From an optimization exercise on the open Yosys and OpenROAD flow, aimed at small area, a short achievable clock period and few clock cycles; shortcuts taken in it are not production practice. At most, simulation tests tie the RTL to the original design; equivalence was not proved. The series may have gaps, and a smaller design here may also do less where the tests do not look. The RTL of runs 2 and 5 to 8 was laid out without a check of its function.

**Run 1: cell classes on the final placement**

Scale bar: 100 um.
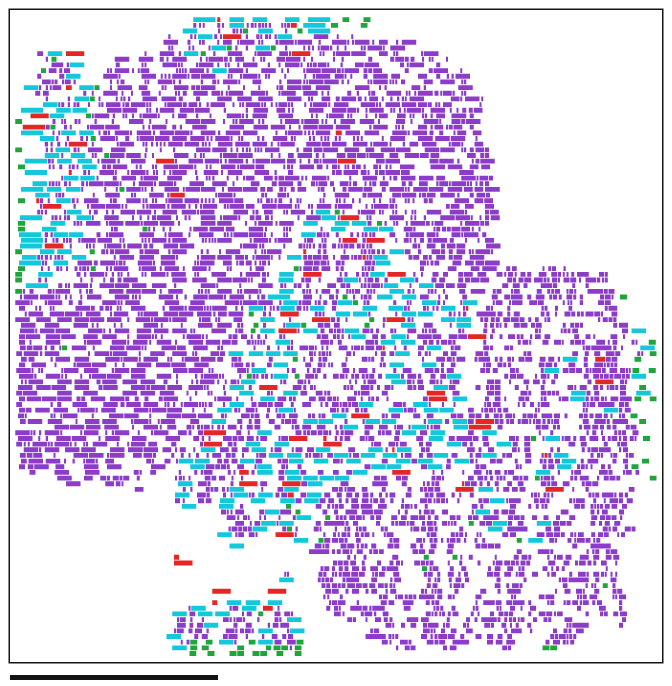
**Run 1: routing congestion map**

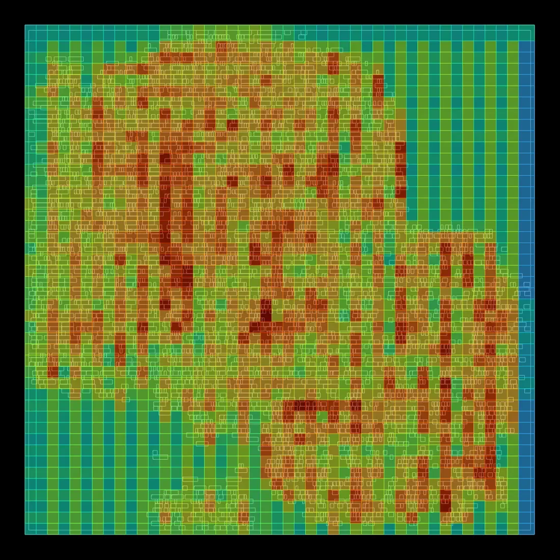
**Run 1: logic cells by family**

Scale bar: 100 um.
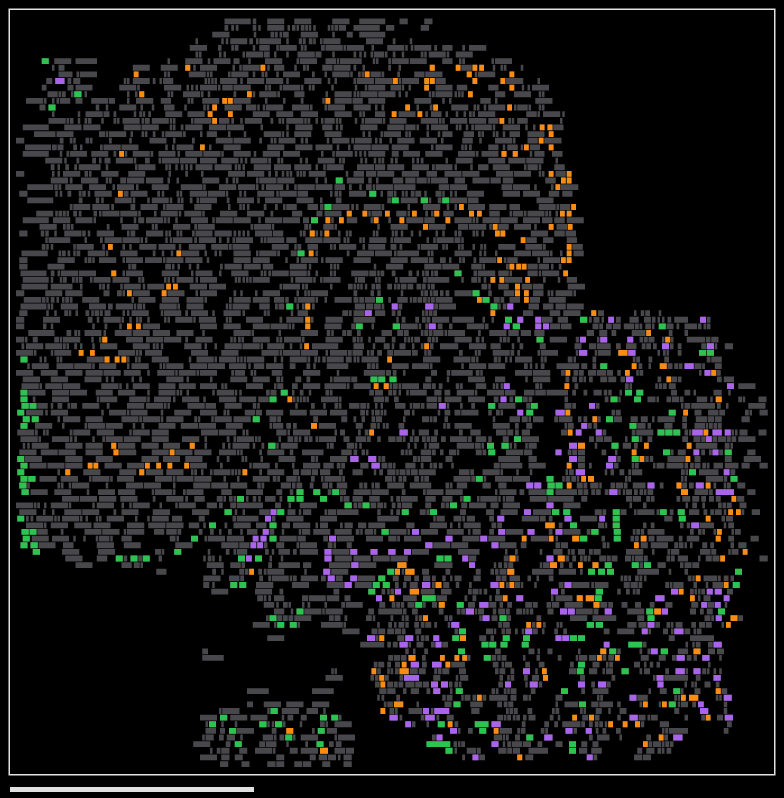
==> flow/design.v <==
`timescale 1ns / 1ps
module conv1_dsp(
    input  wire signed [15:0] A,
    input  wire signed [15:0] B,
    output wire signed [31:0] P
);
    assign P = A * B;
endmodule
`timescale 1ns / 1ps
module conv1_weights_memory(
    input  wire                clk,
    input  wire                rst,
    input  wire                start,
    input  wire        [4: 0]  input_filter,
    output wire signed [15: 0] w0, w1,
    output wire signed [31: 0] b,
    output wire                done
);
    function signed [15:0] weights0_rom;
        input [4:0] i0;
        begin
            case (i0)
                5'd0: weights0_rom = -16'sd551;
                5'd1: weights0_rom = -16'sd35;
                5'd2: weights0_rom = -16'sd460;
                5'd3: weights0_rom = -16'sd1;
                5'd4: weights0_rom = -16'sd6;
                5'd5: weights0_rom = -16'sd4;
                5'd6: weights0_rom = -16'sd542;
                5'd7: weights0_rom = 16'sd267;
                5'd8: weights0_rom = -16'sd474;
                5'd9: weights0_rom = -16'sd637;
                5'd10: weights0_rom = -16'sd16;
                5'd11: weights0_rom = -16'sd485;
                5'd12: weights0_rom = 16'sd0;
                5'd13: weights0_rom = 16'sd978;
                5'd14: weights0_rom = -16'sd15;
                5'd15: weights0_rom = -16'sd497;
                5'd16: weights0_rom = 16'sd11;
                5'd17: weights0_rom = 16'sd395;
                5'd18: weights0_rom = -16'sd953;
                5'd19: weights0_rom = -16'sd647;
                default: weights0_rom = 16'sd0;
            endcase
        end
    endfunction
    function signed [15:0] weights1_rom;
        input [4:0] i0;
        begin
            case (i0)
                5'd0: weights1_rom = 16'sd577;
                5'd1: weights1_rom = 16'sd12;
                5'd2: weights1_rom = -16'sd737;
                5'd3: weights1_rom = -16'sd13;
                5'd4: weights1_rom = 16'sd590;
                5'd5: weights1_rom = 16'sd4;
                5'd6: weights1_rom = 16'sd609;
                5'd7: weights1_rom = -16'sd1219;
                5'd8: weights1_rom = -16'sd630;
                5'd9: weights1_rom = -16'sd460;
                5'd10: weights1_rom = -16'sd9;
                5'd11: weights1_rom = -16'sd1330;
                5'd12: weights1_rom = -16'sd12;
                5'd13: weights1_rom = -16'sd942;
                5'd14: weights1_rom = 16'sd18;
                5'd15: weights1_rom = -16'sd1270;
                5'd16: weights1_rom = 16'sd60;
                5'd17: weights1_rom = -16'sd1709;
                5'd18: weights1_rom = 16'sd70;
                5'd19: weights1_rom = 16'sd658;
                default: weights1_rom = 16'sd0;
            endcase
        end
    endfunction
    function signed [31:0] bias_rom;
        input [4:0] i0;
        begin
            case (i0)
                5'd0: bias_rom = 32'sd477383;
                5'd1: bias_rom = -32'sd808036;
                5'd2: bias_rom = -32'sd1332065;
                5'd3: bias_rom = -32'sd531149;
                5'd4: bias_rom = -32'sd1745857;
                5'd5: bias_rom = -32'sd74238;
                5'd6: bias_rom = 32'sd527788;
                5'd7: bias_rom = 32'sd747790;
                5'd8: bias_rom = 32'sd459118;
                5'd9: bias_rom = -32'sd1312600;
                5'd10: bias_rom = -32'sd272469;
                5'd11: bias_rom = 32'sd733043;
                5'd12: bias_rom = -32'sd234679;
                5'd13: bias_rom = -32'sd780901;
                5'd14: bias_rom = -32'sd340703;
                5'd15: bias_rom = 32'sd743281;
                5'd16: bias_rom = -32'sd272248;
                5'd17: bias_rom = 32'sd683411;
                5'd18: bias_rom = -32'sd805462;
                5'd19: bias_rom = -32'sd1882176;
                default: bias_rom = 32'sd0;
            endcase
        end
    endfunction
    assign w0   = weights0_rom(input_filter);
    assign w1   = weights1_rom(input_filter);
    assign b    = bias_rom(input_filter);
    assign done = (start == 1) ? 1 : 0;
endmodule
`timescale 1ns / 1ps
module conv1_input_buffer(
    input  wire               clk,
    input  wire               rst,
    input  wire               start,
    input  wire signed [15:0] idata,
    output reg  signed [15:0] x0, x1,
    output reg                done
);
    integer i;
    reg signed [15:0] buffer  [0:1]; 
    reg        [4:0]  addra;
    always @(posedge clk) begin
        if(rst) begin
            for(i=0; i<1; i=i+1) begin
                buffer[i] <= 0;
            end
        end else if(start) begin
            buffer[1] <= idata;
            for(i=0; i<1; i=i+1) begin
                buffer[i] <= buffer[i+1];
            end
        end
    end
    always @(posedge clk) begin
        if(rst) begin
            x0 <= 0; x1 <= 0;
            done <= 0;
        end else if(start) begin
            if((addra > 1) && (addra <= 23)) begin 
                x0 <= buffer[0];
                x1 <= buffer[1];
                done <= 1;
            end else begin 
                x0 <= x0;
                x1 <= x1;
                done <= 0;
            end
        end
    end
    always @(posedge clk) begin
        if(rst) begin
            addra <= 0;
        end else if(start) begin
            if(addra <= 23) begin
                addra <= addra + 1;
            end else begin
                addra <= addra;
            end
        end
    end
endmodule
`timescale  1ns / 1ps
module conv1_processing_element(
    input  wire               clk,
    input  wire               rst,
    input  wire               start,
    input  wire signed [15:0] x0, x1,
    input  wire signed [15:0] w0, w1,
    input  wire signed [31:0] b,
    output reg  signed [15:0] odata, 
    output reg                done
);
    reg adder_1_start;
    reg relu_start;
    reg quantify_start;
    wire signed [31:0] mult0, mult1;
    reg  signed [31:0] adder_0 [0:1];
    reg  signed [31:0] adder_1;
    reg  signed [31:0] relu;
    conv1_dsp conv1_dsp_0(.A(x0), .B(w0), .P(mult0));
    conv1_dsp conv1_dsp_1(.A(x1), .B(w1), .P(mult1));
    always @(posedge clk) begin
        if(rst) begin
            adder_0[0] <= 0;
            adder_0[1] <= 0;
            adder_1_start <= 0;
        end else if(start) begin
            adder_0[0] <= mult0 + mult1;
            adder_0[1] <= b;
            adder_1_start <= 1;
        end
    end
    always @(posedge clk) begin
        if(rst) begin
            adder_1 <= 0;
            relu_start <= 0;
        end else if(adder_1_start) begin
            adder_1 <= adder_0[0] + adder_0[1];
            relu_start <= 1;
        end
    end
    always @(posedge clk) begin
        if(rst) begin
            relu <= 0;
            quantify_start <= 0;
        end else if(relu_start) begin
            if(adder_1 > 0) begin
                relu <= adder_1;
            end else begin
                relu <= 0;
            end
            quantify_start <= 1;
        end
    end
    always @(posedge clk) begin
        if(rst) begin
            odata <= 0;
            done <= 0;
        end else if(quantify_start) begin
            odata <= relu / 1000;
            done <= 1;
        end
    end 
endmodule
`timescale 1ns / 1ps
module conv1_top#(
    parameter CONV_INPUT_SIZE = 23,
    parameter CONV_OUTPUT_SIZE = 22,
    parameter CONV_OUTPUT_FILTER = 20
)(
    input                     clk,
    input                     rst,
    input                     start,
    output reg         [4: 0] input_addra,
    input  wire signed [15:0] idata,
    output wire signed [15:0] odata,
    output reg         [4: 0] output_filter,
    output reg         [4: 0] output_addra,
    output reg                done
);
    reg [2:0] input_buffer_delay;
    reg [4:0] weights_memory_filter;
    reg [4:0] weights_memory_filter_counter;
    wire all_rst;
    wire input_buffer_start;
    wire input_buffer_done;
    wire weights_memory_start;
    wire weights_memory_done;
    wire pe_start;
    wire pe_done;
    wire signed [15: 0] x [0: 1];
    wire signed [15: 0] w [0: 1];
    wire signed [31: 0] b;
    conv1_input_buffer conv1_input_buffer1(
        .clk  (clk),
        .rst  (rst || all_rst),
        .start(input_buffer_start && input_buffer_delay == 2),
        .idata(idata),
        .x0   (x[0]), .x1(x[1]),
        .done (input_buffer_done)
    );
    assign input_buffer_start = start;
    conv1_weights_memory conv1_weights_memory_0(
        .clk         (clk), 
        .rst         (rst || all_rst), 
        .start       (start), 
        .input_filter(weights_memory_filter), 
        .w0          (w[0]), 
        .w1          (w[1]), 
        .b           (b), 
        .done        (weights_memory_done)
    );
    assign weights_memory_start = start;
    conv1_processing_element conv1_processing_element_0(
        .clk  (clk), 
        .rst  (rst || all_rst), 
        .start(pe_start), 
        .x0   (x[0]), 
        .x1   (x[1]), 
        .w0   (w[0]), 
        .w1   (w[1]), 
        .b    (b), 
        .odata(odata), 
        .done (pe_done)
    );
    assign pe_start = input_buffer_done && weights_memory_done;
    always @(posedge clk) begin
        if(rst || all_rst) begin
            input_buffer_delay <= 0;
        end else if(start) begin
            if(input_buffer_delay != 2) begin
                input_buffer_delay <= input_buffer_delay + 1;
            end else begin
                input_buffer_delay <= input_buffer_delay;
            end
        end
    end
    always @(posedge clk) begin
        if(rst || all_rst) begin
            input_addra <= 0;
        end else if(start) begin
            if(input_addra != CONV_INPUT_SIZE - 1) begin
                input_addra <= input_addra + 1;
            end else begin
                input_addra <= 0;
            end
        end
    end
    always @(posedge clk) begin
        if(rst) begin
            weights_memory_filter <= 0;
        end else if(start) begin
            if(weights_memory_filter != CONV_OUTPUT_FILTER - 1 && weights_memory_filter_counter == CONV_OUTPUT_SIZE - 1) begin
                weights_memory_filter <= weights_memory_filter + 1;
            end else begin
                weights_memory_filter <= weights_memory_filter;
            end
        end
    end
    always @(posedge clk) begin
        if(rst || all_rst) begin
            weights_memory_filter_counter <= 0;
        end else if(pe_start) begin
            if(weights_memory_filter_counter != CONV_INPUT_SIZE - 1) begin
                weights_memory_filter_counter <= weights_memory_filter_counter + 1;
            end else begin
                weights_memory_filter_counter <= 0;
            end
        end
    end
    always @(posedge clk) begin
        if(rst || all_rst) begin
            output_addra <= 0;
        end else if(pe_done) begin
            if(output_addra ==  CONV_OUTPUT_SIZE - 1) begin
                output_addra <= 0;
            end else begin
                output_addra <= output_addra + 1;
            end
        end
    end
    always @(posedge clk) begin
        if(rst) begin
            output_filter <= 0;
        end else if(output_addra == CONV_OUTPUT_SIZE - 1) begin
            if(output_filter !=  CONV_OUTPUT_FILTER - 1) begin
                output_filter <= output_filter + 1;
            end else begin
                output_filter <= output_filter;
            end
        end
    end
     always @(posedge clk) begin
        if(rst) begin
            done <= 0;
        end else if(output_filter == CONV_OUTPUT_FILTER - 1 && output_addra == CONV_OUTPUT_SIZE - 1) begin
            done <= 1;
        end
    end
    assign all_rst = (output_addra == CONV_OUTPUT_SIZE - 1)? 1 : 0;
endmodule
==> flow/run.sh <==
#!/bin/bash
# synth_recipe.tcl (not shown) runs the flow's synth.tcl, then flattens the netlist and writes it again
# the make line also repeats each setting of config.mk as NAME=value (left out here)
make -C /OpenROAD-flow-scripts/flow DESIGN_CONFIG=/design/flow/config.mk WORK_HOME=/design/flow/orfs CLKGATE_MAP_FILE= SYNTH_SCRIPT=/design/flow/synth_recipe.tcl finish
==> flow/config.mk <==
export PLATFORM = sky130hd
export DESIGN_NAME = conv1_top
export DESIGN_NICKNAME = conv1_top
export VERILOG_FILES = /design/flow/design.v
export SDC_FILE = /design/flow/constraint.sdc
export NUM_CORES = 8
export LEC_CHECK = 0
export CAP_MARGIN = 20
export CORE_MARGIN = 2
export CORE_UTILIZATION = 40
export SLEW_MARGIN = 20
==> flow/constraint.sdc <==
create_clock -name core_clock -period 30.0 [get_ports {clk}]
set_input_delay 6.0000 -clock core_clock [delete_from_list [all_inputs] [get_ports {clk}]]
set_output_delay 6.0000 -clock core_clock [all_outputs]
set_load 0.01 [all_outputs]
==> qor.csv, run 1 <==
metric,value,unit
htree depth,2,
drc violations,0,
Hold Startpoint,conv1_processing_element_0.odata[7],
CTS Buffer Depth,3,
Final Slew Violations,0,
largest net degree at the start of global routing,65,
routed length on met3,5.34,mm
initial antenna violation count,0,
Worst Setup Path Type,reg -> reg,
Worst Hold Class,reg -> reg,
"Max FO, Critical Path",13,
Via Count,31000,
Synth Area in XOR/XNOR,4.73,%
"Seq/Total Area, Yosys",14.0,%
ANT cells,0,
Post-synth top flop,dfxtp_1,
WL/cell,18.5,um
Die W,313,um
crit path launch type,flop,
crit path capture,conv1_processing_element_0.odata[10],
run status,"complete, no violations",
multiplexer share of the synthesized area,1.91,%
cts hold-fix bufs,0,
Testbench counts for the RTL of run 1, summed over its fixed seeds: cycles 29,856.
Back to the opening pictures, 'cell classes on the final placement':
class	color	cells
combinational and other logic	purple	3959
flops	cyan	260
clock drivers and dummy loads	red	61
other buffers and delay cells	green	97
Core Region: 94900 um2
Final Util: 43.3%

Back to the opening pictures, 'routing congestion map':
routing usage on met2: 36.6%
met1 GRT Util: 29.2%
Global Route met3 Usage: 1.95%

Back to the opening pictures, 'logic cells by family':
family	color	cells	most used
AND and OR gates	orange	245	and2_1
XOR/XNOR gates	green	202	xnor2_1
AND-OR and OR-AND gates	purple	169	a21o_1
Final Non-Filler Cells: 5642
most common cell after layout, fill and taps aside: inv_1

run 1: final cells by class:
class                      instances  area (um2)
fill                            9488       53800
multi-input combinational       3320       29700
sequential                       260        5370
inverter                         639        2400
tap                             1265        1580
clock buffer                      43         957
timing repair buffer              97         853
clock inverter                    18         215
run 1: flip-flops by register name, indices dropped and copies added, names as in the netlist, 11 cells and up:
name / cells
conv1_input_buffer1.x1: 16
conv1_input_buffer1.buffer: 32
conv1_processing_element_0.conv1_dsp_1.B: 12
conv1_processing_element_0.adder_0: 54
conv1_processing_element_0.adder_1: 32
conv1_processing_element_0.conv1_dsp_0.B: 11
conv1_processing_element_0.odata: 16
conv1_input_buffer1.x0: 16
conv1_processing_element_0.relu: 32
run 1: synth_stat cells, types with 51 or more instances:
cell type	instances
nor3_1	78
a21oi_1	260
ha_1	215
o21ai_0	93
and2_1	147
inv_1	636
nand3_1	67
xor2_1	56
xnor2_1	142
mux2i_1	59
nor2_1	251
clkbuf_1	168
o21bai_1	51
fa_1	566
nand2_1	576
dfxtp_1	244
run 1: worst reg2reg max path, delay by kind of cell, from the launching register on:
kind / cells / cell delay (ps)
compound gates: 33 / 11020
mux: 5 / 1240
flops: 1 / 450
buf+inv: 2 / 540
xor+xnor: 4 / 1840
fa+ha+maj: 1 / 220
simple gates: 15 / 4430
run 1: cells in the final DEF (no fill, tap or decap), types with 36 or more instances in the layout:
| cell | instances |
|---|---|
| nand3_1 | 67 |
| o21bai_1 | 51 |
| o21ai_0 | 93 |
| ha_1 | 215 |
| clkdlybuf4s50_1 | 50 |
| nor3_1 | 78 |
| fa_1 | 565 |
| a21oi_1 | 260 |
| dfxtp_1 | 242 |
| inv_1 | 636 |
| nor2_1 | 248 |
| and2_1 | 146 |
| nand2b_1 | 36 |
| mux2i_1 | 59 |
| xnor2_1 | 142 |
| buf_4 | 47 |
| nand2_1 | 575 |
| a31oi_1 | 40 |
| clkbuf_16 | 36 |
| xor2_1 | 56 |
run 1: per-layer routing:
| metal | vias to the layer above | GRT usage, % |
|---|---|---|
| met5 | - | 0 |
| met4 | 0 | 5.01 |
| met3 | 136 | 1.95 |
| met2 | 871 | 36.6 |
| met1 | 15400 | 29.2 |
| li1 | 14600 | - |
**Run 1: the metal 3 layer**

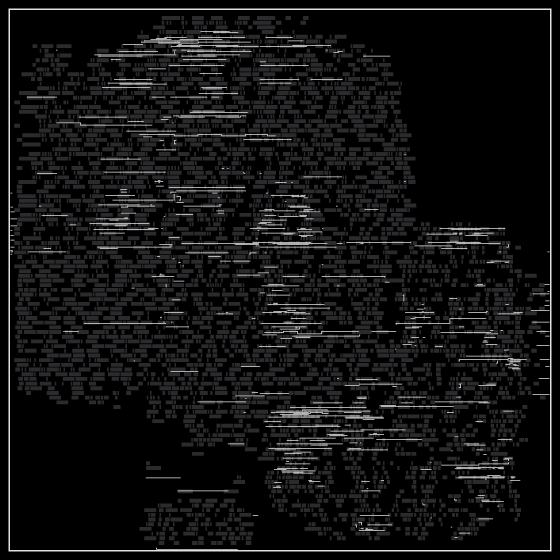

## Run 2: files that changed since run 1, shown whole
==> flow/design.v <==
`timescale 1ns / 1ps
module conv1_top #(
    parameter CONV_INPUT_SIZE = 23,
    parameter CONV_OUTPUT_SIZE = 22,
    parameter CONV_OUTPUT_FILTER = 20
)(
    input                     clk,
    input                     rst,
    input                     start,
    output reg         [4: 0] input_addra,
    input  wire signed [15:0] idata,
    output reg  signed [15:0] odata,
    output reg         [4: 0] output_filter,
    output reg         [4: 0] output_addra,
    output reg                done
);
    function [35:0] rom_ctl;
        input [4:0] i;
        begin
            case (i)
                5'd0: rom_ctl = 36'h38806aab1;
                5'd1: rom_ctl = 36'h2aa40068;
                5'd2: rom_ctl = 36'ha42146348;
                5'd3: rom_ctl = 36'h14014d;
                5'd4: rom_ctl = 36'h38918002e;
                5'd5: rom_ctl = 36'ha00008;
                5'd6: rom_ctl = 36'h39606a18e;
                5'd7: rom_ctl = 36'h41b6d229;
                5'd8: rom_ctl = 36'hab1b86396;
                5'd9: rom_ctl = 36'hab0346348;
                5'd10: rom_ctl = 36'h5540140;
                5'd11: rom_ctl = 36'h182b6da46;
                5'd12: rom_ctl = 36'h5200000;
                5'd13: rom_ctl = 36'h2293a824e;
                5'd14: rom_ctl = 36'h1380141;
                5'd15: rom_ctl = 36'h18116d06e;
                5'd16: rom_ctl = 36'h8a0006d;
                5'd17: rom_ctl = 36'hb1b7124d;
                5'd18: rom_ctl = 36'h85a8215;
                5'd19: rom_ctl = 36'ha50c4dc4e;
                default: rom_ctl = 36'h0;
            endcase
        end
    endfunction
    function [27:0] rom_k;
        input [4:0] i;
        begin
            case (i)
                5'd0: rom_k = 28'h55d4e0b;
                5'd1: rom_k = 28'h549abe4;
                5'd2: rom_k = 28'h541b1b0;
                5'd3: rom_k = 28'h54de545;
                5'd4: rom_k = 28'h53b5d45;
                5'd5: rom_k = 28'h554de06;
                5'd6: rom_k = 28'h55e12cd;
                5'd7: rom_k = 28'h5616e17;
                5'd8: rom_k = 28'h55d06c4;
                5'd9: rom_k = 28'h541fdf9;
                5'd10: rom_k = 28'h551d7cc;
                5'd11: rom_k = 28'h56135b9;
                5'd12: rom_k = 28'h5526b59;
                5'd13: rom_k = 28'h54a19dd;
                5'd14: rom_k = 28'h550cd32;
                5'd15: rom_k = 28'h5615d77;
                5'd16: rom_k = 28'h551d891;
                5'd17: rom_k = 28'h56071d9;
                5'd18: rom_k = 28'h549b9ac;
                5'd19: rom_k = 28'h5394d05;
                default: rom_k = 28'h0;
            endcase
        end
    endfunction
    reg idir;    
    always @(posedge clk) begin
        if (rst) begin
            input_addra <= 5'd0;
            idir <= 1'b0;
        end else if (start) begin
            if (!idir) begin
                if (input_addra == 5'd22) begin
                    input_addra <= 5'd21;
                    idir <= 1'b1;
                end else begin
                    input_addra <= input_addra + 5'd1;
                end
            end else begin
                if (input_addra == 5'd0) begin
                    input_addra <= 5'd1;
                    idir <= 1'b0;
                end else begin
                    input_addra <= input_addra - 5'd1;
                end
            end
        end
    end
    always @(posedge clk) begin
        if (rst) begin
            output_filter <= 5'd31;
            output_addra <= 5'd5;
        end else if (start) begin
            if (!output_filter[0]) begin
                if (output_addra == 5'd21) output_filter <= output_filter + 5'd1;
                else output_addra <= output_addra + 5'd1;
            end else begin
                if (output_addra == 5'd0) output_filter <= output_filter + 5'd1;
                else output_addra <= output_addra - 5'd1;
            end
        end
    end
    always @(posedge clk) begin
        if (rst) done <= 1'b0;
        else if (output_filter == 5'd19 && output_addra == 5'd0) done <= 1'b1;
    end
    reg signed [15:0] xn, xo;    
    always @(posedge clk) begin
        xn <= idata;
        xo <= xn;
    end
    wire near_end = output_filter[0] ? (output_addra <= 5'd1) : (output_addra >= 5'd20);
    wire [4:0] fidx = output_filter + {4'd0, near_end};
    wire [35:0] ctl = rom_ctl(fidx);
    wire [27:0] kc = rom_k(fidx);
    wire [16:0] m0 = ctl[0] ? {xo[15], xo} : (ctl[1] ? {xo, 1'b0} : 17'd0);
    wire [16:0] p0 = m0 ^ {17{ctl[2]}};
    wire [27:0] t0 = {{11{1'b0}}, ~p0[16], p0[15:0]} << 0;
    wire [16:0] m1 = ctl[3] ? {xo[15], xo} : (ctl[4] ? {xo, 1'b0} : 17'd0);
    wire [16:0] p1 = m1 ^ {17{ctl[5]}};
    wire [27:0] t1 = {{11{1'b0}}, ~p1[16], p1[15:0]} << 2;
    wire [16:0] m2 = ctl[6] ? {xo[15], xo} : (ctl[7] ? {xo, 1'b0} : 17'd0);
    wire [16:0] p2 = m2 ^ {17{ctl[8]}};
    wire [27:0] t2 = {{11{1'b0}}, ~p2[16], p2[15:0]} << 4;
    wire [16:0] m3 = ctl[9] ? {xo[15], xo} : (ctl[10] ? {xo, 1'b0} : 17'd0);
    wire [16:0] p3 = m3 ^ {17{ctl[11]}};
    wire [27:0] t3 = {{11{1'b0}}, ~p3[16], p3[15:0]} << 6;
    wire [16:0] m4 = ctl[12] ? {xo[15], xo} : (ctl[13] ? {xo, 1'b0} : 17'd0);
    wire [16:0] p4 = m4 ^ {17{ctl[14]}};
    wire [27:0] t4 = {{11{1'b0}}, ~p4[16], p4[15:0]} << 8;
    wire [16:0] m5 = ctl[15] ? {xo[15], xo} : (ctl[16] ? {xo, 1'b0} : 17'd0);
    wire [16:0] p5 = m5 ^ {17{ctl[17]}};
    wire [27:0] t5 = {{11{1'b0}}, ~p5[16], p5[15:0]} << 10;
    wire [16:0] m6 = ctl[18] ? {xn[15], xn} : (ctl[19] ? {xn, 1'b0} : 17'd0);
    wire [16:0] p6 = m6 ^ {17{ctl[20]}};
    wire [27:0] t6 = {{11{1'b0}}, ~p6[16], p6[15:0]} << 0;
    wire [16:0] m7 = ctl[21] ? {xn[15], xn} : (ctl[22] ? {xn, 1'b0} : 17'd0);
    wire [16:0] p7 = m7 ^ {17{ctl[23]}};
    wire [27:0] t7 = {{11{1'b0}}, ~p7[16], p7[15:0]} << 2;
    wire [16:0] m8 = ctl[24] ? {xn[15], xn} : (ctl[25] ? {xn, 1'b0} : 17'd0);
    wire [16:0] p8 = m8 ^ {17{ctl[26]}};
    wire [27:0] t8 = {{11{1'b0}}, ~p8[16], p8[15:0]} << 4;
    wire [16:0] m9 = ctl[27] ? {xn[15], xn} : (ctl[28] ? {xn, 1'b0} : 17'd0);
    wire [16:0] p9 = m9 ^ {17{ctl[29]}};
    wire [27:0] t9 = {{11{1'b0}}, ~p9[16], p9[15:0]} << 6;
    wire [16:0] m10 = ctl[30] ? {xn[15], xn} : (ctl[31] ? {xn, 1'b0} : 17'd0);
    wire [16:0] p10 = m10 ^ {17{ctl[32]}};
    wire [27:0] t10 = {{11{1'b0}}, ~p10[16], p10[15:0]} << 8;
    wire [16:0] m11 = ctl[33] ? {xn[15], xn} : (ctl[34] ? {xn, 1'b0} : 17'd0);
    wire [16:0] p11 = m11 ^ {17{ctl[35]}};
    wire [27:0] t11 = {{11{1'b0}}, ~p11[16], p11[15:0]} << 10;
    wire [27:0] s = t0 + t1 + t2 + t3 + t4 + t5 + t6 + t7 + t8 + t9 + t10 + t11 + kc;
    reg [23:0] sr;       
    reg        sneg;     
    always @(posedge clk) begin
        sr <= s[26:3];
        sneg <= s[27];
    end
    wire [26:0] srw = {3'd0, sr};
    wire [26:0] dsum = (srw >> 12) + (srw >> 10) + (srw >> 7) + (srw >> 1) + (srw << 4) - (srw >> 19) - (srw >> 15) - (srw >> 3) + 5;
    wire [15:0] q = dsum[26:11];
    always @(posedge clk) begin
        odata <= sneg ? 16'sd0 : q;
    end
endmodule
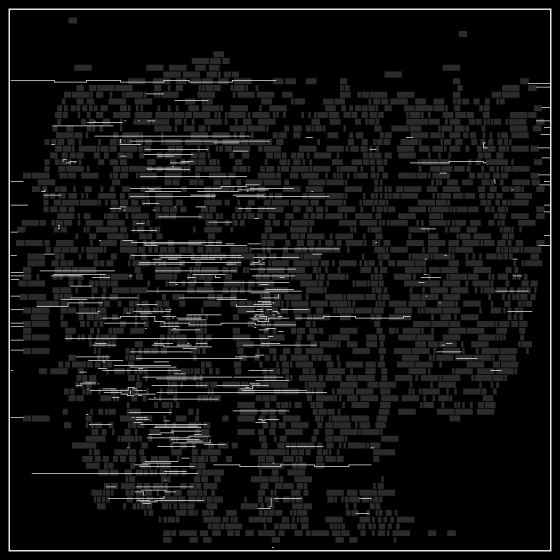
**Above:** run 2 (the metal 3 layer).
longest straight run	81.9 um
wire length on this layer	3390 um
share of all routed wire	6.5%
main direction	horizontal
Via Count: 14600
drt total wl: 52.5 mm

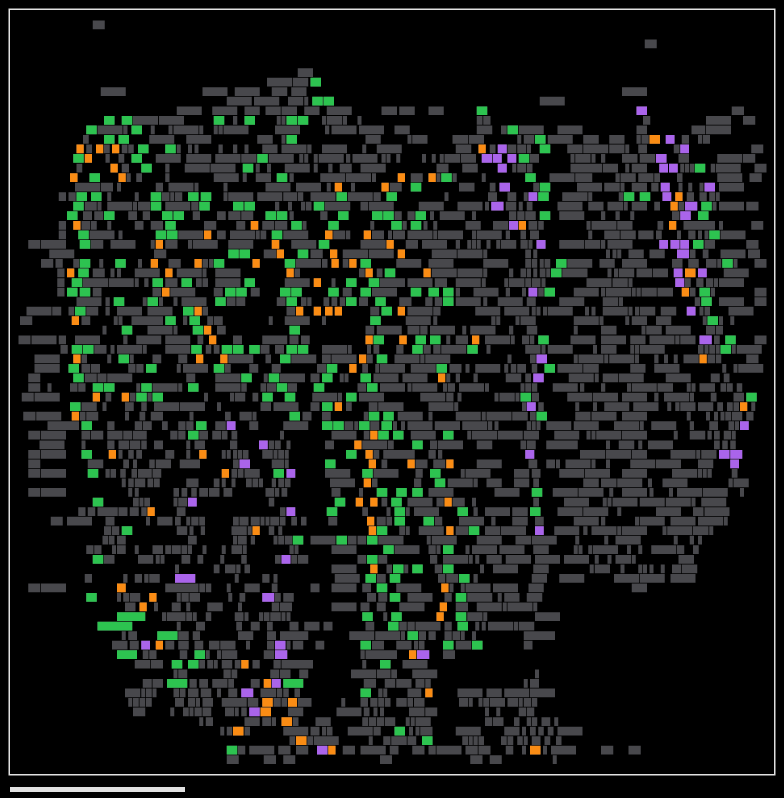
**Above:** run 2 (logic cells by family).
Scale bar: 50 um.
family	color	cells	most used
AND-OR and OR-AND gates	purple	57	a21o_1
XOR/XNOR gates	green	250	xnor2_1
AND and OR gates	orange	104	and3_1
multi-input gate share of the layout cell area: 75.7%
Final Non-Filler Cells: 2651

==> run 2 against run 1 <==
  * Fmax increased by 95%
  * First-iteration DRC count down 46%
  * Area after synthesis fell by 52%
  * Count of clock-buffer cells in the layout down 32
==> qor.csv, run 2 <==
metric,value,unit,change
run status,"complete, no violations",,
CTS Buffer Depth,2,,-1
most frequent cell after synthesis,inv_1,,
top cells by instance count after synthesis,"302 x inv_1, 248 x fa_1, 144 x ha_1",,
Die W,218,um,-31%
initial antenna violation count,2,,+2
Hold Startpoint,done,,
crit path capture,sr[23],,
crit path launch type,flop,,
Fin Clk Skew,16.4,ps,
cts hold-fix bufs,0,,unchanged
Synth cell types,90,,
WL/cell,19.8,um,+6.7%
largest net degree at the start of global routing,43,,-34%
max FFs per register,24,,-56%
hpwl dp,41.2,mm,
hold path endpoint,done,,
Post-synth top flop,dfxtp_1,,
clock sinks,90,,
DIE AREA,47400,um2,
drc violations,0,,unchanged
Worst Hold Class,reg -> reg,,
ranking of synthesized cells by area,"fa_1 27%, dfxtp_1 9.9%, ha_1 9.9%, xnor2_1 6.6%, inv_1 6.2%",,
"Max FO, Critical Path",32,,+19
Final Slew Violations,0,,unchanged
"most common cell after layout, fill and taps aside",inv_1,,
most frequent cells in the layout,"302 x inv_1, 248 x fa_1, 144 x ha_1, 136 x xnor2_1, 121 x a21oi_1",,
most flop-heavy register,sr,,
ANT cells,0,,unchanged
htree depth,3,,+1
Setup Buffers After CTS,0,,
Worst Setup Path Type,reg -> reg,,
"Seq/Total Area, Yosys",9.86,%,-4.2 points
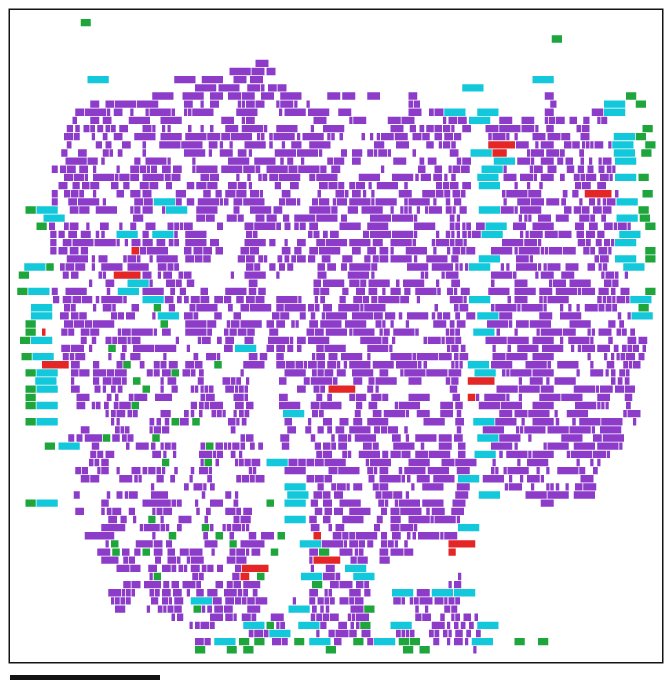
**Above:** run 2 (cell classes on the final placement).
Scale bar: 50 um.
class	color	cells
flops	cyan	90
clock drivers and dummy loads	red	16
other buffers and delay cells	green	82
combinational and other logic	purple	1863
cell area after layout: 19500 um2
sequential cell area share: 9.26%
Core Region: 45300 um2
# rows: 78

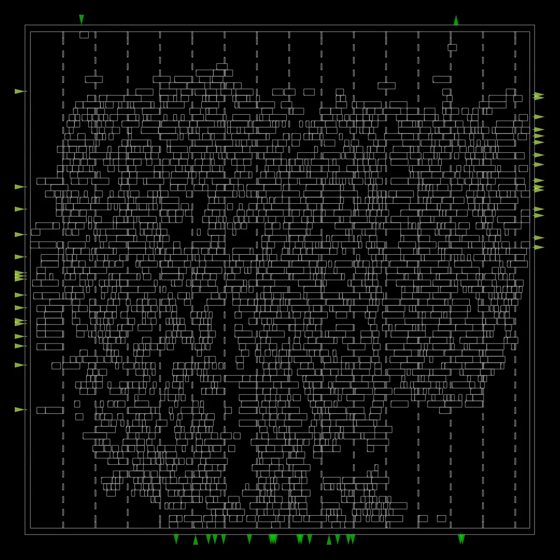
**Above:** run 2 (placed standard cells).
Final Util: 43.0%
Fillers: 4558
seq_cells: 90

[run 2: cell count changes after synthesis, sizes merged, moves of 58 or more]
cell | before | now
dfxtp | 244 | 90
and2 | 147 | 37
clkbuf | 168 | 63
ha | 215 | 144
nor3 | 81 | 23
nor2 | 252 | 85
fa | 566 | 248
inv | 637 | 304
a21oi | 272 | 127
nand2 | 577 | 98
[run 2: layer usage]
| layer | up-vias | track usage, % | part of all wire [%] |
|---|---|---|---|
| met5 | - | 0 | 0 |
| met4 | 0 | 8.16 | 3.2 |
| met3 | 96 | 3.32 | 6.5 |
| met2 | 555 | 36.8 | 46 |
| met1 | 7160 | 31.1 | 44 |
| li1 | 6789 | - | - |
[run 2: area by class of cell]
type	instances	area, um2	share of cell area [%]
clock buffers	11	243	1.25
multi-input cells	1558	14700	75.7
inverters	305	1140	5.88
flip-flops and latches	90	1800	9.26
well taps	600	751	3.86
repair buffers	82	741	3.81
clock inverters	5	38.8	0.199
[run 2: cell families (layout without fill, tap and decap cells)]
family	Yosys count	in the layout	share of synthesized area, %
AOI/OAI and AO/OA	449	449	16.3
buffers and inverters	435	403	9.85
and+or+nand+nor	416	416	11.8
adders and majority gates	392	392	37.0
xor gates and xnor gates	250	250	12.2
DFF	90	90	9.86
muxes	51	51	2.89
[run 2: worst max-delay path: cells and delay by family (launching register included)]
| kind | cells | cell delay [ps] |
|---|---|---|
| and+or+nand+nor | 4 | 1650 |
| adders and majority gates | 9 | 4460 |
| buffers and inverters | 6 | 920 |
| xor gates and xnor gates | 3 | 440 |
| DFF | 1 | 390 |
| AOI/OAI and AO/OA | 8 | 2170 |
[run 2: stage by stage]
step | util [%] | worst slack (ps) | hold WS [ps] | instance area [um2]
finish | 43.0 | 19810 | 498 | 19500
global placement | 42.3 | 20290 | 469 | 19200
CTS | 42.9 | 19990 | 490 | 19400
floorplan | - | 21790 | 342 | 18300
global route | 43.0 | 19260 | 531 | 19500
detailed placement | 42.3 | 19990 | 474 | 19200
**Run 2: wires at chosen ports, followed through buffers**

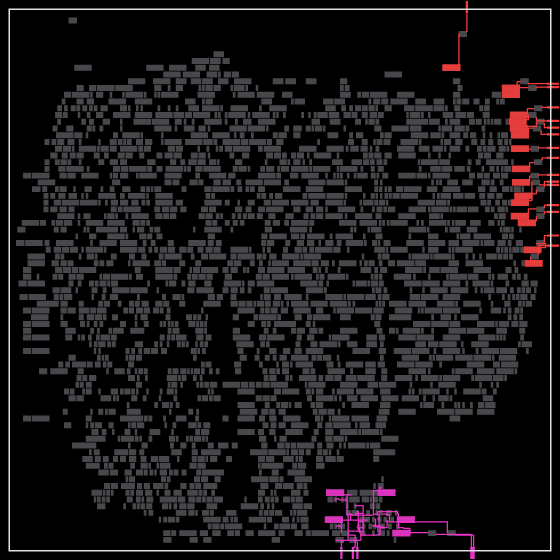

==> run 3: too many edits to list; what changed since run 2 <==
flow/design.v: 172 -> 938 lines; modules unchanged: 0
  conv1_top: edited, 171 -> 929 lines
  csa_fa: new, 4 lines
  csa_ha: new, 4 lines
==> module csa_ha as of run 3 <==
module csa_ha(input a, input b, output s, output co);
    assign s = a ^ b;
    assign co = a & b;
endmodule
==> module csa_fa as of run 3 <==
module csa_fa(input a, input b, input c, output s, output co);
    assign s = a ^ b ^ c;
    assign co = (a & b) | (a & c) | (b & c);
endmodule
==> flow/flow/run.sh (new file) <==
#!/bin/bash
# Standard ORFS layout, with repair_timing asked for extra setup margin so
# that it sizes the critical paths for a shorter period than the clock's.
set -uo pipefail
MARGIN=$(cat "$(dirname "$0")/margin.txt")
bash standard.sh synth > synth.log 2>&1 || exit 1
bash standard.sh SETUP_SLACK_MARGIN=$MARGIN finish > layout.log 2>&1 || exit 1
==> flow/flow/margin.txt (new file) <==
22.5
==> flow/standard.sh (new file) <==
#!/bin/bash
# synth_recipe.tcl (not shown) runs the flow's synth.tcl, then flattens the netlist and writes it again
# the make line also repeats each setting of config.mk as NAME=value (left out here)
make -C /OpenROAD-flow-scripts/flow DESIGN_CONFIG=/design/flow/config.mk WORK_HOME=/design/flow/orfs CLKGATE_MAP_FILE= SYNTH_SCRIPT=/design/flow/synth_recipe.tcl "${@:-finish}"
--- a/flow/config.mk
+++ b/flow/config.mk
@@ -10,2 +10,3 @@
 export CORE_UTILIZATION = 40
 export SLEW_MARGIN = 20
+export SYNTH_HIERARCHICAL = 1
removed: flow/run.sh
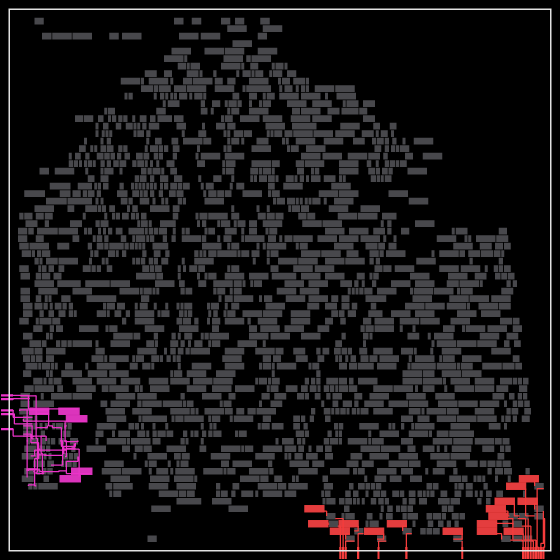
**Above:** run 3 (wires at chosen ports, followed through buffers).
port	color	bits	direction	edge	end cells	buffers	wire
odata	red	16	output	bottom	16	16	233 um
input_addra	magenta	5	output	left	5	5	372 um
port buffer count: 50
IO Pins: 51

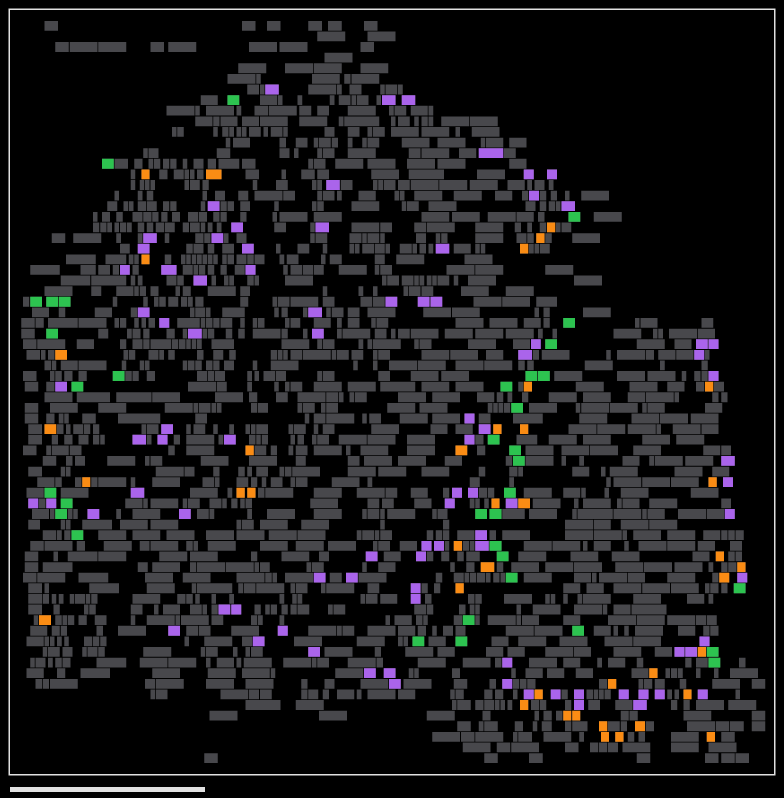
**Above:** run 3 (logic cells by family).
Scale bar: 50 um.
family	color	cells	most used
AND-OR and OR-AND gates	purple	89	a21o_1
XOR/XNOR gates	green	35	xnor2_1
AND and OR gates	orange	40	and2_1
multi-input gate share of the layout cell area: 76.0%
most common cell after layout, fill and taps aside: fa_1
Final Non-Filler Cells: 2036

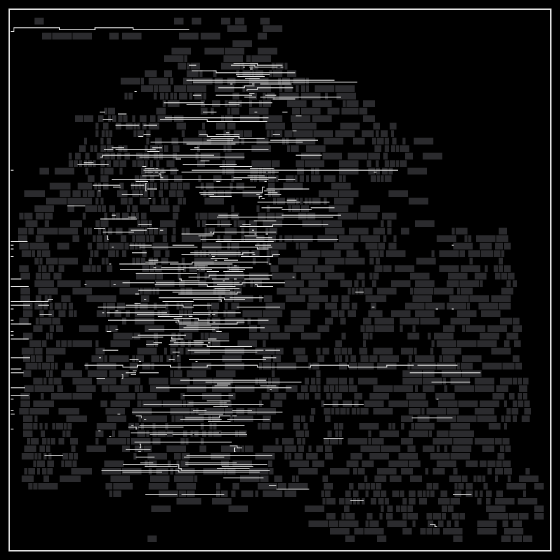
**Above:** run 3 (the metal 3 layer).
main direction	horizontal
longest straight run	74.5 um
Via Count: 12600
drt total wl: 45.7 mm
Global Route met3 Usage: 5.40%

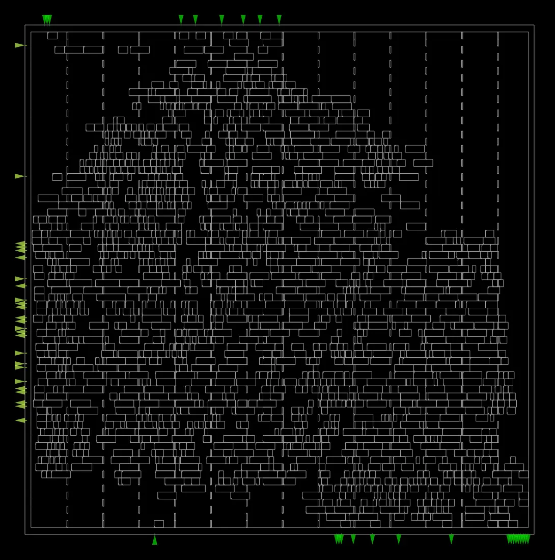
**Above:** run 3 (placed standard cells).
# rows: 70
Final Util: 43.5%
seq_cells: 95

==> run 3 against run 2 <==
  * Still clean
  * Area after synthesis decreased by 19%
  * Synthesized cell count decreased by 23%
  * Via count decreased by 14%
  * Worst hold slack got worse by 15 ps
  * Routed wire length decreased by 13%
  * Die area decreased by 19%
  * Clock skew decreased by 2.3 ps
  * Sequential cell count increased by 5
  * Non-clock buffer count decreased by 9
==> qor.csv, run 3 <==
metric,value,unit,change
largest net degree at the start of global routing,68,,+58%
Synth Area in Adders,42.2,%,+5.2 points
most frequent cell after synthesis,fa_1,,
pre-CTS setup slack,22060,ps,+2070 ps
share of the synthesized area in the top cell type,34.1,%,
crit path launch type,flop,,
cells along the critical path,clkdlybuf4s50_1,,
Fin Clk Skew,14.0,ps,-2.33 ps
Synth Area in XOR/XNOR,2.08,%,-10 points
max FFs per register,24,,unchanged
multiplexer share of the synthesized area,0.757,%,-2.1 points
htree depth,3,,unchanged
TritonCTS Buffers,9,,
Compound-Gate Fraction of Synth Area,23.6,%,+7.2 points
Post-synth top flop,dfxtp_1,,
CP max-delay cell,clkdlybuf4s50_1,,
cts hold-fix bufs,0,,unchanged
critical path's top delay family,buffers and inverters,,
setup ws final,22540,ps,+2720 ps
Fillers,3596,,-21%
Crit path depth,1,,-97%
WL/cell,22.4,um,+13%
crit path capture,output_filter[3],,
Max Cap Viol,0,,
drc violations,0,,unchanged
"Seq/Total Area, Yosys",12.9,%,+3.1 points
most frequent cells in the layout,"251 x fa_1, 204 x nor2_1, 118 x a221oi_1, 101 x nand2_1, 95 x ha_1",,
most flop-heavy register,srn,,
ANT cells,0,,unchanged
main combinational cell family by area after synthesis,adder cells,,
DIE AREA,38300,um2,-19%
FF/Latch Area,1920,um2,+6.5%
Final Slew Violations,0,,unchanged
reg2reg path depth,18,,
ys async rst share,0,%,
Final GP Congestion,0.942,,
Multi-input gate area,12000,um2,-18%
Worst Setup Path Type,reg -> out,,
Synth cell types,75,,-17%
Core Region,36400,um2,-20%
Die W,196,um,-10%
run status,"complete, no violations",,
top cells by instance count after synthesis,"251 x fa_1, 207 x nor2_1, 118 x a221oi_1",,
Worst Hold Class,reg -> reg,,
hpwl dp,34.5,mm,-16%
Worst Path Buf+Inv,1,,-5
simple-gate share of the synthesized area,12.7,%,+0.89 points
Testbench counts for the RTL of run 3, summed over its fixed seeds: cycles 21,504.
run 3: what timing repair did:
item	in CTS	in global routing
setup endpoints to repair	11	20
resized for setup	12	12
buffers inserted	0	4
pin swaps	0	1
cloned	0	0
run 3: metrics by stage:
| stage | utilization (%) | area [um2] | hold WS, ps |
|---|---|---|---|
| final | 43.5 | 15800 | 483 |
| after detailed placement | 42.4 | 15400 | 464 |
| after global routing | 43.5 | 15800 | 509 |
| after global placement | 42.4 | 15400 | 459 |
| after CTS | 43.3 | 15800 | 490 |
| after floorplan | - | 14700 | 329 |
run 3: worst min path at each step:
stage,startpoint,end,slack [ps],cells after the start
3_5_place_dp,done,done,460,2
4_1_cts,done,done,490,2
6_report,done,done,480,2
3_3_place_gp,done,done,460,2
2_1_floorplan,xn[10],xo[10],330,0
5_1_grt,done,done,510,2
run 3: logic make-up (layout without fill, tap and decap cells):
family                     count (synthesis)  in the layout
AOI/OAI and AO/OA                        484            484
adders and majority gates                346            346
buffers and inverters                    219            173
xor gates and xnor gates                  35             35
muxes                                     11             11
and+or+nand+nor                          424            424
DFF                                       95             95
run 3: cell type report:
type	count	area share, %
Clock buffer	10	1.45
Sequential cell	95	12.1
Clock inverter	6	0.435
Multi-Input combinational cell	1300	76.0
Tap cell	468	3.70
Timing Repair Buffer	73	4.27
Inverter	84	2.01
run 3: per-layer routing:
metal / up-vias / share of wire (%) / routed length (um) / GRT usage, %
met5: - / 0 / 0 / 0
met4: 0 / 4.1 / 1850 / 11.2
met3: 131 / 8.6 / 3950 / 5.40
met2: 632 / 46 / 21100 / 39.0
met1: 6179 / 41 / 18800 / 31.1
li1: 5655 / - / - / -
run 3: per-module statistics from Yosys (local to each module, per instance):
module,cells,copies in the design,area (um2),flops+latches
csa_ha,1,13,12.5,0
conv1_top,1351,1,9550,95
csa_fa,1,250,20.0,0
**Run 3: routing congestion map**

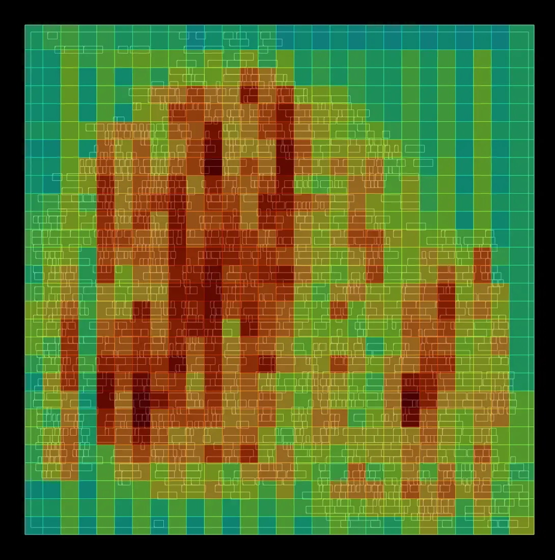

==> run 4, diff against run 3 <==
==> flow/run.sh (new file) <==
#!/bin/bash
# synth_recipe.tcl (not shown) runs the flow's synth.tcl, then flattens the netlist and writes it again
# the make line also repeats each setting of config.mk as NAME=value (left out here)
make -C /OpenROAD-flow-scripts/flow DESIGN_CONFIG=/design/flow/config.mk WORK_HOME=/design/flow/orfs CLKGATE_MAP_FILE= SYNTH_SCRIPT=/design/flow/synth_recipe.tcl finish
removed: flow/flow/run.sh
removed: flow/flow/margin.txt
removed: flow/standard.sh
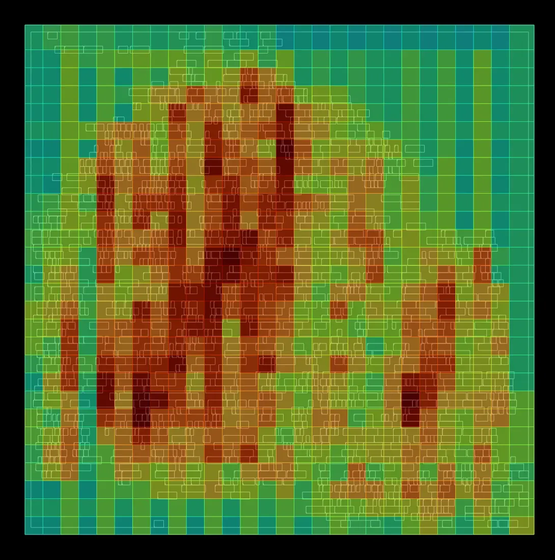
**Above:** run 4 (routing congestion map).
Global Route met3 Usage: 5.09%
Final Util: 43.2%
GRT busiest layer: met2

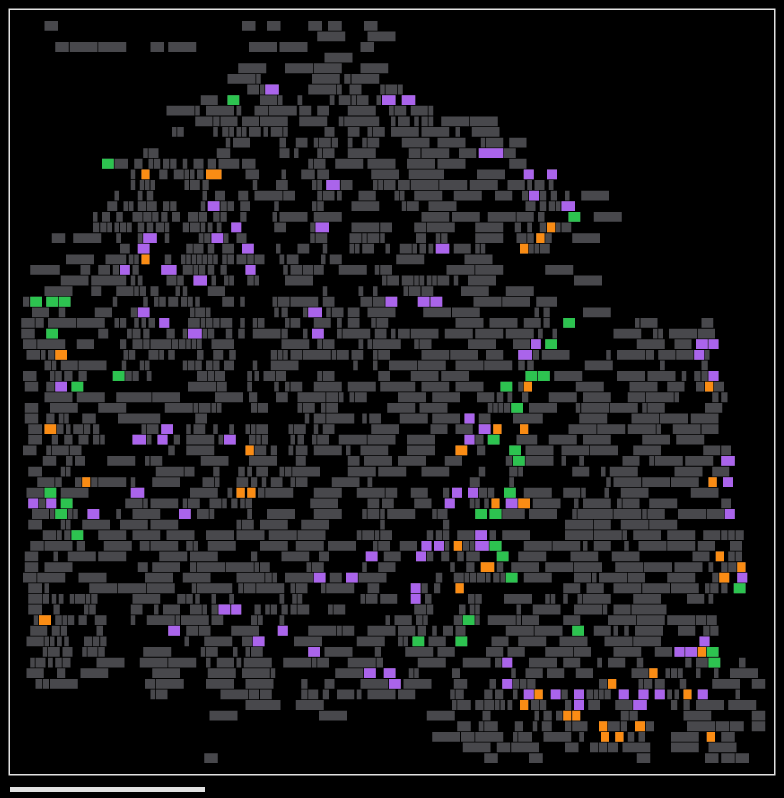
**Above:** run 4 (logic cells by family).
Scale bar: 50 um.
family	color	cells	most used
XOR/XNOR gates	green	35	xnor2_1
AND-OR and OR-AND gates	purple	89	a21o_1
AND and OR gates	orange	40	and2_1
Final Non-Filler Cells: 2032
multi-input gate share of the layout cell area: 76.2%

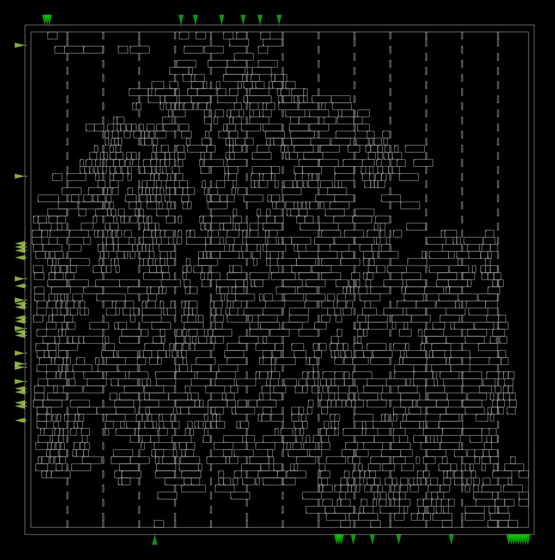
**Above:** run 4 (placed standard cells).
Core Region: 36400 um2
sequential cell area share: 12.1%
tap cells: 468
Fillers: 3604

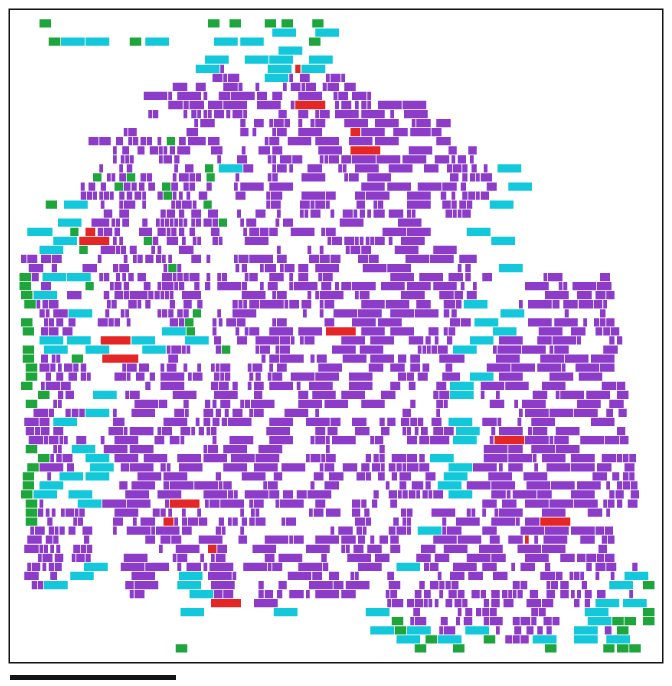
**Above:** run 4 (cell classes on the final placement).
Scale bar: 50 um.
cell area after layout: 15700 um2

==> run 4 against run 3 <==
  * Critical path depth is 17 higher
  * Core utilization down 0.24 points
  * Count of clock-buffer cells in the layout unchanged
  * Die area did not move
  * Sequential share of layout area barely moved
  * Worst hold slack hardly changed
  * Global-route usage barely moved
  * Fmax decreased by 4.0%
  * Area after synthesis stayed put
  * Largest cell class unchanged
  * Routed wire length shrank 0.38%
==> qor.csv, run 4 <==
metric,value,unit,change
most frequent cell after synthesis,fa_1,,
run status,"complete, no violations",,
share of the synthesized area in the top cell type,34.1,%,unchanged
Setup Buffers After CTS,0,,unchanged
drt total wl,45.5,mm,-0.38%
htree depth,3,,unchanged
max FFs per register,24,,unchanged
TritonCTS Buffers,9,,unchanged
reg2reg path depth,18,,unchanged
Synth cell types,75,,unchanged
"most common cell after layout, fill and taps aside",fa_1,,
# rows,70,,unchanged
Worst Setup Path Type,reg -> reg,,
Post-synth top flop,dfxtp_1,,
final hold slack,483,ps,+0.113 ps
ys async rst share,0,%,unchanged
WL/cell,22.4,um,-0.18%
Final GP Congestion,0.942,,unchanged
Final Slew Violations,0,,unchanged
cts hold-fix bufs,0,,unchanged
drc violations,0,,unchanged
post-CTS sizing,0,,-12
Via Count,12600,,+0.41%
largest net degree at the start of global routing,68,,unchanged
IO Pins,51,,unchanged
Die W,196,um,unchanged
Max Cap Viol,0,,unchanged
most flop-heavy register,srn,,
[run 4: cell counts after synthesis]
Identical to the previous run, type by type.
[run 4: per-module statistics from Yosys, one instance, submodules excluded]
module	cells	cell area [um2]	copies in the design
conv1_top	1351	9550	1
csa_fa	1	20.0	250
csa_ha	1	12.5	13
[run 4: path summary, 6_finish.rpt]
path,end,from
hold / removal,done,done
setup reg to reg,srn[23],fidx[0]
setup / recovery,srn[23],fidx[0]
hold reg to reg,done,done
[run 4: critical path: stages, from the launching register on]
cell	delay [ps]
dfxtp_1	310
buf_4	380
clkinv_1	530
nor2_1	450
nand2_1	470
nand2_1	780
a21oi_1	230
fa_1	600
fa_1	450
fa_1	520
fa_1	520
fa_1	490
ha_1	370
and3_1	220
and2_1	200
a221oi_2	400
a21oi_4	110
o21ai_0	150
or4b_1	440
[run 4: cell type report]
type | instances | area [um2] | share of cell area [%]
Clock inverter | 6 | 68.8 | 0.437
Tap cell | 468 | 586 | 3.72
Clock buffer | 10 | 229 | 1.45
Multi-Input combinational cell | 1300 | 12000 | 76.2
Timing Repair Buffer | 69 | 643 | 4.08
Inverter | 84 | 315 | 2.00
Sequential cell | 95 | 1900 | 12.1
[run 4: logic make-up after synthesis]
logic type,synth area share [%]
adders and majority gates,42.2
buffers and inverters,5.75
xor gates and xnor gates,2.08
AOI/OAI and AO/OA,23.6
DFF,12.9
and+or+nand+nor,12.7
muxes,0.757
[run 4: layer usage]
layer | vias up | part of all wire (%) | track usage (%)
li1 | 5647 | - | -
met4 | 2 | 4.7 | 11.8
met2 | 680 | 46 | 38.8
met1 | 6167 | 41 | 31.1
met3 | 153 | 9.0 | 5.09
met5 | - | 0.035 | 0
[run 4: stage by stage]
step	setup slack [ps]
global placement	22040
CTS	22340
detailed placement	22060
finish	22230
floorplan	22800
global route	21800
**Run 4: wires at chosen ports, followed through buffers**

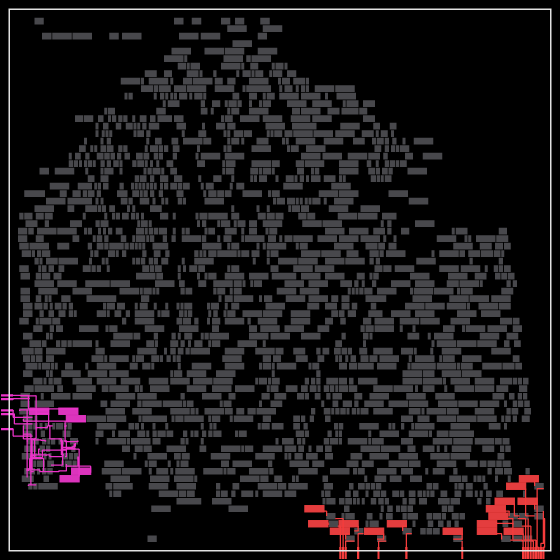

==> run 5, diff against run 4 <==
--- a/flow/design.v
+++ b/flow/design.v
@@ -920,10 +920,168 @@
     wire d202 = ~srn[20];
     wire d203 = ~srn[21];
     wire d204 = ~srn[22];
-    wire [26:0] da = {d204, d203, d202, d200, d198, d196, d194, d192, d190, d188, d186, d184, d182, d180, d178, d176, d174, d172, d170, d168, d166, d164, d162, d160, d158, d156, d154};
-    wire [26:0] db = {srn[21], srn[20], d201, d199, d197, d195, d193, d191, d189, d187, d185, d183, d181, d179, d177, d175, d173, d171, d169, d167, d165, d163, d161, d159, d157, d155, srn[1]};
-    wire [26:0] dsumn = da + db + 1'b1;    
-    wire [15:0] q = ~dsumn[26:11];
+    wire [26:0] da_p, da_g;
+    assign da_p[0] = d154 ^ srn[1];
+    assign da_g[0] = d154 & srn[1];
+    assign da_p[1] = d156 ^ d155;
+    assign da_g[1] = d156 & d155;
+    assign da_p[2] = d158 ^ d157;
+    assign da_g[2] = d158 & d157;
+    assign da_p[3] = d160 ^ d159;
+    assign da_g[3] = d160 & d159;
+    assign da_p[4] = d162 ^ d161;
+    assign da_g[4] = d162 & d161;
+    assign da_p[5] = d164 ^ d163;
+    assign da_g[5] = d164 & d163;
+    assign da_p[6] = d166 ^ d165;
+    assign da_g[6] = d166 & d165;
+    assign da_p[7] = d168 ^ d167;
+    assign da_g[7] = d168 & d167;
+    assign da_p[8] = d170 ^ d169;
+    assign da_g[8] = d170 & d169;
+    assign da_p[9] = d172 ^ d171;
+    assign da_g[9] = d172 & d171;
+    assign da_p[10] = d174 ^ d173;
+    assign da_g[10] = d174 & d173;
+    assign da_p[11] = d176 ^ d175;
+    assign da_g[11] = d176 & d175;
+    assign da_p[12] = d178 ^ d177;
+    assign da_g[12] = d178 & d177;
+    assign da_p[13] = d180 ^ d179;
+    assign da_g[13] = d180 & d179;
+    assign da_p[14] = d182 ^ d181;
+    assign da_g[14] = d182 & d181;
+    assign da_p[15] = d184 ^ d183;
+    assign da_g[15] = d184 & d183;
+    assign da_p[16] = d186 ^ d185;
+    assign da_g[16] = d186 & d185;
+    assign da_p[17] = d188 ^ d187;
+    assign da_g[17] = d188 & d187;
+    assign da_p[18] = d190 ^ d189;
+    assign da_g[18] = d190 & d189;
+    assign da_p[19] = d192 ^ d191;
+    assign da_g[19] = d192 & d191;
+    assign da_p[20] = d194 ^ d193;
+    assign da_g[20] = d194 & d193;
+    assign da_p[21] = d196 ^ d195;
+    assign da_g[21] = d196 & d195;
+    assign da_p[22] = d198 ^ d197;
+    assign da_g[22] = d198 & d197;
+    assign da_p[23] = d200 ^ d199;
+    assign da_g[23] = d200 & d199;
+    assign da_p[24] = d202 ^ d201;
+    assign da_g[24] = d202 & d201;
+    assign da_p[25] = d203 ^ srn[20];
+    assign da_g[25] = d203 & srn[20];
+    assign da_p[26] = d204 ^ srn[21];
+    assign da_g[26] = d204 & srn[21];
+    wire da_G0 = da_g[1] | (da_p[1] & (da_g[0] | da_p[0]));
+    wire da_P0 = da_p[1] & da_p[0];
+    wire da_G1 = da_g[3] | (da_p[3] & da_g[2]);
+    wire da_P1 = da_p[3] & da_p[2];
+    wire da_G2 = da_g[5] | (da_p[5] & da_g[4]);
+    wire da_P2 = da_p[5] & da_p[4];
+    wire da_G3 = da_g[7] | (da_p[7] & da_g[6]);
+    wire da_P3 = da_p[7] & da_p[6];
+    wire da_G4 = da_g[9] | (da_p[9] & da_g[8]);
+    wire da_P4 = da_p[9] & da_p[8];
+    wire da_G5 = da_g[11] | (da_p[11] & da_g[10]);
+    wire da_P5 = da_p[11] & da_p[10];
+    wire da_G6 = da_g[13] | (da_p[13] & da_g[12]);
+    wire da_P6 = da_p[13] & da_p[12];
+    wire da_G7 = da_g[15] | (da_p[15] & da_g[14]);
+    wire da_P7 = da_p[15] & da_p[14];
+    wire da_G8 = da_g[17] | (da_p[17] & da_g[16]);
+    wire da_P8 = da_p[17] & da_p[16];
+    wire da_G9 = da_g[19] | (da_p[19] & da_g[18]);
+    wire da_P9 = da_p[19] & da_p[18];
+    wire da_G10 = da_g[21] | (da_p[21] & da_g[20]);
+    wire da_P10 = da_p[21] & da_p[20];
+    wire da_G11 = da_g[23] | (da_p[23] & da_g[22]);
+    wire da_P11 = da_p[23] & da_p[22];
+    wire da_G12 = da_g[25] | (da_p[25] & da_g[24]);
+    wire da_P12 = da_p[25] & da_p[24];
+    wire da_G13 = da_G1 | (da_P1 & da_G0);
+    wire da_P13 = da_P1 & da_P0;
+    wire da_G14 = da_G3 | (da_P3 & da_G2);
+    wire da_P14 = da_P3 & da_P2;
+    wire da_G15 = da_G5 | (da_P5 & da_G4);
+    wire da_P15 = da_P5 & da_P4;
+    wire da_G16 = da_G7 | (da_P7 & da_G6);
+    wire da_P16 = da_P7 & da_P6;
+    wire da_G17 = da_G9 | (da_P9 & da_G8);
+    wire da_P17 = da_P9 & da_P8;
+    wire da_G18 = da_G11 | (da_P11 & da_G10);
+    wire da_P18 = da_P11 & da_P10;
+    wire da_G19 = da_G14 | (da_P14 & da_G13);
+    wire da_P19 = da_P14 & da_P13;
+    wire da_G20 = da_G16 | (da_P16 & da_G15);
+    wire da_P20 = da_P16 & da_P15;
+    wire da_G21 = da_G18 | (da_P18 & da_G17);
+    wire da_P21 = da_P18 & da_P17;
+    wire da_G22 = da_G20 | (da_P20 & da_G19);
+    wire da_P22 = da_P20 & da_P19;
+    wire da_G23 = da_G21 | (da_P21 & da_G22);
+    wire da_P23 = da_P21 & da_P22;
+    wire da_G24 = da_G15 | (da_P15 & da_G19);
+    wire da_P24 = da_P15 & da_P19;
+    wire da_G25 = da_G17 | (da_P17 & da_G22);
+    wire da_P25 = da_P17 & da_P22;
+    wire da_G26 = da_G2 | (da_P2 & da_G13);
+    wire da_P26 = da_P2 & da_P13;
+    wire da_G27 = da_G4 | (da_P4 & da_G19);
+    wire da_P27 = da_P4 & da_P19;
+    wire da_G28 = da_G6 | (da_P6 & da_G24);
+    wire da_P28 = da_P6 & da_P24;
+    wire da_G29 = da_G8 | (da_P8 & da_G22);
+    wire da_P29 = da_P8 & da_P22;
+    wire da_G30 = da_G10 | (da_P10 & da_G25);
+    wire da_P30 = da_P10 & da_P25;
+    wire da_G31 = da_G12 | (da_P12 & da_G23);
+    wire da_P31 = da_P12 & da_P23;
+    wire da_G32 = da_g[2] | (da_p[2] & da_G0);
+    wire da_P32 = da_p[2] & da_P0;
+    wire da_G33 = da_g[4] | (da_p[4] & da_G13);
+    wire da_P33 = da_p[4] & da_P13;
+    wire da_G34 = da_g[6] | (da_p[6] & da_G26);
+    wire da_P34 = da_p[6] & da_P26;
+    wire da_G35 = da_g[8] | (da_p[8] & da_G19);
+    wire da_P35 = da_p[8] & da_P19;
+    wire da_G36 = da_g[10] | (da_p[10] & da_G27);
+    wire da_P36 = da_p[10] & da_P27;
+    wire da_G37 = da_g[12] | (da_p[12] & da_G24);
+    wire da_P37 = da_p[12] & da_P24;
+    wire da_G38 = da_g[14] | (da_p[14] & da_G28);
+    wire da_P38 = da_p[14] & da_P28;
+    wire da_G39 = da_g[16] | (da_p[16] & da_G22);
+    wire da_P39 = da_p[16] & da_P22;
+    wire da_G40 = da_g[18] | (da_p[18] & da_G29);
+    wire da_P40 = da_p[18] & da_P29;
+    wire da_G41 = da_g[20] | (da_p[20] & da_G25);
+    wire da_P41 = da_p[20] & da_P25;
+    wire da_G42 = da_g[22] | (da_p[22] & da_G30);
+    wire da_P42 = da_p[22] & da_P30;
+    wire da_G43 = da_g[24] | (da_p[24] & da_G23);
+    wire da_P43 = da_p[24] & da_P23;
+    wire da_G44 = da_g[26] | (da_p[26] & da_G31);
+    wire da_P44 = da_p[26] & da_P31;
+    wire [15:0] q;
+    assign q[0] = ~(da_p[11] ^ da_G36);
+    assign q[1] = ~(da_p[12] ^ da_G24);
+    assign q[2] = ~(da_p[13] ^ da_G37);
+    assign q[3] = ~(da_p[14] ^ da_G28);
+    assign q[4] = ~(da_p[15] ^ da_G38);
+    assign q[5] = ~(da_p[16] ^ da_G22);
+    assign q[6] = ~(da_p[17] ^ da_G39);
+    assign q[7] = ~(da_p[18] ^ da_G29);
+    assign q[8] = ~(da_p[19] ^ da_G40);
+    assign q[9] = ~(da_p[20] ^ da_G25);
+    assign q[10] = ~(da_p[21] ^ da_G41);
+    assign q[11] = ~(da_p[22] ^ da_G30);
+    assign q[12] = ~(da_p[23] ^ da_G42);
+    assign q[13] = ~(da_p[24] ^ da_G23);
+    assign q[14] = ~(da_p[25] ^ da_G43);
+    assign q[15] = ~(da_p[26] ^ da_G31);
     always @(posedge clk) begin
         odata <= spos ? q : 16'sd0;
     end
==> flow/flow/run.sh (new file) <==
#!/bin/bash
# Standard ORFS layout, with repair_timing asked for extra setup margin so
# that it sizes the critical paths for a shorter period than the clock's.
set -uo pipefail
MARGIN=$(cat "$(dirname "$0")/margin.txt")
bash standard.sh synth > synth.log 2>&1 || exit 1
bash standard.sh SETUP_SLACK_MARGIN=$MARGIN finish > layout.log 2>&1 || exit 1
==> flow/flow/margin.txt (new file) <==
23.0
==> flow/standard.sh (new file) <==
#!/bin/bash
# synth_recipe.tcl (not shown) runs the flow's synth.tcl, then flattens the netlist and writes it again
# the make line also repeats each setting of config.mk as NAME=value (left out here)
make -C /OpenROAD-flow-scripts/flow DESIGN_CONFIG=/design/flow/config.mk WORK_HOME=/design/flow/orfs CLKGATE_MAP_FILE= SYNTH_SCRIPT=/design/flow/synth_recipe.tcl "${@:-finish}"
removed: flow/run.sh
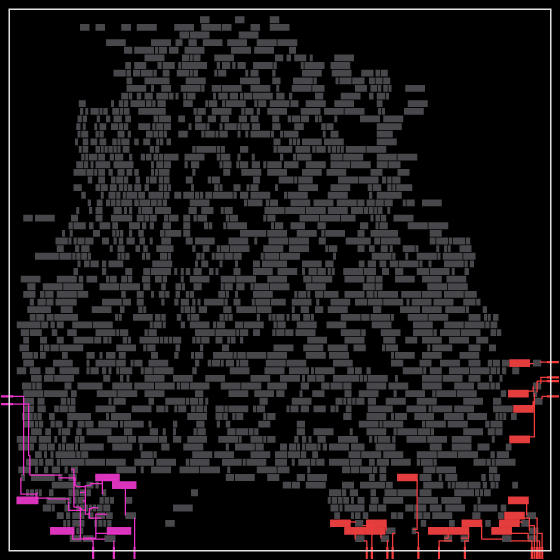
**Above:** run 5 (wires at chosen ports, followed through buffers).
port	color	bits	direction	edge	end cells	buffers	wire
input_addra	magenta	5	output	3 bottom, 2 left	5	5	265 um
odata	red	16	output	12 bottom, 4 right	16	16	201 um

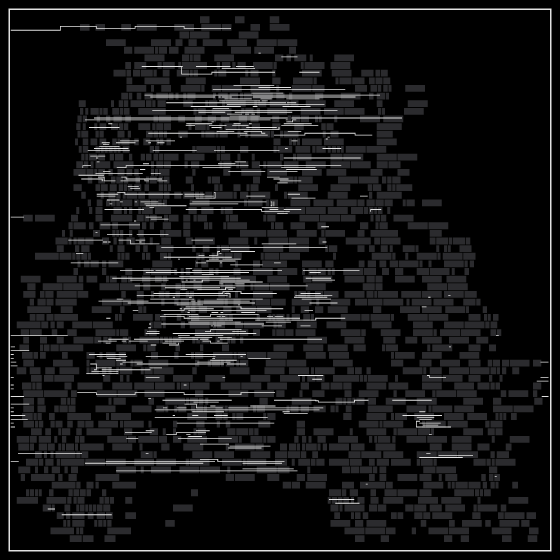
**Above:** run 5 (the metal 3 layer).
share of all routed wire	9.5%
longest straight run	83.7 um
wire length on this layer	4180 um
drt total wl: 43.9 mm
Via Count: 12100
Global Route met3 Usage: 6.42%

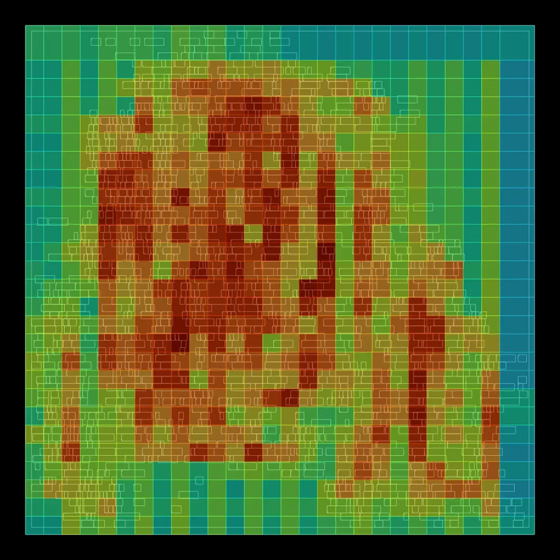
**Above:** run 5 (routing congestion map).
WL/cell: 22.1 um
routing usage on met2: 39.2%
Final Util: 45.5%
GRT Overall Usage: 24.1%

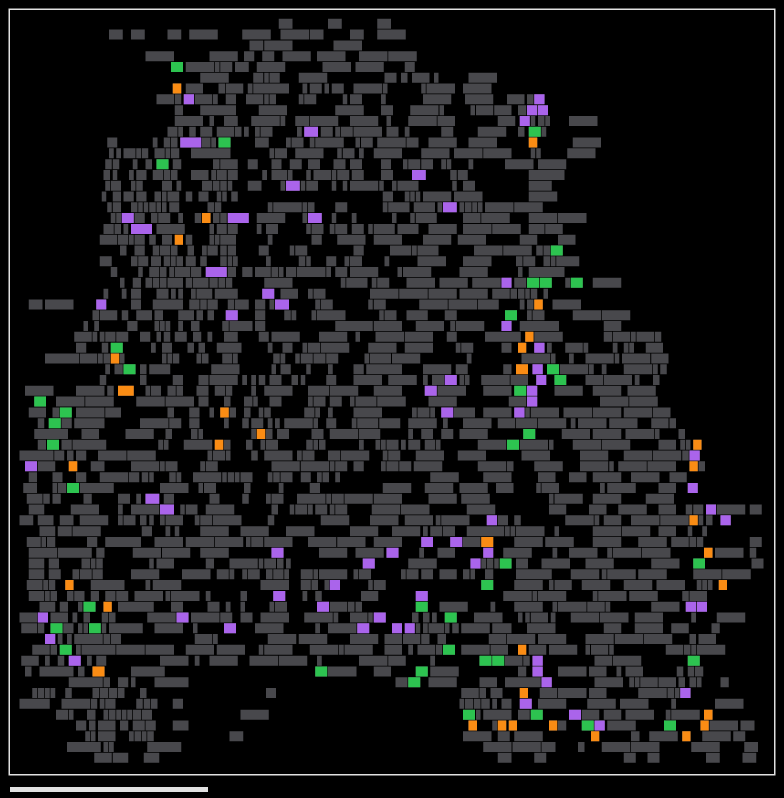
**Above:** run 5 (logic cells by family).
Scale bar: 50 um.
multi-input gate share of the layout cell area: 73.5%
Final Non-Filler Cells: 1989

==> run 5 against run 4 <==
  * Still clean on timing, DRC and antenna
  * Die area is 3.3% lower
  * Area after synthesis shrank 3.4%
  * Clock skew is 6.6 ps higher
  * Register-to-register slack gained 1100 ps
  * Synthesized cell count is 5.8% lower
  * Cell count is 2.1% lower
  * Sequential share of layout area is 0.11 points higher
  * Global-route usage decreased by 0.065 points
  * Core utilization up 2.3 points
  * Routed wire length is 3.7% lower
  * Highest routed layer is now met4
==> qor.csv, run 5 <==
metric,value,unit,change
run status,"complete, no violations",,
Final GP Congestion,0.969,,+2.9%
Core Region,35300,um2,-3.1%
ys async rst share,0,%,unchanged
# rows,69,,-1.4%
Synth cell types,68,,-9.3%
FF/Latch Area,1960,um2,+3.0%
IO Pins,51,,unchanged
Worst-Margin Slew,1150,ps,
count of non-CTS buffers in the layout,119,,+72%
Synth Cell Area,14200,um2,
Layout area overhead,13.1,%,
cts hold-fix bufs,0,,unchanged
Non-clk invs,93,,+11%
largest net degree at the start of global routing,63,,-7.4%
Non-clock buffering overhead,6.55,%,+2.5 points
Final Slew Violations,0,,unchanged
drc violations,0,,unchanged
TritonCTS Buffers,9,,unchanged
sequential cell area share,12.2,%,+0.11 points
Post-synth top flop,dfxtp_1,,
most flop-heavy register,srn,,
Fillers,3333,,-7.5%
Worst Setup Path Type,reg -> out,,
critical path's top delay family,flip-flops,,
Max-slew headroom,22.4,%,
layout cell share with drive strength beyond 1,12.6,%,
Multi-input gate area,11800,um2,-1.5%
CP max-delay cell,dfxtp_4,,
htree depth,3,,unchanged
DR iter-0 viols,1444,,
tap cells,461,,-1.5%
most frequent cell after synthesis,fa_1,,
Max Cap Viol,0,,unchanged
Post-synth EDFFs,0,,
#MultiIn Comb,1205,,-7.3%
Largest cell class,multi-input gates,,
final hold slack,486,ps,+2.22 ps
max FFs per register,24,,unchanged
"slowest stage delay, CP",360,ps,-420 ps
clock network area share,1.87,%,-0.023 points
clkbuf count,10,,unchanged
Die W,193,um,-1.7%
-- run 5: cell types whose count changed in the layout (fill, tap and decap cells not counted), moves of 13 or more --
cell	before	now
o21ai_0	92	64
clkdlybuf4s50_1	50	16
clkdlybuf4s15_2	0	13
dfxtp_1	94	78
dfxtp_4	0	15
a221oi_1	118	99
nand2_1	105	67
a221oi_2	2	18
buf_4	19	64
-- run 5: routing by layer --
metal / up-vias / wire [um] / global-route usage [%]
li1: 5333 / - / -
met1: 5905 / 17300 / 30.3
met2: 689 / 20600 / 39.2
met3: 126 / 4180 / 6.42
met4: 0 / 1780 / 10.2
met5: - / 0 / 0
-- run 5: cell families after synthesis --
group                    Yosys count  share of synthesized area [%]
XOR/XNOR                          41                           2.53
multiplexers                       5                          0.361
flip-flops                        95                           13.4
AO/OA/AOI/OAI                    419                           21.4
adder cells (fa/ha/maj)          353                           44.7
buffers and inverters            220                           5.98
AND/OR/NAND/NOR                  387                           11.7
-- run 5: what timing repair did --
action,in CTS,in global routing
buffers inserted,25,21
pin swaps,1,7
hold endpoints to repair,0,0
endpoints found under the setup margin,59,21
gates resized for setup,128,60
-- run 5: per-stage QoR --
| step | utilization (%) | cell area [um2] | worst slack (ps) |
|---|---|---|---|
| CTS | 44.4 | 15700 | 22990 |
| global route | 45.5 | 16100 | 22970 |
| global placement | 42.5 | 15000 | 22180 |
| floorplan | - | 14200 | 23250 |
| detailed placement | 42.5 | 15000 | 22000 |
| finish | 45.5 | 16100 | 23030 |
-- run 5: worst paths after layout --
path | start | end | slack, ps | cells past startpoint
worst max-delay path | output_filter[1] | output_filter[1] | 23030 | 1
worst min-delay path | done | done | 490 | 2
worst max register to register | fidx[2] | spos | 23290 | 21
worst min register to register | done | done | 490 | 2
-- run 5: Yosys stat by module (local to each module, per instance) --
module | cell area, um2 | flops+latches | times used | cells
csa_ha | 12.5 | 0 | 13 | 1
conv1_top | 9050 | 95 | 1 | 1257
csa_fa | 20.0 | 0 | 250 | 1
**Run 5: cell classes on the final placement**

Scale bar: 50 um.
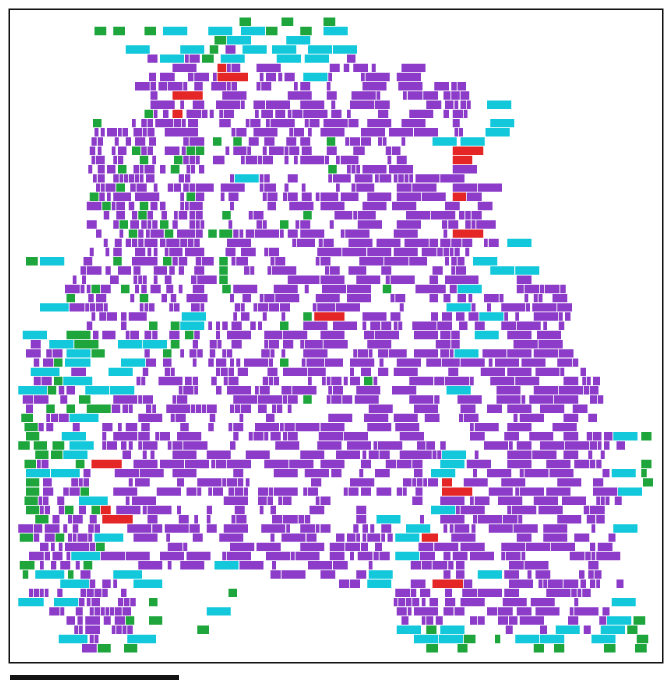

==> run 6, diff against run 5 <==
==> flow/flow/margin.txt (replaced) <==
24.0
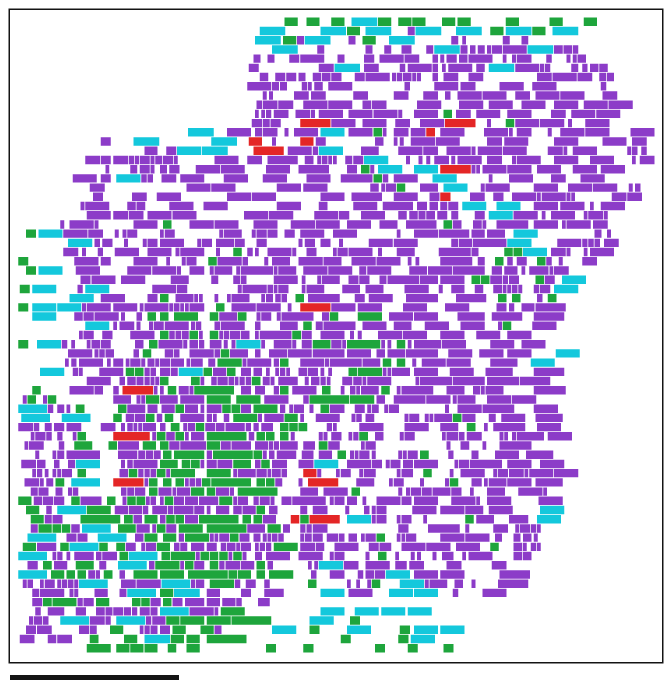
**Above:** run 6 (cell classes on the final placement).
Scale bar: 50 um.
class	color	cells
other buffers and delay cells	green	259
combinational and other logic	purple	1302
clock drivers and dummy loads	red	16
flops	cyan	95
Core Region: 35300 um2
sequential cell area share: 10.4%
Final Util: 54.7%
cell area after layout: 19300 um2
# rows: 69

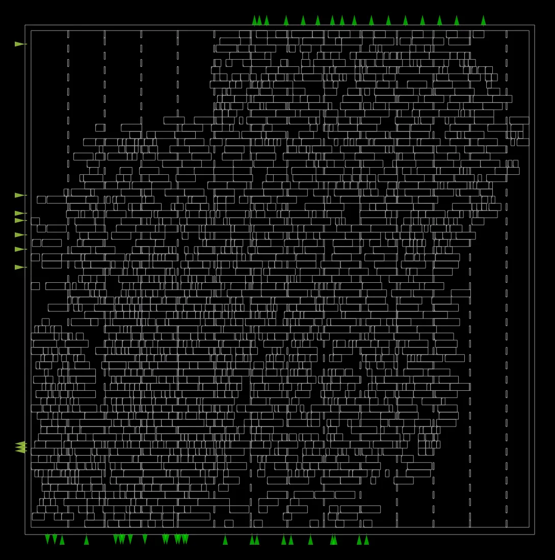
**Above:** run 6 (placed standard cells).
Final Non-Filler Cells: 2133
tap cells: 461
Fillers: 2925

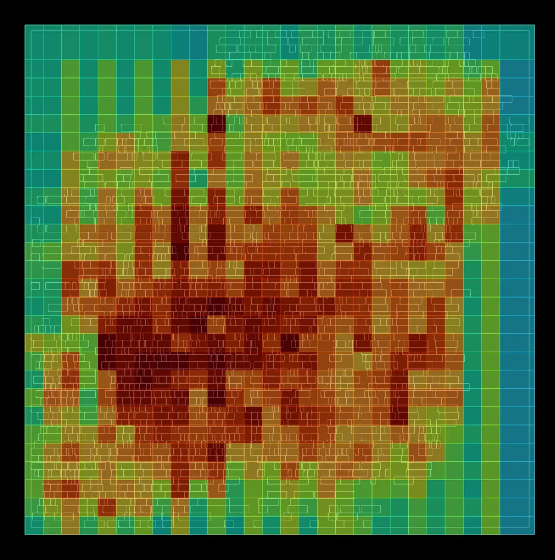
**Above:** run 6 (routing congestion map).
GRT Overall Usage: 28.6%
routing usage on met2: 45.8%

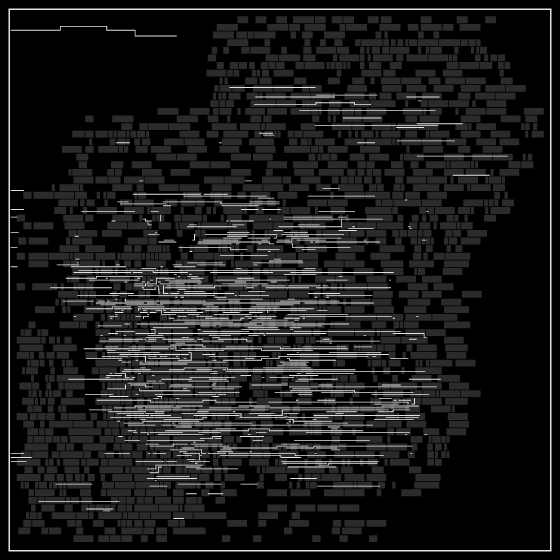
**Above:** run 6 (the metal 3 layer).
Via Count: 13500
drt total wl: 52.9 mm
Global Route met3 Usage: 6.84%

==> run 6 against run 5 <==
  * Critical path depth did not move
  * Still clean on timing, DRC and antenna
  * Non-clock buffer count increased by 140
  * First-iteration DRC count rose by 31%
==> qor.csv, run 6 <==
metric,value,unit,change
DR iter-0 viols,1894,,+31%
Post-synth top flop,dfxtp_1,,
htree depth,3,,unchanged
most frequent cell after synthesis,fa_1,,
Post-synth EDFFs,0,,unchanged
setup ws final,23140,ps,+102 ps
ANT nets after route,0,,
final hold slack,582,ps,+96.5 ps
Layout area overhead,35.7,%,
crit path capture,output_addra[0],,
met1 GRT Util,36.6,%,+6.3 points
IO Pins,51,,unchanged
Setup crit start,output_addra[0],,
GR Overflow Total,0,,
reg2reg setup slack,23620,ps,+330 ps
critical path's top delay family,flip-flops,,
pre-CTS setup slack,22360,ps,+352 ps
WL/cell,24.8,um,+12%
worst r2r src,fidx[1],,
Crit path depth,1,,unchanged
Die W,193,um,unchanged
TritonCTS Buffers,9,,unchanged
Fin Clk Skew,20.5,ps,
layout cell share with drive strength beyond 1,32.0,%,+19 points
Fin Setup TNS,0,ps,
max FFs per register,24,,unchanged
CP max-delay cell,dfxtp_4,,
Worst-Margin Slew,1320,ps,+172 ps
GRT busiest layer,met2,,
reg2reg path depth,23,,+9.5%
Critical R2R Capture,srn[22],,
Max Cap Viol,0,,unchanged
Final GP Congestion,0.938,,-3.3%
drc violations,0,,unchanged
Synth Cell Area,14200,um2,unchanged
run status,"complete, no violations",,
Peak Freq,146,MHz,
ANT cells,0,,
"slowest stage delay, CP",370,ps,about the same
Synth cell types,68,,unchanged
most flop-heavy register,srn,,
largest net degree at the start of global routing,32,,-49%
ys async rst share,0,%,unchanged
cts hold-fix bufs,0,,unchanged
Max-slew headroom,11.8,%,-11 points
Final Slew Violations,0,,unchanged
"most common cell after layout, fill and taps aside",fa_1,,
Worst Setup Path Type,reg -> out,,
crit path launch type,flop,,
[run 6: cells by family after synthesis]
group           share of synthesized area [%]
flops                                    13.4
simple gates                             11.7
fa+ha+maj                                44.7
xor+xnor                                 2.53
buf+inv                                  5.98
mux                                     0.361
compound gates                           21.4
[run 6: area by class of cell]
type | count | area [um2]
Fill cell | 2925 | 16000
Multi-Input combinational cell | 1208 | 13200
Timing Repair Buffer | 259 | 2850
Sequential cell | 95 | 2000
Tap cell | 461 | 577
Inverter | 93 | 397
Clock buffer | 9 | 225
Clock inverter | 7 | 87.6
Timing Repair inverter | 1 | 8.76
[run 6: timing repair]
| action | in CTS | in global routing |
|---|---|---|
| resized for setup | 415 | 92 |
| pin swaps | 112 | 91 |
| cloned | 17 | 2 |
| endpoints found under the setup margin | 89 | 68 |
| setup buffers | 141 | 41 |
[run 6: metal layers]
metal | vias to the layer above | part of all wire [%]
met4 | 0 | 6.6
li1 | 5670 | -
met1 | 6691 | 37
met2 | 907 | 45
met3 | 246 | 11
met5 | - | 0
[run 6: per-module statistics from Yosys, one instance, submodules excluded]
module	flip-flops and latches	times used
csa_ha	0	13
csa_fa	0	250
conv1_top	95	1
[run 6: through the flow]
stage	cell area (um2)	utilization [%]
floorplan	14800	-
global placement	15300	43.4
detailed placement	15300	43.4
CTS	18400	52.2
global route	19300	54.7
finish	19300	54.7
[run 6: worst min-delay path by stage]
| stage | cells past startpoint | startpoint | slack [ps] | endpoint |
|---|---|---|---|---|
| 6_report | 3 | done | 580 | done |
| 5_1_grt | 2 | output_filter[3] | 610 | fidx[3] |
| 4_1_cts | 2 | output_filter[4] | 580 | fidx[4] |
| 3_5_place_dp | 1 | output_filter[4] | 470 | fidx[4] |
| 3_3_place_gp | 2 | done | 460 | done |
| 2_1_floorplan | 0 | xn[10] | 330 | xo[10] |
**Run 6: logic cells by family**

Scale bar: 50 um.
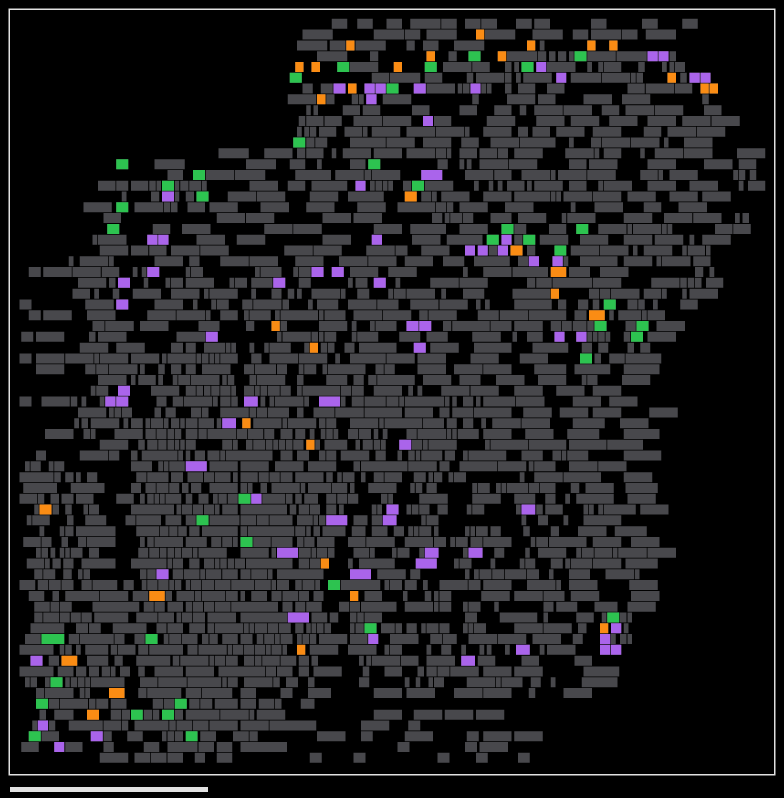

==> run 7, diff against run 6 <==
==> flow/flow/margin.txt (replaced) <==
22.75
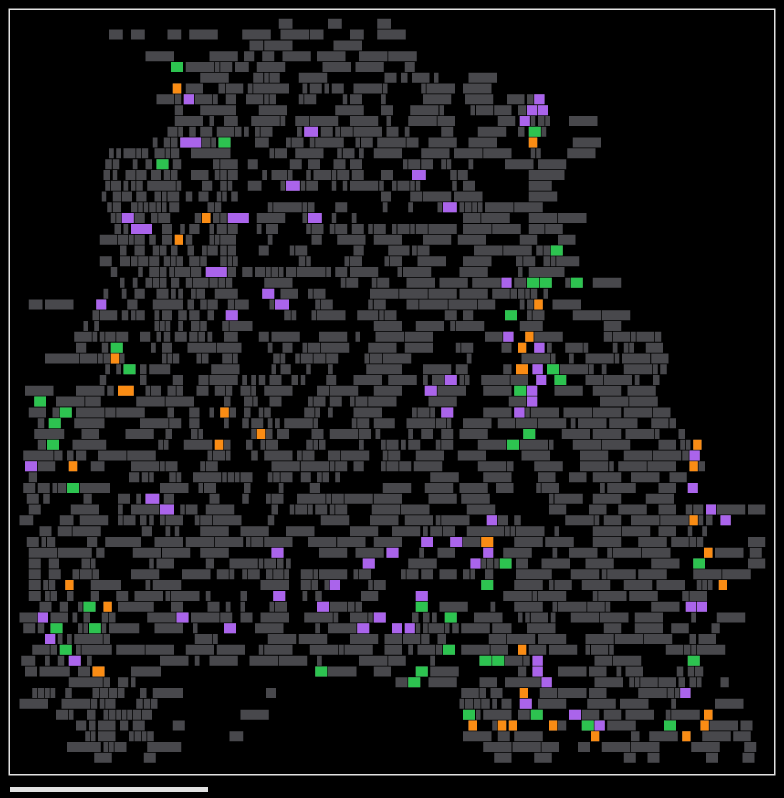
**Above:** run 7 (logic cells by family).
Scale bar: 50 um.
family	color	cells	most used
XOR/XNOR gates	green	41	xnor2_1
AND and OR gates	orange	33	and2_1
AND-OR and OR-AND gates	purple	67	a21o_1
Final Non-Filler Cells: 1970
multi-input gate share of the layout cell area: 74.1%

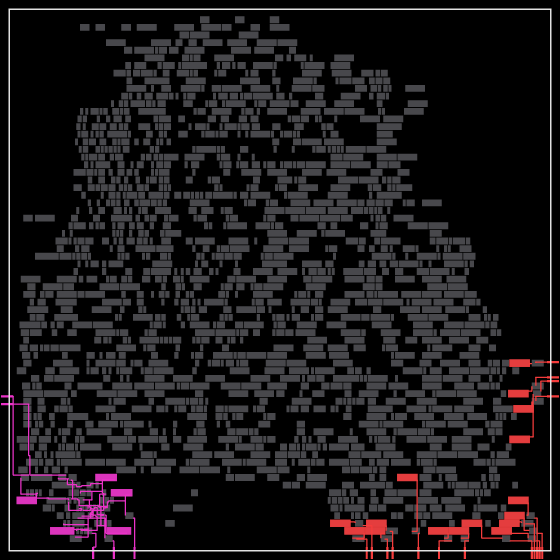
**Above:** run 7 (wires at chosen ports, followed through buffers).
port	color	bits	direction	edge	end cells	buffers	wire
odata	red	16	output	12 bottom, 4 right	16	16	214 um
input_addra	magenta	5	output	3 bottom, 2 left	5	5	349 um

==> run 7 against run 6 <==
  * Still clean
  * Cell count is 7.6% lower
  * Area after synthesis stayed put
  * Worst hold slack worse by 100 ps
  * Non-clock buffer count is 160 lower
  * Sequential cell count stayed put
  * Routed wire length is 18% lower
  * Critical path depth stayed put
  * Core utilization is 10 points lower
  * Fmax is 3.9% lower
  * Sequential share of layout area is 1.9 points higher
  * Critical endpoint is now input_addra[2]
  * Highest routed layer unchanged
==> qor.csv, run 7 <==
metric,value,unit,change
largest net degree at the start of global routing,63,,+97%
CP max-delay cell,dfxtp_2,,
Final GP Congestion,0.969,,+3.4%
Crit path depth,1,,unchanged
ANT nets after route,0,,unchanged
ANT cells,0,,unchanged
layout cell share with drive strength beyond 1,8.95,%,-23 points
crit path launch type,flop,,
Worst-Margin Slew,1070,ps,-251 ps
Worst Setup Path Type,reg -> out,,
most frequent cell after synthesis,fa_1,,
"slowest stage delay, CP",430,ps,+60 ps
max FFs per register,24,,unchanged
Die W,193,um,unchanged
Post-synth top flop,dfxtp_1,,
Placement Cell Area,15000,um2,-2.1%
"most common cell after layout, fill and taps aside",fa_1,,
DR iter-0 viols,1414,,-25%
cell depth of the worst min-delay path,2,,-1
run status,"complete, no violations",,
reg2reg path depth,21,,-8.7%
Peak Freq,140,MHz,-3.9%
Max Cap Viol,0,,unchanged
Max-slew headroom,27.8,%,+16 points
GRT Overall Usage,24.0,%,-4.6 points
Synth Cell Area,14200,um2,unchanged
Layout area overhead,10.7,%,
critical path's top delay family,flip-flops,,
# rows,69,,unchanged
ys async rst share,0,%,unchanged
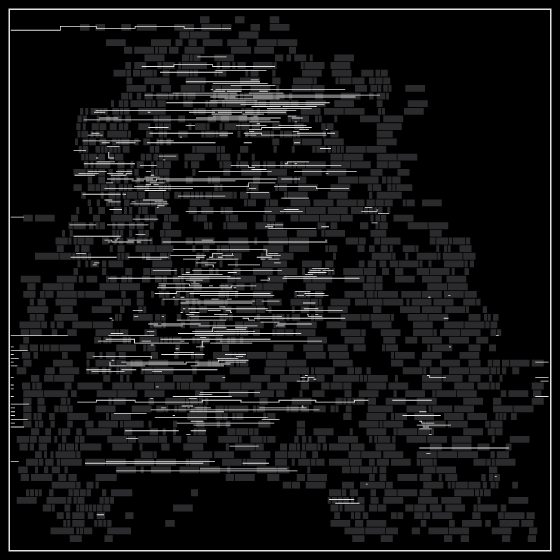
**Above:** run 7 (the metal 3 layer).
main direction	horizontal
share of all routed wire	9.1%
nets with wire on the layer	206
drt total wl: 43.4 mm
Global Route met3 Usage: 6.07%
Via Count: 12000

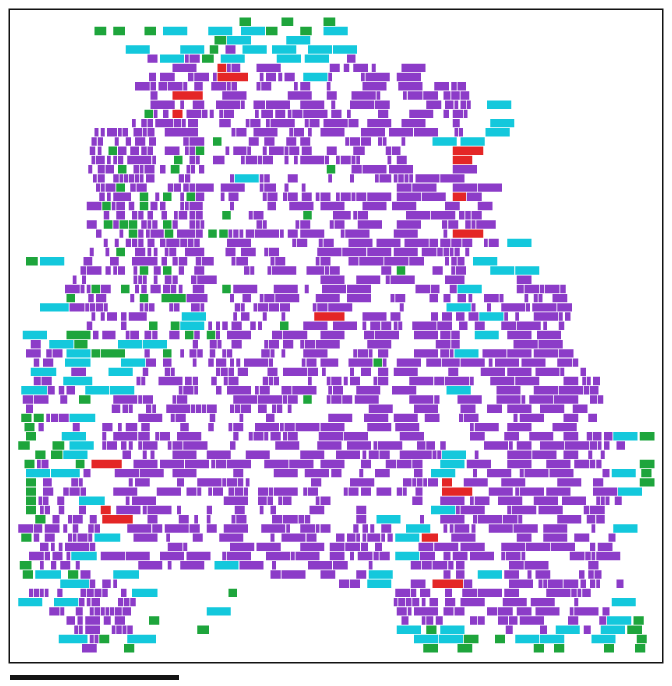
**Above:** run 7 (cell classes on the final placement).
Scale bar: 50 um.
sequential cell area share: 12.3%
Final Util: 44.6%
cell area after layout: 15700 um2

run 7: cell counts after synthesis:
Identical to the previous run, type by type.
run 7: kinds of logic (layout without fill, tap and decap cells):
| family | Yosys count | after routing | share of synthesized area, % |
|---|---|---|---|
| multiplexers | 5 | 5 | 0.361 |
| AO/OA/AOI/OAI | 419 | 419 | 21.4 |
| adder cells (fa/ha/maj) | 353 | 353 | 44.7 |
| flip-flops | 95 | 95 | 13.4 |
| XOR/XNOR | 41 | 41 | 2.53 |
| buffers and inverters | 220 | 209 | 5.98 |
| AND/OR/NAND/NOR | 387 | 387 | 11.7 |
run 7: repair_timing:
item                       in CTS  in global routing
setup buffers                   4                 22
cloned                          0                  1
setup endpoints to repair      43                 17
resized for setup              60                 41
pin swaps                       0                  3
hold buffers                    0                  0
run 7: layer usage:
layer | GRT usage (%) | vias to the layer above | part of all wire (%)
met5 | 0 | - | 0
met4 | 9.95 | 0 | 4.3
met3 | 6.07 | 119 | 9.1
met2 | 38.6 | 645 | 46
met1 | 30.7 | 5914 | 40
li1 | - | 5289 | -
run 7: stage by stage:
stage / util (%) / hold WS [ps] / setup WS [ps]
2_1_floorplan: - / 329 / 23250
3_3_place_gp: 42.5 / 460 / 22180
3_5_place_dp: 42.5 / 459 / 22000
4_1_cts: 43.6 / 479 / 22740
5_1_grt: 44.6 / 518 / 22770
6_report: 44.6 / 480 / 22860
run 7: layout make-up:
cell class | instances | area [um2]
Clock inverter | 6 | 61.3
Tap cell | 461 | 577
Timing Repair inverter | 1 | 5.00
Multi-Input combinational cell | 1205 | 11700
Inverter | 93 | 364
Clock buffer | 10 | 239
Fill cell | 3359 | 19600
Sequential cell | 95 | 1940
Timing Repair Buffer | 99 | 895
run 7: final timing paths:
kind | end | slack, ps | startpoint
setup / recovery | input_addra[2] | 22860 | input_addra[2]
hold / removal | done | 480 | done
setup reg to reg | spos | 23140 | fidx[3]
hold reg to reg | done | 480 | done
**Run 7: placed standard cells**

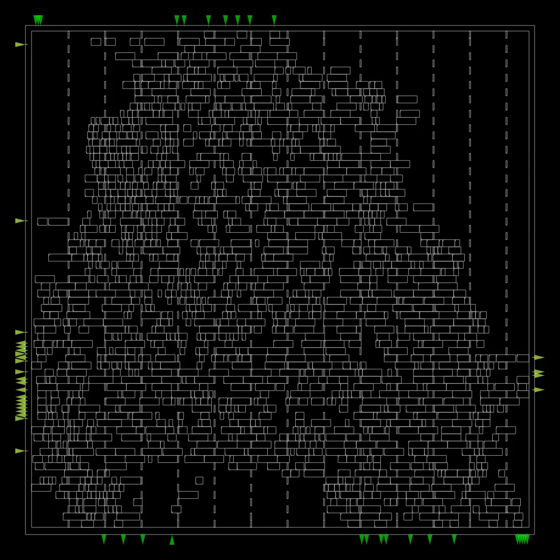

==> run 8, diff against run 7 <==
==> flow/flow/margin.txt (replaced) <==
23.0
--- a/flow/config.mk
+++ b/flow/config.mk
@@ -8,5 +8,7 @@
 export CAP_MARGIN = 20
 export CORE_MARGIN = 2
 export CORE_UTILIZATION = 40
+export CTS_CLUSTER_DIAMETER = 300
+export CTS_CLUSTER_SIZE = 60
 export SLEW_MARGIN = 20
 export SYNTH_HIERARCHICAL = 1
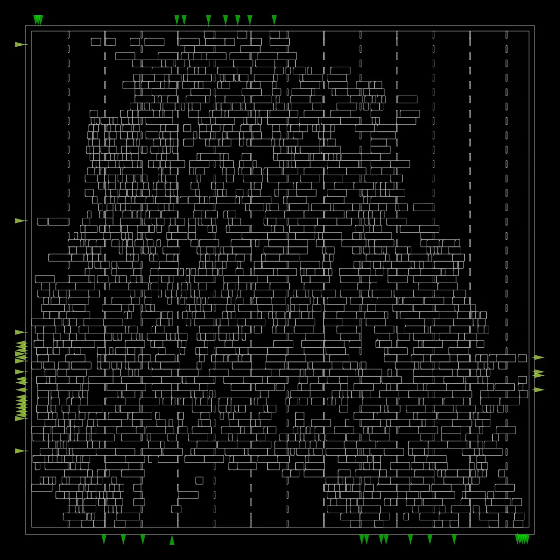
**Above:** run 8 (placed standard cells).
sequential cell area share: 12.2%
Final Util: 45.5%
Fillers: 3333
Final Non-Filler Cells: 1989

==> run 8 against run 7 <==
  * Final area is 2.2% higher
  * Area after synthesis stayed put
  * First-iteration DRC count up 2.1%
  * Critical path type unchanged
==> qor.csv, run 8 <==
metric,value,unit,change
largest net degree at the start of global routing,63,,unchanged
pre-CTS setup slack,22000,ps,unchanged
cell area after layout,16100,um2,+2.2%
Max-slew headroom,22.4,%,-5.3 points
Final GP Congestion,0.969,,unchanged
drt total wl,43.9,mm,+1.0%
Worst Setup Path Type,reg -> out,,
most frequent cell after synthesis,fa_1,,
"slowest stage delay, CP",360,ps,-70 ps
Placement Cell Area,15000,um2,unchanged
max FFs per register,24,,unchanged
ys async rst share,0,%,unchanged
TritonCTS Buffers,9,,
Layout area overhead,13.1,%,
# rows,69,,unchanged
reg2reg setup slack,23290,ps,+150 ps
Max Cap Viol,0,,unchanged
Via density,6.06,,
run status,"complete, no violations",,
critical path's top delay family,flip-flops,,
DR iter-0 viols,1444,,+2.1%
Hold Startpoint,done,,
Nets,1895,,
crit path launch type,flop,,
ANT cells,0,,unchanged
worst path arrival time,970,ps,
Via Count,12100,,+0.72%
Die W,193,um,unchanged
worst r2r src,fidx[2],,
"most common cell after layout, fill and taps aside",fa_1,,
GRT Overall Usage,24.1,%,+0.15 points
cell depth of the worst min-delay path,2,,unchanged
Peak Freq,144,MHz,+2.6%
setup ws final,23030,ps,+178 ps
reg2reg path depth,21,,unchanged
Post-synth top flop,dfxtp_1,,
Critical R2R Capture,spos,,
Syn. warnings,7,,
CP max-delay cell,dfxtp_4,,
[run 8: cell counts after synthesis]
Identical to the previous run, type by type.
[run 8: cells by family after synthesis]
family / after synthesis / synth area share, %
AO/OA/AOI/OAI: 419 / 21.4
adder cells (fa/ha/maj): 353 / 44.7
buffers and inverters: 220 / 5.98
AND/OR/NAND/NOR: 387 / 11.7
flip-flops: 95 / 13.4
multiplexers: 5 / 0.361
XOR/XNOR: 41 / 2.53
[run 8: stage by stage]
stage	hold WS [ps]
after floorplan	329
after global placement	460
after detailed placement	459
after CTS	479
after global routing	532
final	486
[run 8: worst max path at each step]
stage	from	to	slack [ps]	depth (start not counted)
after floorplan	start	output_addra[4]	23250	4
after global placement	fidx[3]	spos	22180	21
after detailed placement	fidx[3]	spos	22000	21
after CTS	fidx[0]	spos	22990	21
after global routing	fidx[0]	spos	22970	21
final	output_filter[1]	output_filter[1]	23030	1
[run 8: per-layer routing]
layer | global-route usage (%) | vias up | wire (um)
met2 | 39.2 | 689 | 20600
met1 | 30.3 | 5905 | 17300
met3 | 6.42 | 126 | 4180
met5 | 0 | - | 0
li1 | - | 5333 | -
met4 | 10.2 | 0 | 1780
[run 8: repair_timing]
item | in CTS | in global routing
pin swaps | 1 | 7
resized for setup | 128 | 60
setup endpoints to repair | 59 | 21
gates cloned | 0 | 0
hold buffers | 0 | 0
setup buffers | 25 | 21
[run 8: area by class of cell]
type	instances	area (um2)	share of cell area [%]
inverters	93	368	2.29
well taps	461	577	3.59
flip-flops and latches	95	1960	12.2
clock inverters	6	61.3	0.381
repair buffers	119	1050	6.55
clock buffers	10	239	1.49
multi-input cells	1205	11800	73.5
[run 8: per-module statistics from Yosys, one instance, submodules excluded]
module	copies in the design	flip-flops and latches
csa_ha	13	0
conv1_top	1	95
csa_fa	250	0
==> run 9: too many edits to list; what changed since run 8 <==
flow/design.v: 1096 -> 1475 lines; modules unchanged: 2
  conv1_top: edited, 1087 -> 1451 lines
  pp_aoi222: new, 3 lines
  csa_xnor2: new, 3 lines
  csa_xor2: new, 3 lines
  csa_nand2: new, 3 lines
  csa_or2: new, 3 lines
==> module csa_or2 as of run 9 <==
module csa_or2(input a, input b, output y);
    assign y = a | b;
endmodule
==> module csa_nand2 as of run 9 <==
module csa_nand2(input a, input b, output y);
    assign y = ~(a & b);
endmodule
==> module pp_aoi222 as of run 9 <==
module pp_aoi222(input a1, input a2, input b1, input b2, input c1, input c2, output y);
    assign y = ~((a1 & a2) | (b1 & b2) | (c1 & c2));
endmodule
==> module csa_xor2 as of run 9 <==
module csa_xor2(input a, input b, output y);
    assign y = a ^ b;
endmodule
==> module csa_xnor2 as of run 9 <==
module csa_xnor2(input a, input b, output y);
    assign y = ~(a ^ b);
endmodule
==> flow/flow/margin.txt (replaced) <==
22.75
--- a/flow/config.mk
+++ b/flow/config.mk
@@ -9,6 +9,4 @@
 export CORE_MARGIN = 2
 export CORE_UTILIZATION = 40
-export CTS_CLUSTER_DIAMETER = 300
-export CTS_CLUSTER_SIZE = 60
 export SLEW_MARGIN = 20
 export SYNTH_HIERARCHICAL = 1
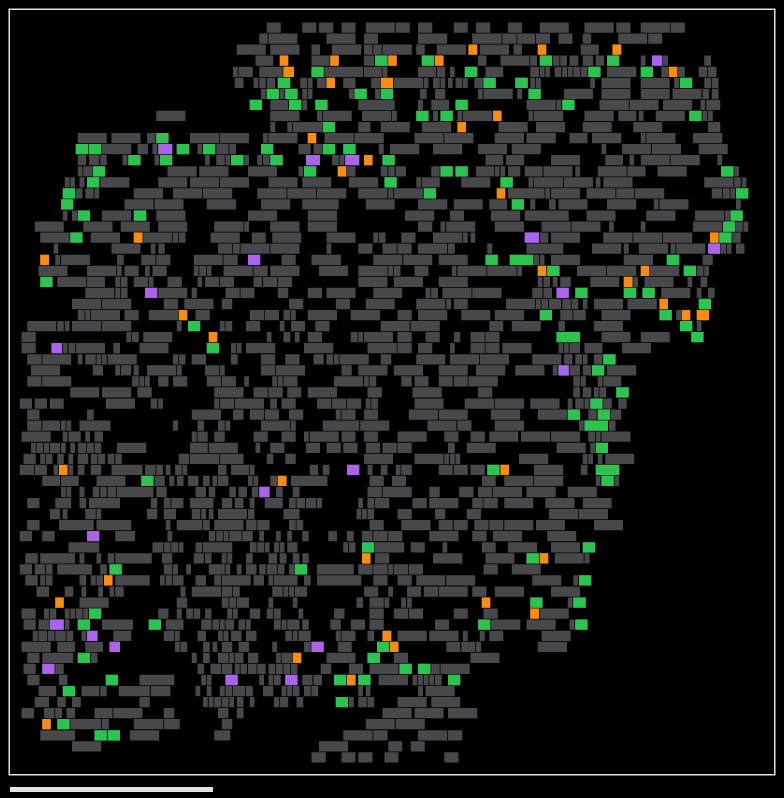
**Above:** run 9 (logic cells by family).
Scale bar: 50 um.
family	color	cells	where
AND-OR and OR-AND gates	purple	21	widely spread
AND and OR gates	orange	42	widely spread
XOR/XNOR gates	green	114	widely spread
multi-input gate share of the layout cell area: 73.7%
Final Non-Filler Cells: 1898

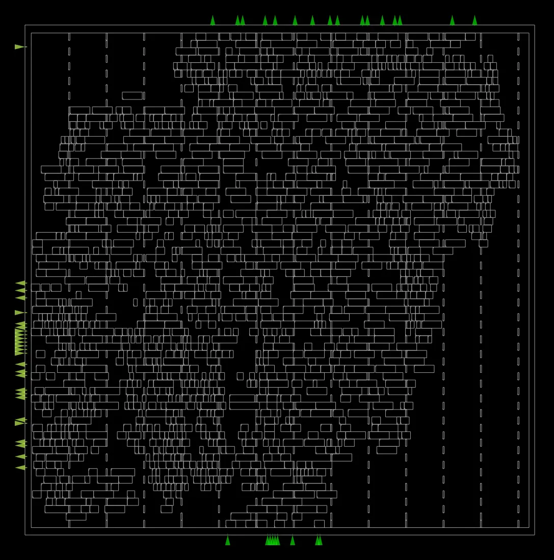
**Above:** run 9 (placed standard cells).
Core Region: 33400 um2
# rows: 67
sequential cell area share: 12.7%

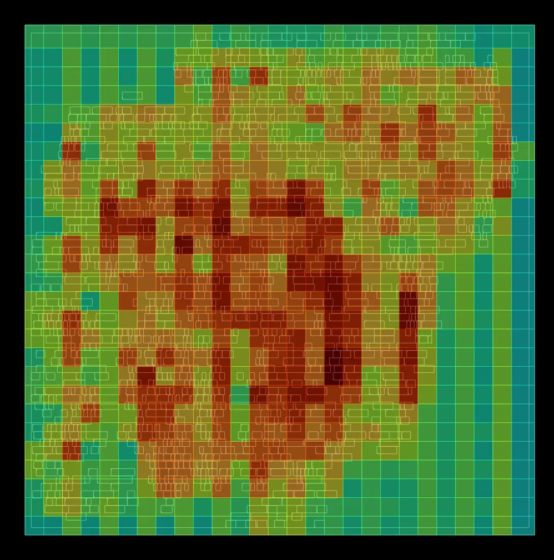
**Above:** run 9 (routing congestion map).
WL/cell: 22.8 um
Final Util: 45.7%
Global Route met3 Usage: 5.71%

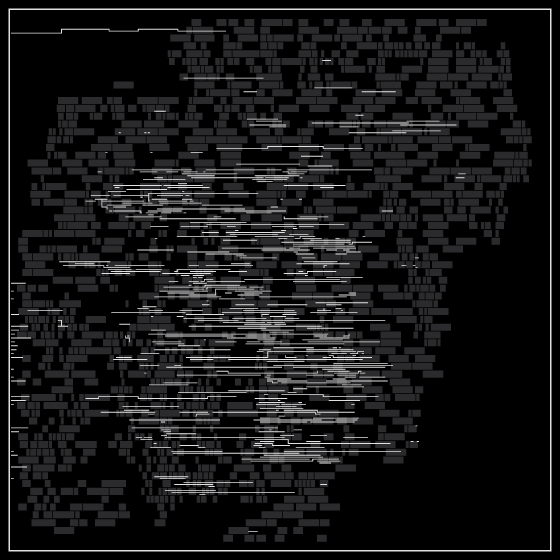
**Above:** run 9 (the metal 3 layer).
longest straight run	62.3 um
nets with wire on the layer	245
Via Count: 12000
drt total wl: 43.2 mm

==> run 9 against run 8 <==
  * Via count shrank 0.62%
  * First-iteration DRC count grew 77%
  * Die area shrank 4.7%
  * Cell count shrank 4.6%
  * Highest routed layer unchanged
==> qor.csv, run 9 <==
metric,value,unit,change
run status,"complete, no violations",,
Peak Freq,139,MHz,-3.2%
"Setup violations, final",0,,
Starting Density,40.4,%,
Layout area overhead,13.0,%,about the same
Syn. warnings,7,,unchanged
Max-slew headroom,47.0,%,+25 points
Post-synth top flop,dfxtp_1,,
"slowest stage delay, CP",540,ps,+180 ps
worst path arrival time,1200,ps,+230 ps
CP max-delay cell,clkdlybuf4s50_1,,
1st-pass router iterations,13,,
ranking of synthesized cells by area,"fa_1 37%, dfxtp_1 14%, a222oi_1 10%, xor2_1 4.3%, nand2_1 3.7%",,
crit path launch type,flop,,
setup ws final,22800,ps,-231 ps
ys async rst share,0,%,unchanged
critical path's top delay family,buffers and inverters,,
"flops & latches, synth",95,,
cts hold-fix bufs,0,,unchanged
first-pass GRT wire length,68.7,mm,
DR iter-0 viols,2561,,+77%
most frequent cells in the layout,"251 x fa_1, 135 x a222oi_1, 130 x nand2_1, 91 x inv_1, 86 x nor2_1",,
ANT cells,0,,unchanged
Worst Path Buf+Inv,1,,
min Tclk post-route,7200,ps,
most flop-heavy register,srn,,
largest net degree at the start of global routing,58,,-7.9%
drc violations,0,,
GRT Overall Usage,25.0,%,+0.94 points
Worst Hold Class,reg -> reg,,
post-synth net total,1689,,
cell depth of the worst min-delay path,2,,unchanged
initial antenna violation count,0,,
pre-CTS setup slack,22120,ps,+119 ps
Final Slew Violations,0,,
Worst Setup Path Type,reg -> out,,
Nets,1749,,-7.7%
Die W,188,um,-2.4%
CTS tree,done,,
reg2reg path depth,22,,+4.8%
"Max FO, Critical Path",1,,
Crit path depth,1,,unchanged
Via density,6.31,,+4.1%
final hold slack,479,ps,-6.58 ps
max FFs per register,24,,unchanged
most frequent cell after synthesis,fa_1,,
TritonCTS Buffers,9,,unchanged
Final GP Congestion,0.938,,-3.3%
Max Cap Viol,0,,unchanged
"most common cell after layout, fill and taps aside",fa_1,,
Testbench counts for the RTL of run 9, summed over its fixed seeds: cycles 21,504.
run 9: changes by cell type in the layout (fill, tap and decap cells not counted), sizes merged, moves of 52 or more:
cell,change
nor2,-126
a222oi,+135
nand2,+60
ha,-61
xor2,+52
a221oi,-119
run 9: stage by stage:
| step | area [um2] | cells |
|---|---|---|
| after floorplan | 13500 | 1385 |
| after global placement | 14700 | 1867 |
| after detailed placement | 14700 | 1867 |
| after CTS | 15000 | 1883 |
| after global routing | 15300 | 1898 |
| final | 15300 | 1898 |
run 9: logic make-up (layout without fill, tap and decap cells):
| kind of cell | after synthesis | in the layout | synth area share (%) |
|---|---|---|---|
| and+or+nand+nor | 348 | 348 | 11.8 |
| buffers and inverters | 136 | 201 | 3.81 |
| xor gates and xnor gates | 114 | 114 | 7.38 |
| adders and majority gates | 285 | 285 | 40.3 |
| muxes | 8 | 8 | 0.601 |
| DFF | 95 | 95 | 14.1 |
| AOI/OAI and AO/OA | 399 | 399 | 22.1 |
run 9: cell type report:
type	instances	area [um2]
Fill cell	3159	18200
Multi-Input combinational cell	1154	11300
Sequential cell	95	1940
Timing Repair Buffer	88	812
Tap cell	448	561
Inverter	97	380
Clock buffer	10	239
Clock inverter	6	97.6
run 9: modules after synthesis, one instance, submodules excluded:
module     area, um2  cells
csa_xor2        8.76      1
csa_ha          12.5      1
csa_nand2       3.75      1
pp_aoi222       10.0      1
conv1_top       6030    839
csa_or2         6.26      1
csa_fa          20.0      1
csa_xnor2       8.76      1
run 9: path summary, 6_finish.rpt:
check / start / end / slack, ps
hold / removal: done / done / 480
setup reg to reg: fidx[3] / spos / 23100
setup / recovery: odata[1] / odata[1] / 22800
hold reg to reg: done / done / 480
run 9: routing by layer:
metal	GRT usage, %	share of wire, %
met1	32.8	40
met2	39.7	45
met3	5.71	10
met4	11.3	4.4
met5	0	0
run 9: timing repair:
item,in CTS,in global routing
resized for setup,45,28
endpoints found under the setup margin,29,14
setup buffers,0,15
pin swaps,0,4

==> layout pictures side by side <==
Wires at chosen ports, followed through buffers.
shot_01.png
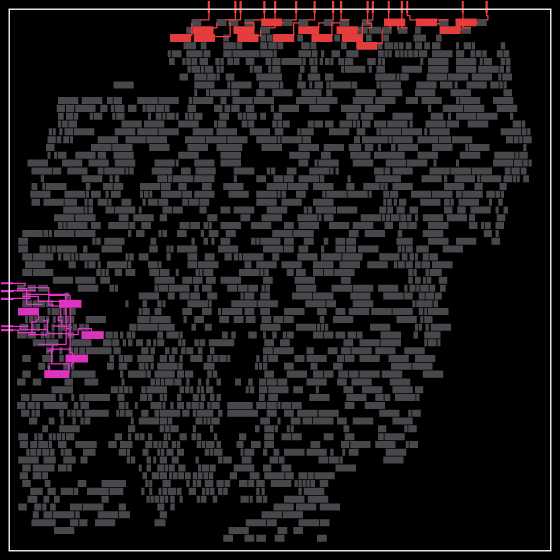
shot_02.png
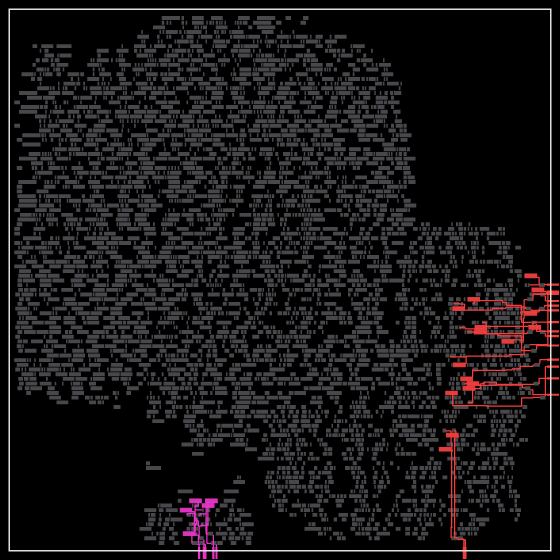
shot_03.png
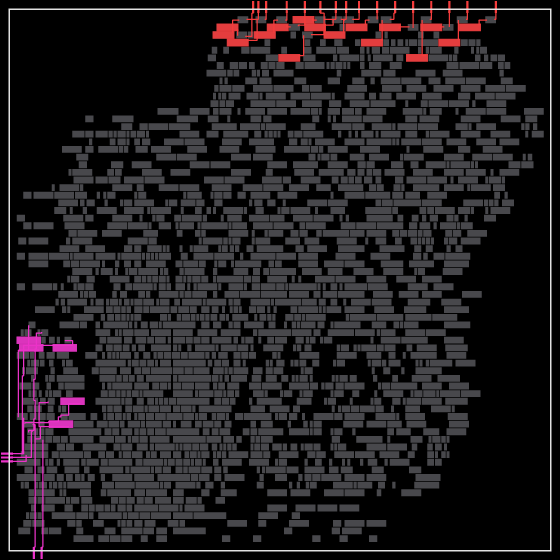
shot_03.png is run 6.
shot_02.png is run 1.
shot_01.png is run 9.
The one with the most cells is shot_02.png.

Key to shot_03.png:
port	color	bits	direction	edge	end cells	buffers	wire
odata	red	16	output	top	16	16	185 um
input_addra	magenta	5	output	3 left, 2 bottom	5	5	325 um

[port drivers added, routing unchanged]
No port has a modelled driver above. Below, the same layouts with a new extraction and two added sets of constraints. Step 1 sets driving cells, clkbuf_16 on the clock port and buf_2 on the other inputs (assumed; they add their load-dependent delay and slew). Step 2 moves the port delays by t, midway between the first and last clock arrival at a register: inputs arrive t later, outputs are due t later. That takes back most of the time a late clock gives input paths. Three values: ideal, step 1, step 2; two values: the first two.
run | t (ns) | setup WS [ns] | hold WS [ns] | worst slew at a driven data input, ns
run 1 | 0.618 | 10.131 / 10.131 / 10.131 | 0.446 / 0.446 / 0.446 | 0.06
run 2 | 0.439 | 19.815 / 19.815 / 19.815 | 0.498 / 0.498 / 0.498 | 0.03
run 3 | 0.441 | 22.537 / 22.483 / 22.303 | 0.483 / 0.483 / 0.483 | 0.05
run 4 | 0.439 | 22.229 / 22.229 / 22.038 | 0.483 / 0.483 / 0.483 | 0.05
run 5 | 0.433 | 23.034 / 22.982 / 22.749 | 0.486 / 0.486 / 0.486 | 0.06
run 6 | 0.423 | 23.136 / 23.087 / 23.248 | 0.582 / 0.582 / 0.582 | 0.10
run 7 | 0.433 | 22.856 / 22.802 / 22.507 | 0.480 / 0.480 / 0.480 | 0.06
run 8 | 0.433 | 23.034 / 22.982 / 22.749 | 0.486 / 0.486 / 0.486 | 0.06
run 9 | 0.412 | 22.803 / 22.753 / 22.583 | 0.479 / 0.479 / 0.479 | 0.05
After both steps every run listed still meets setup and hold. The setup slack of run 7, which loses most, moves by -0.054 ns with the drivers and by -0.349 ns with both steps.
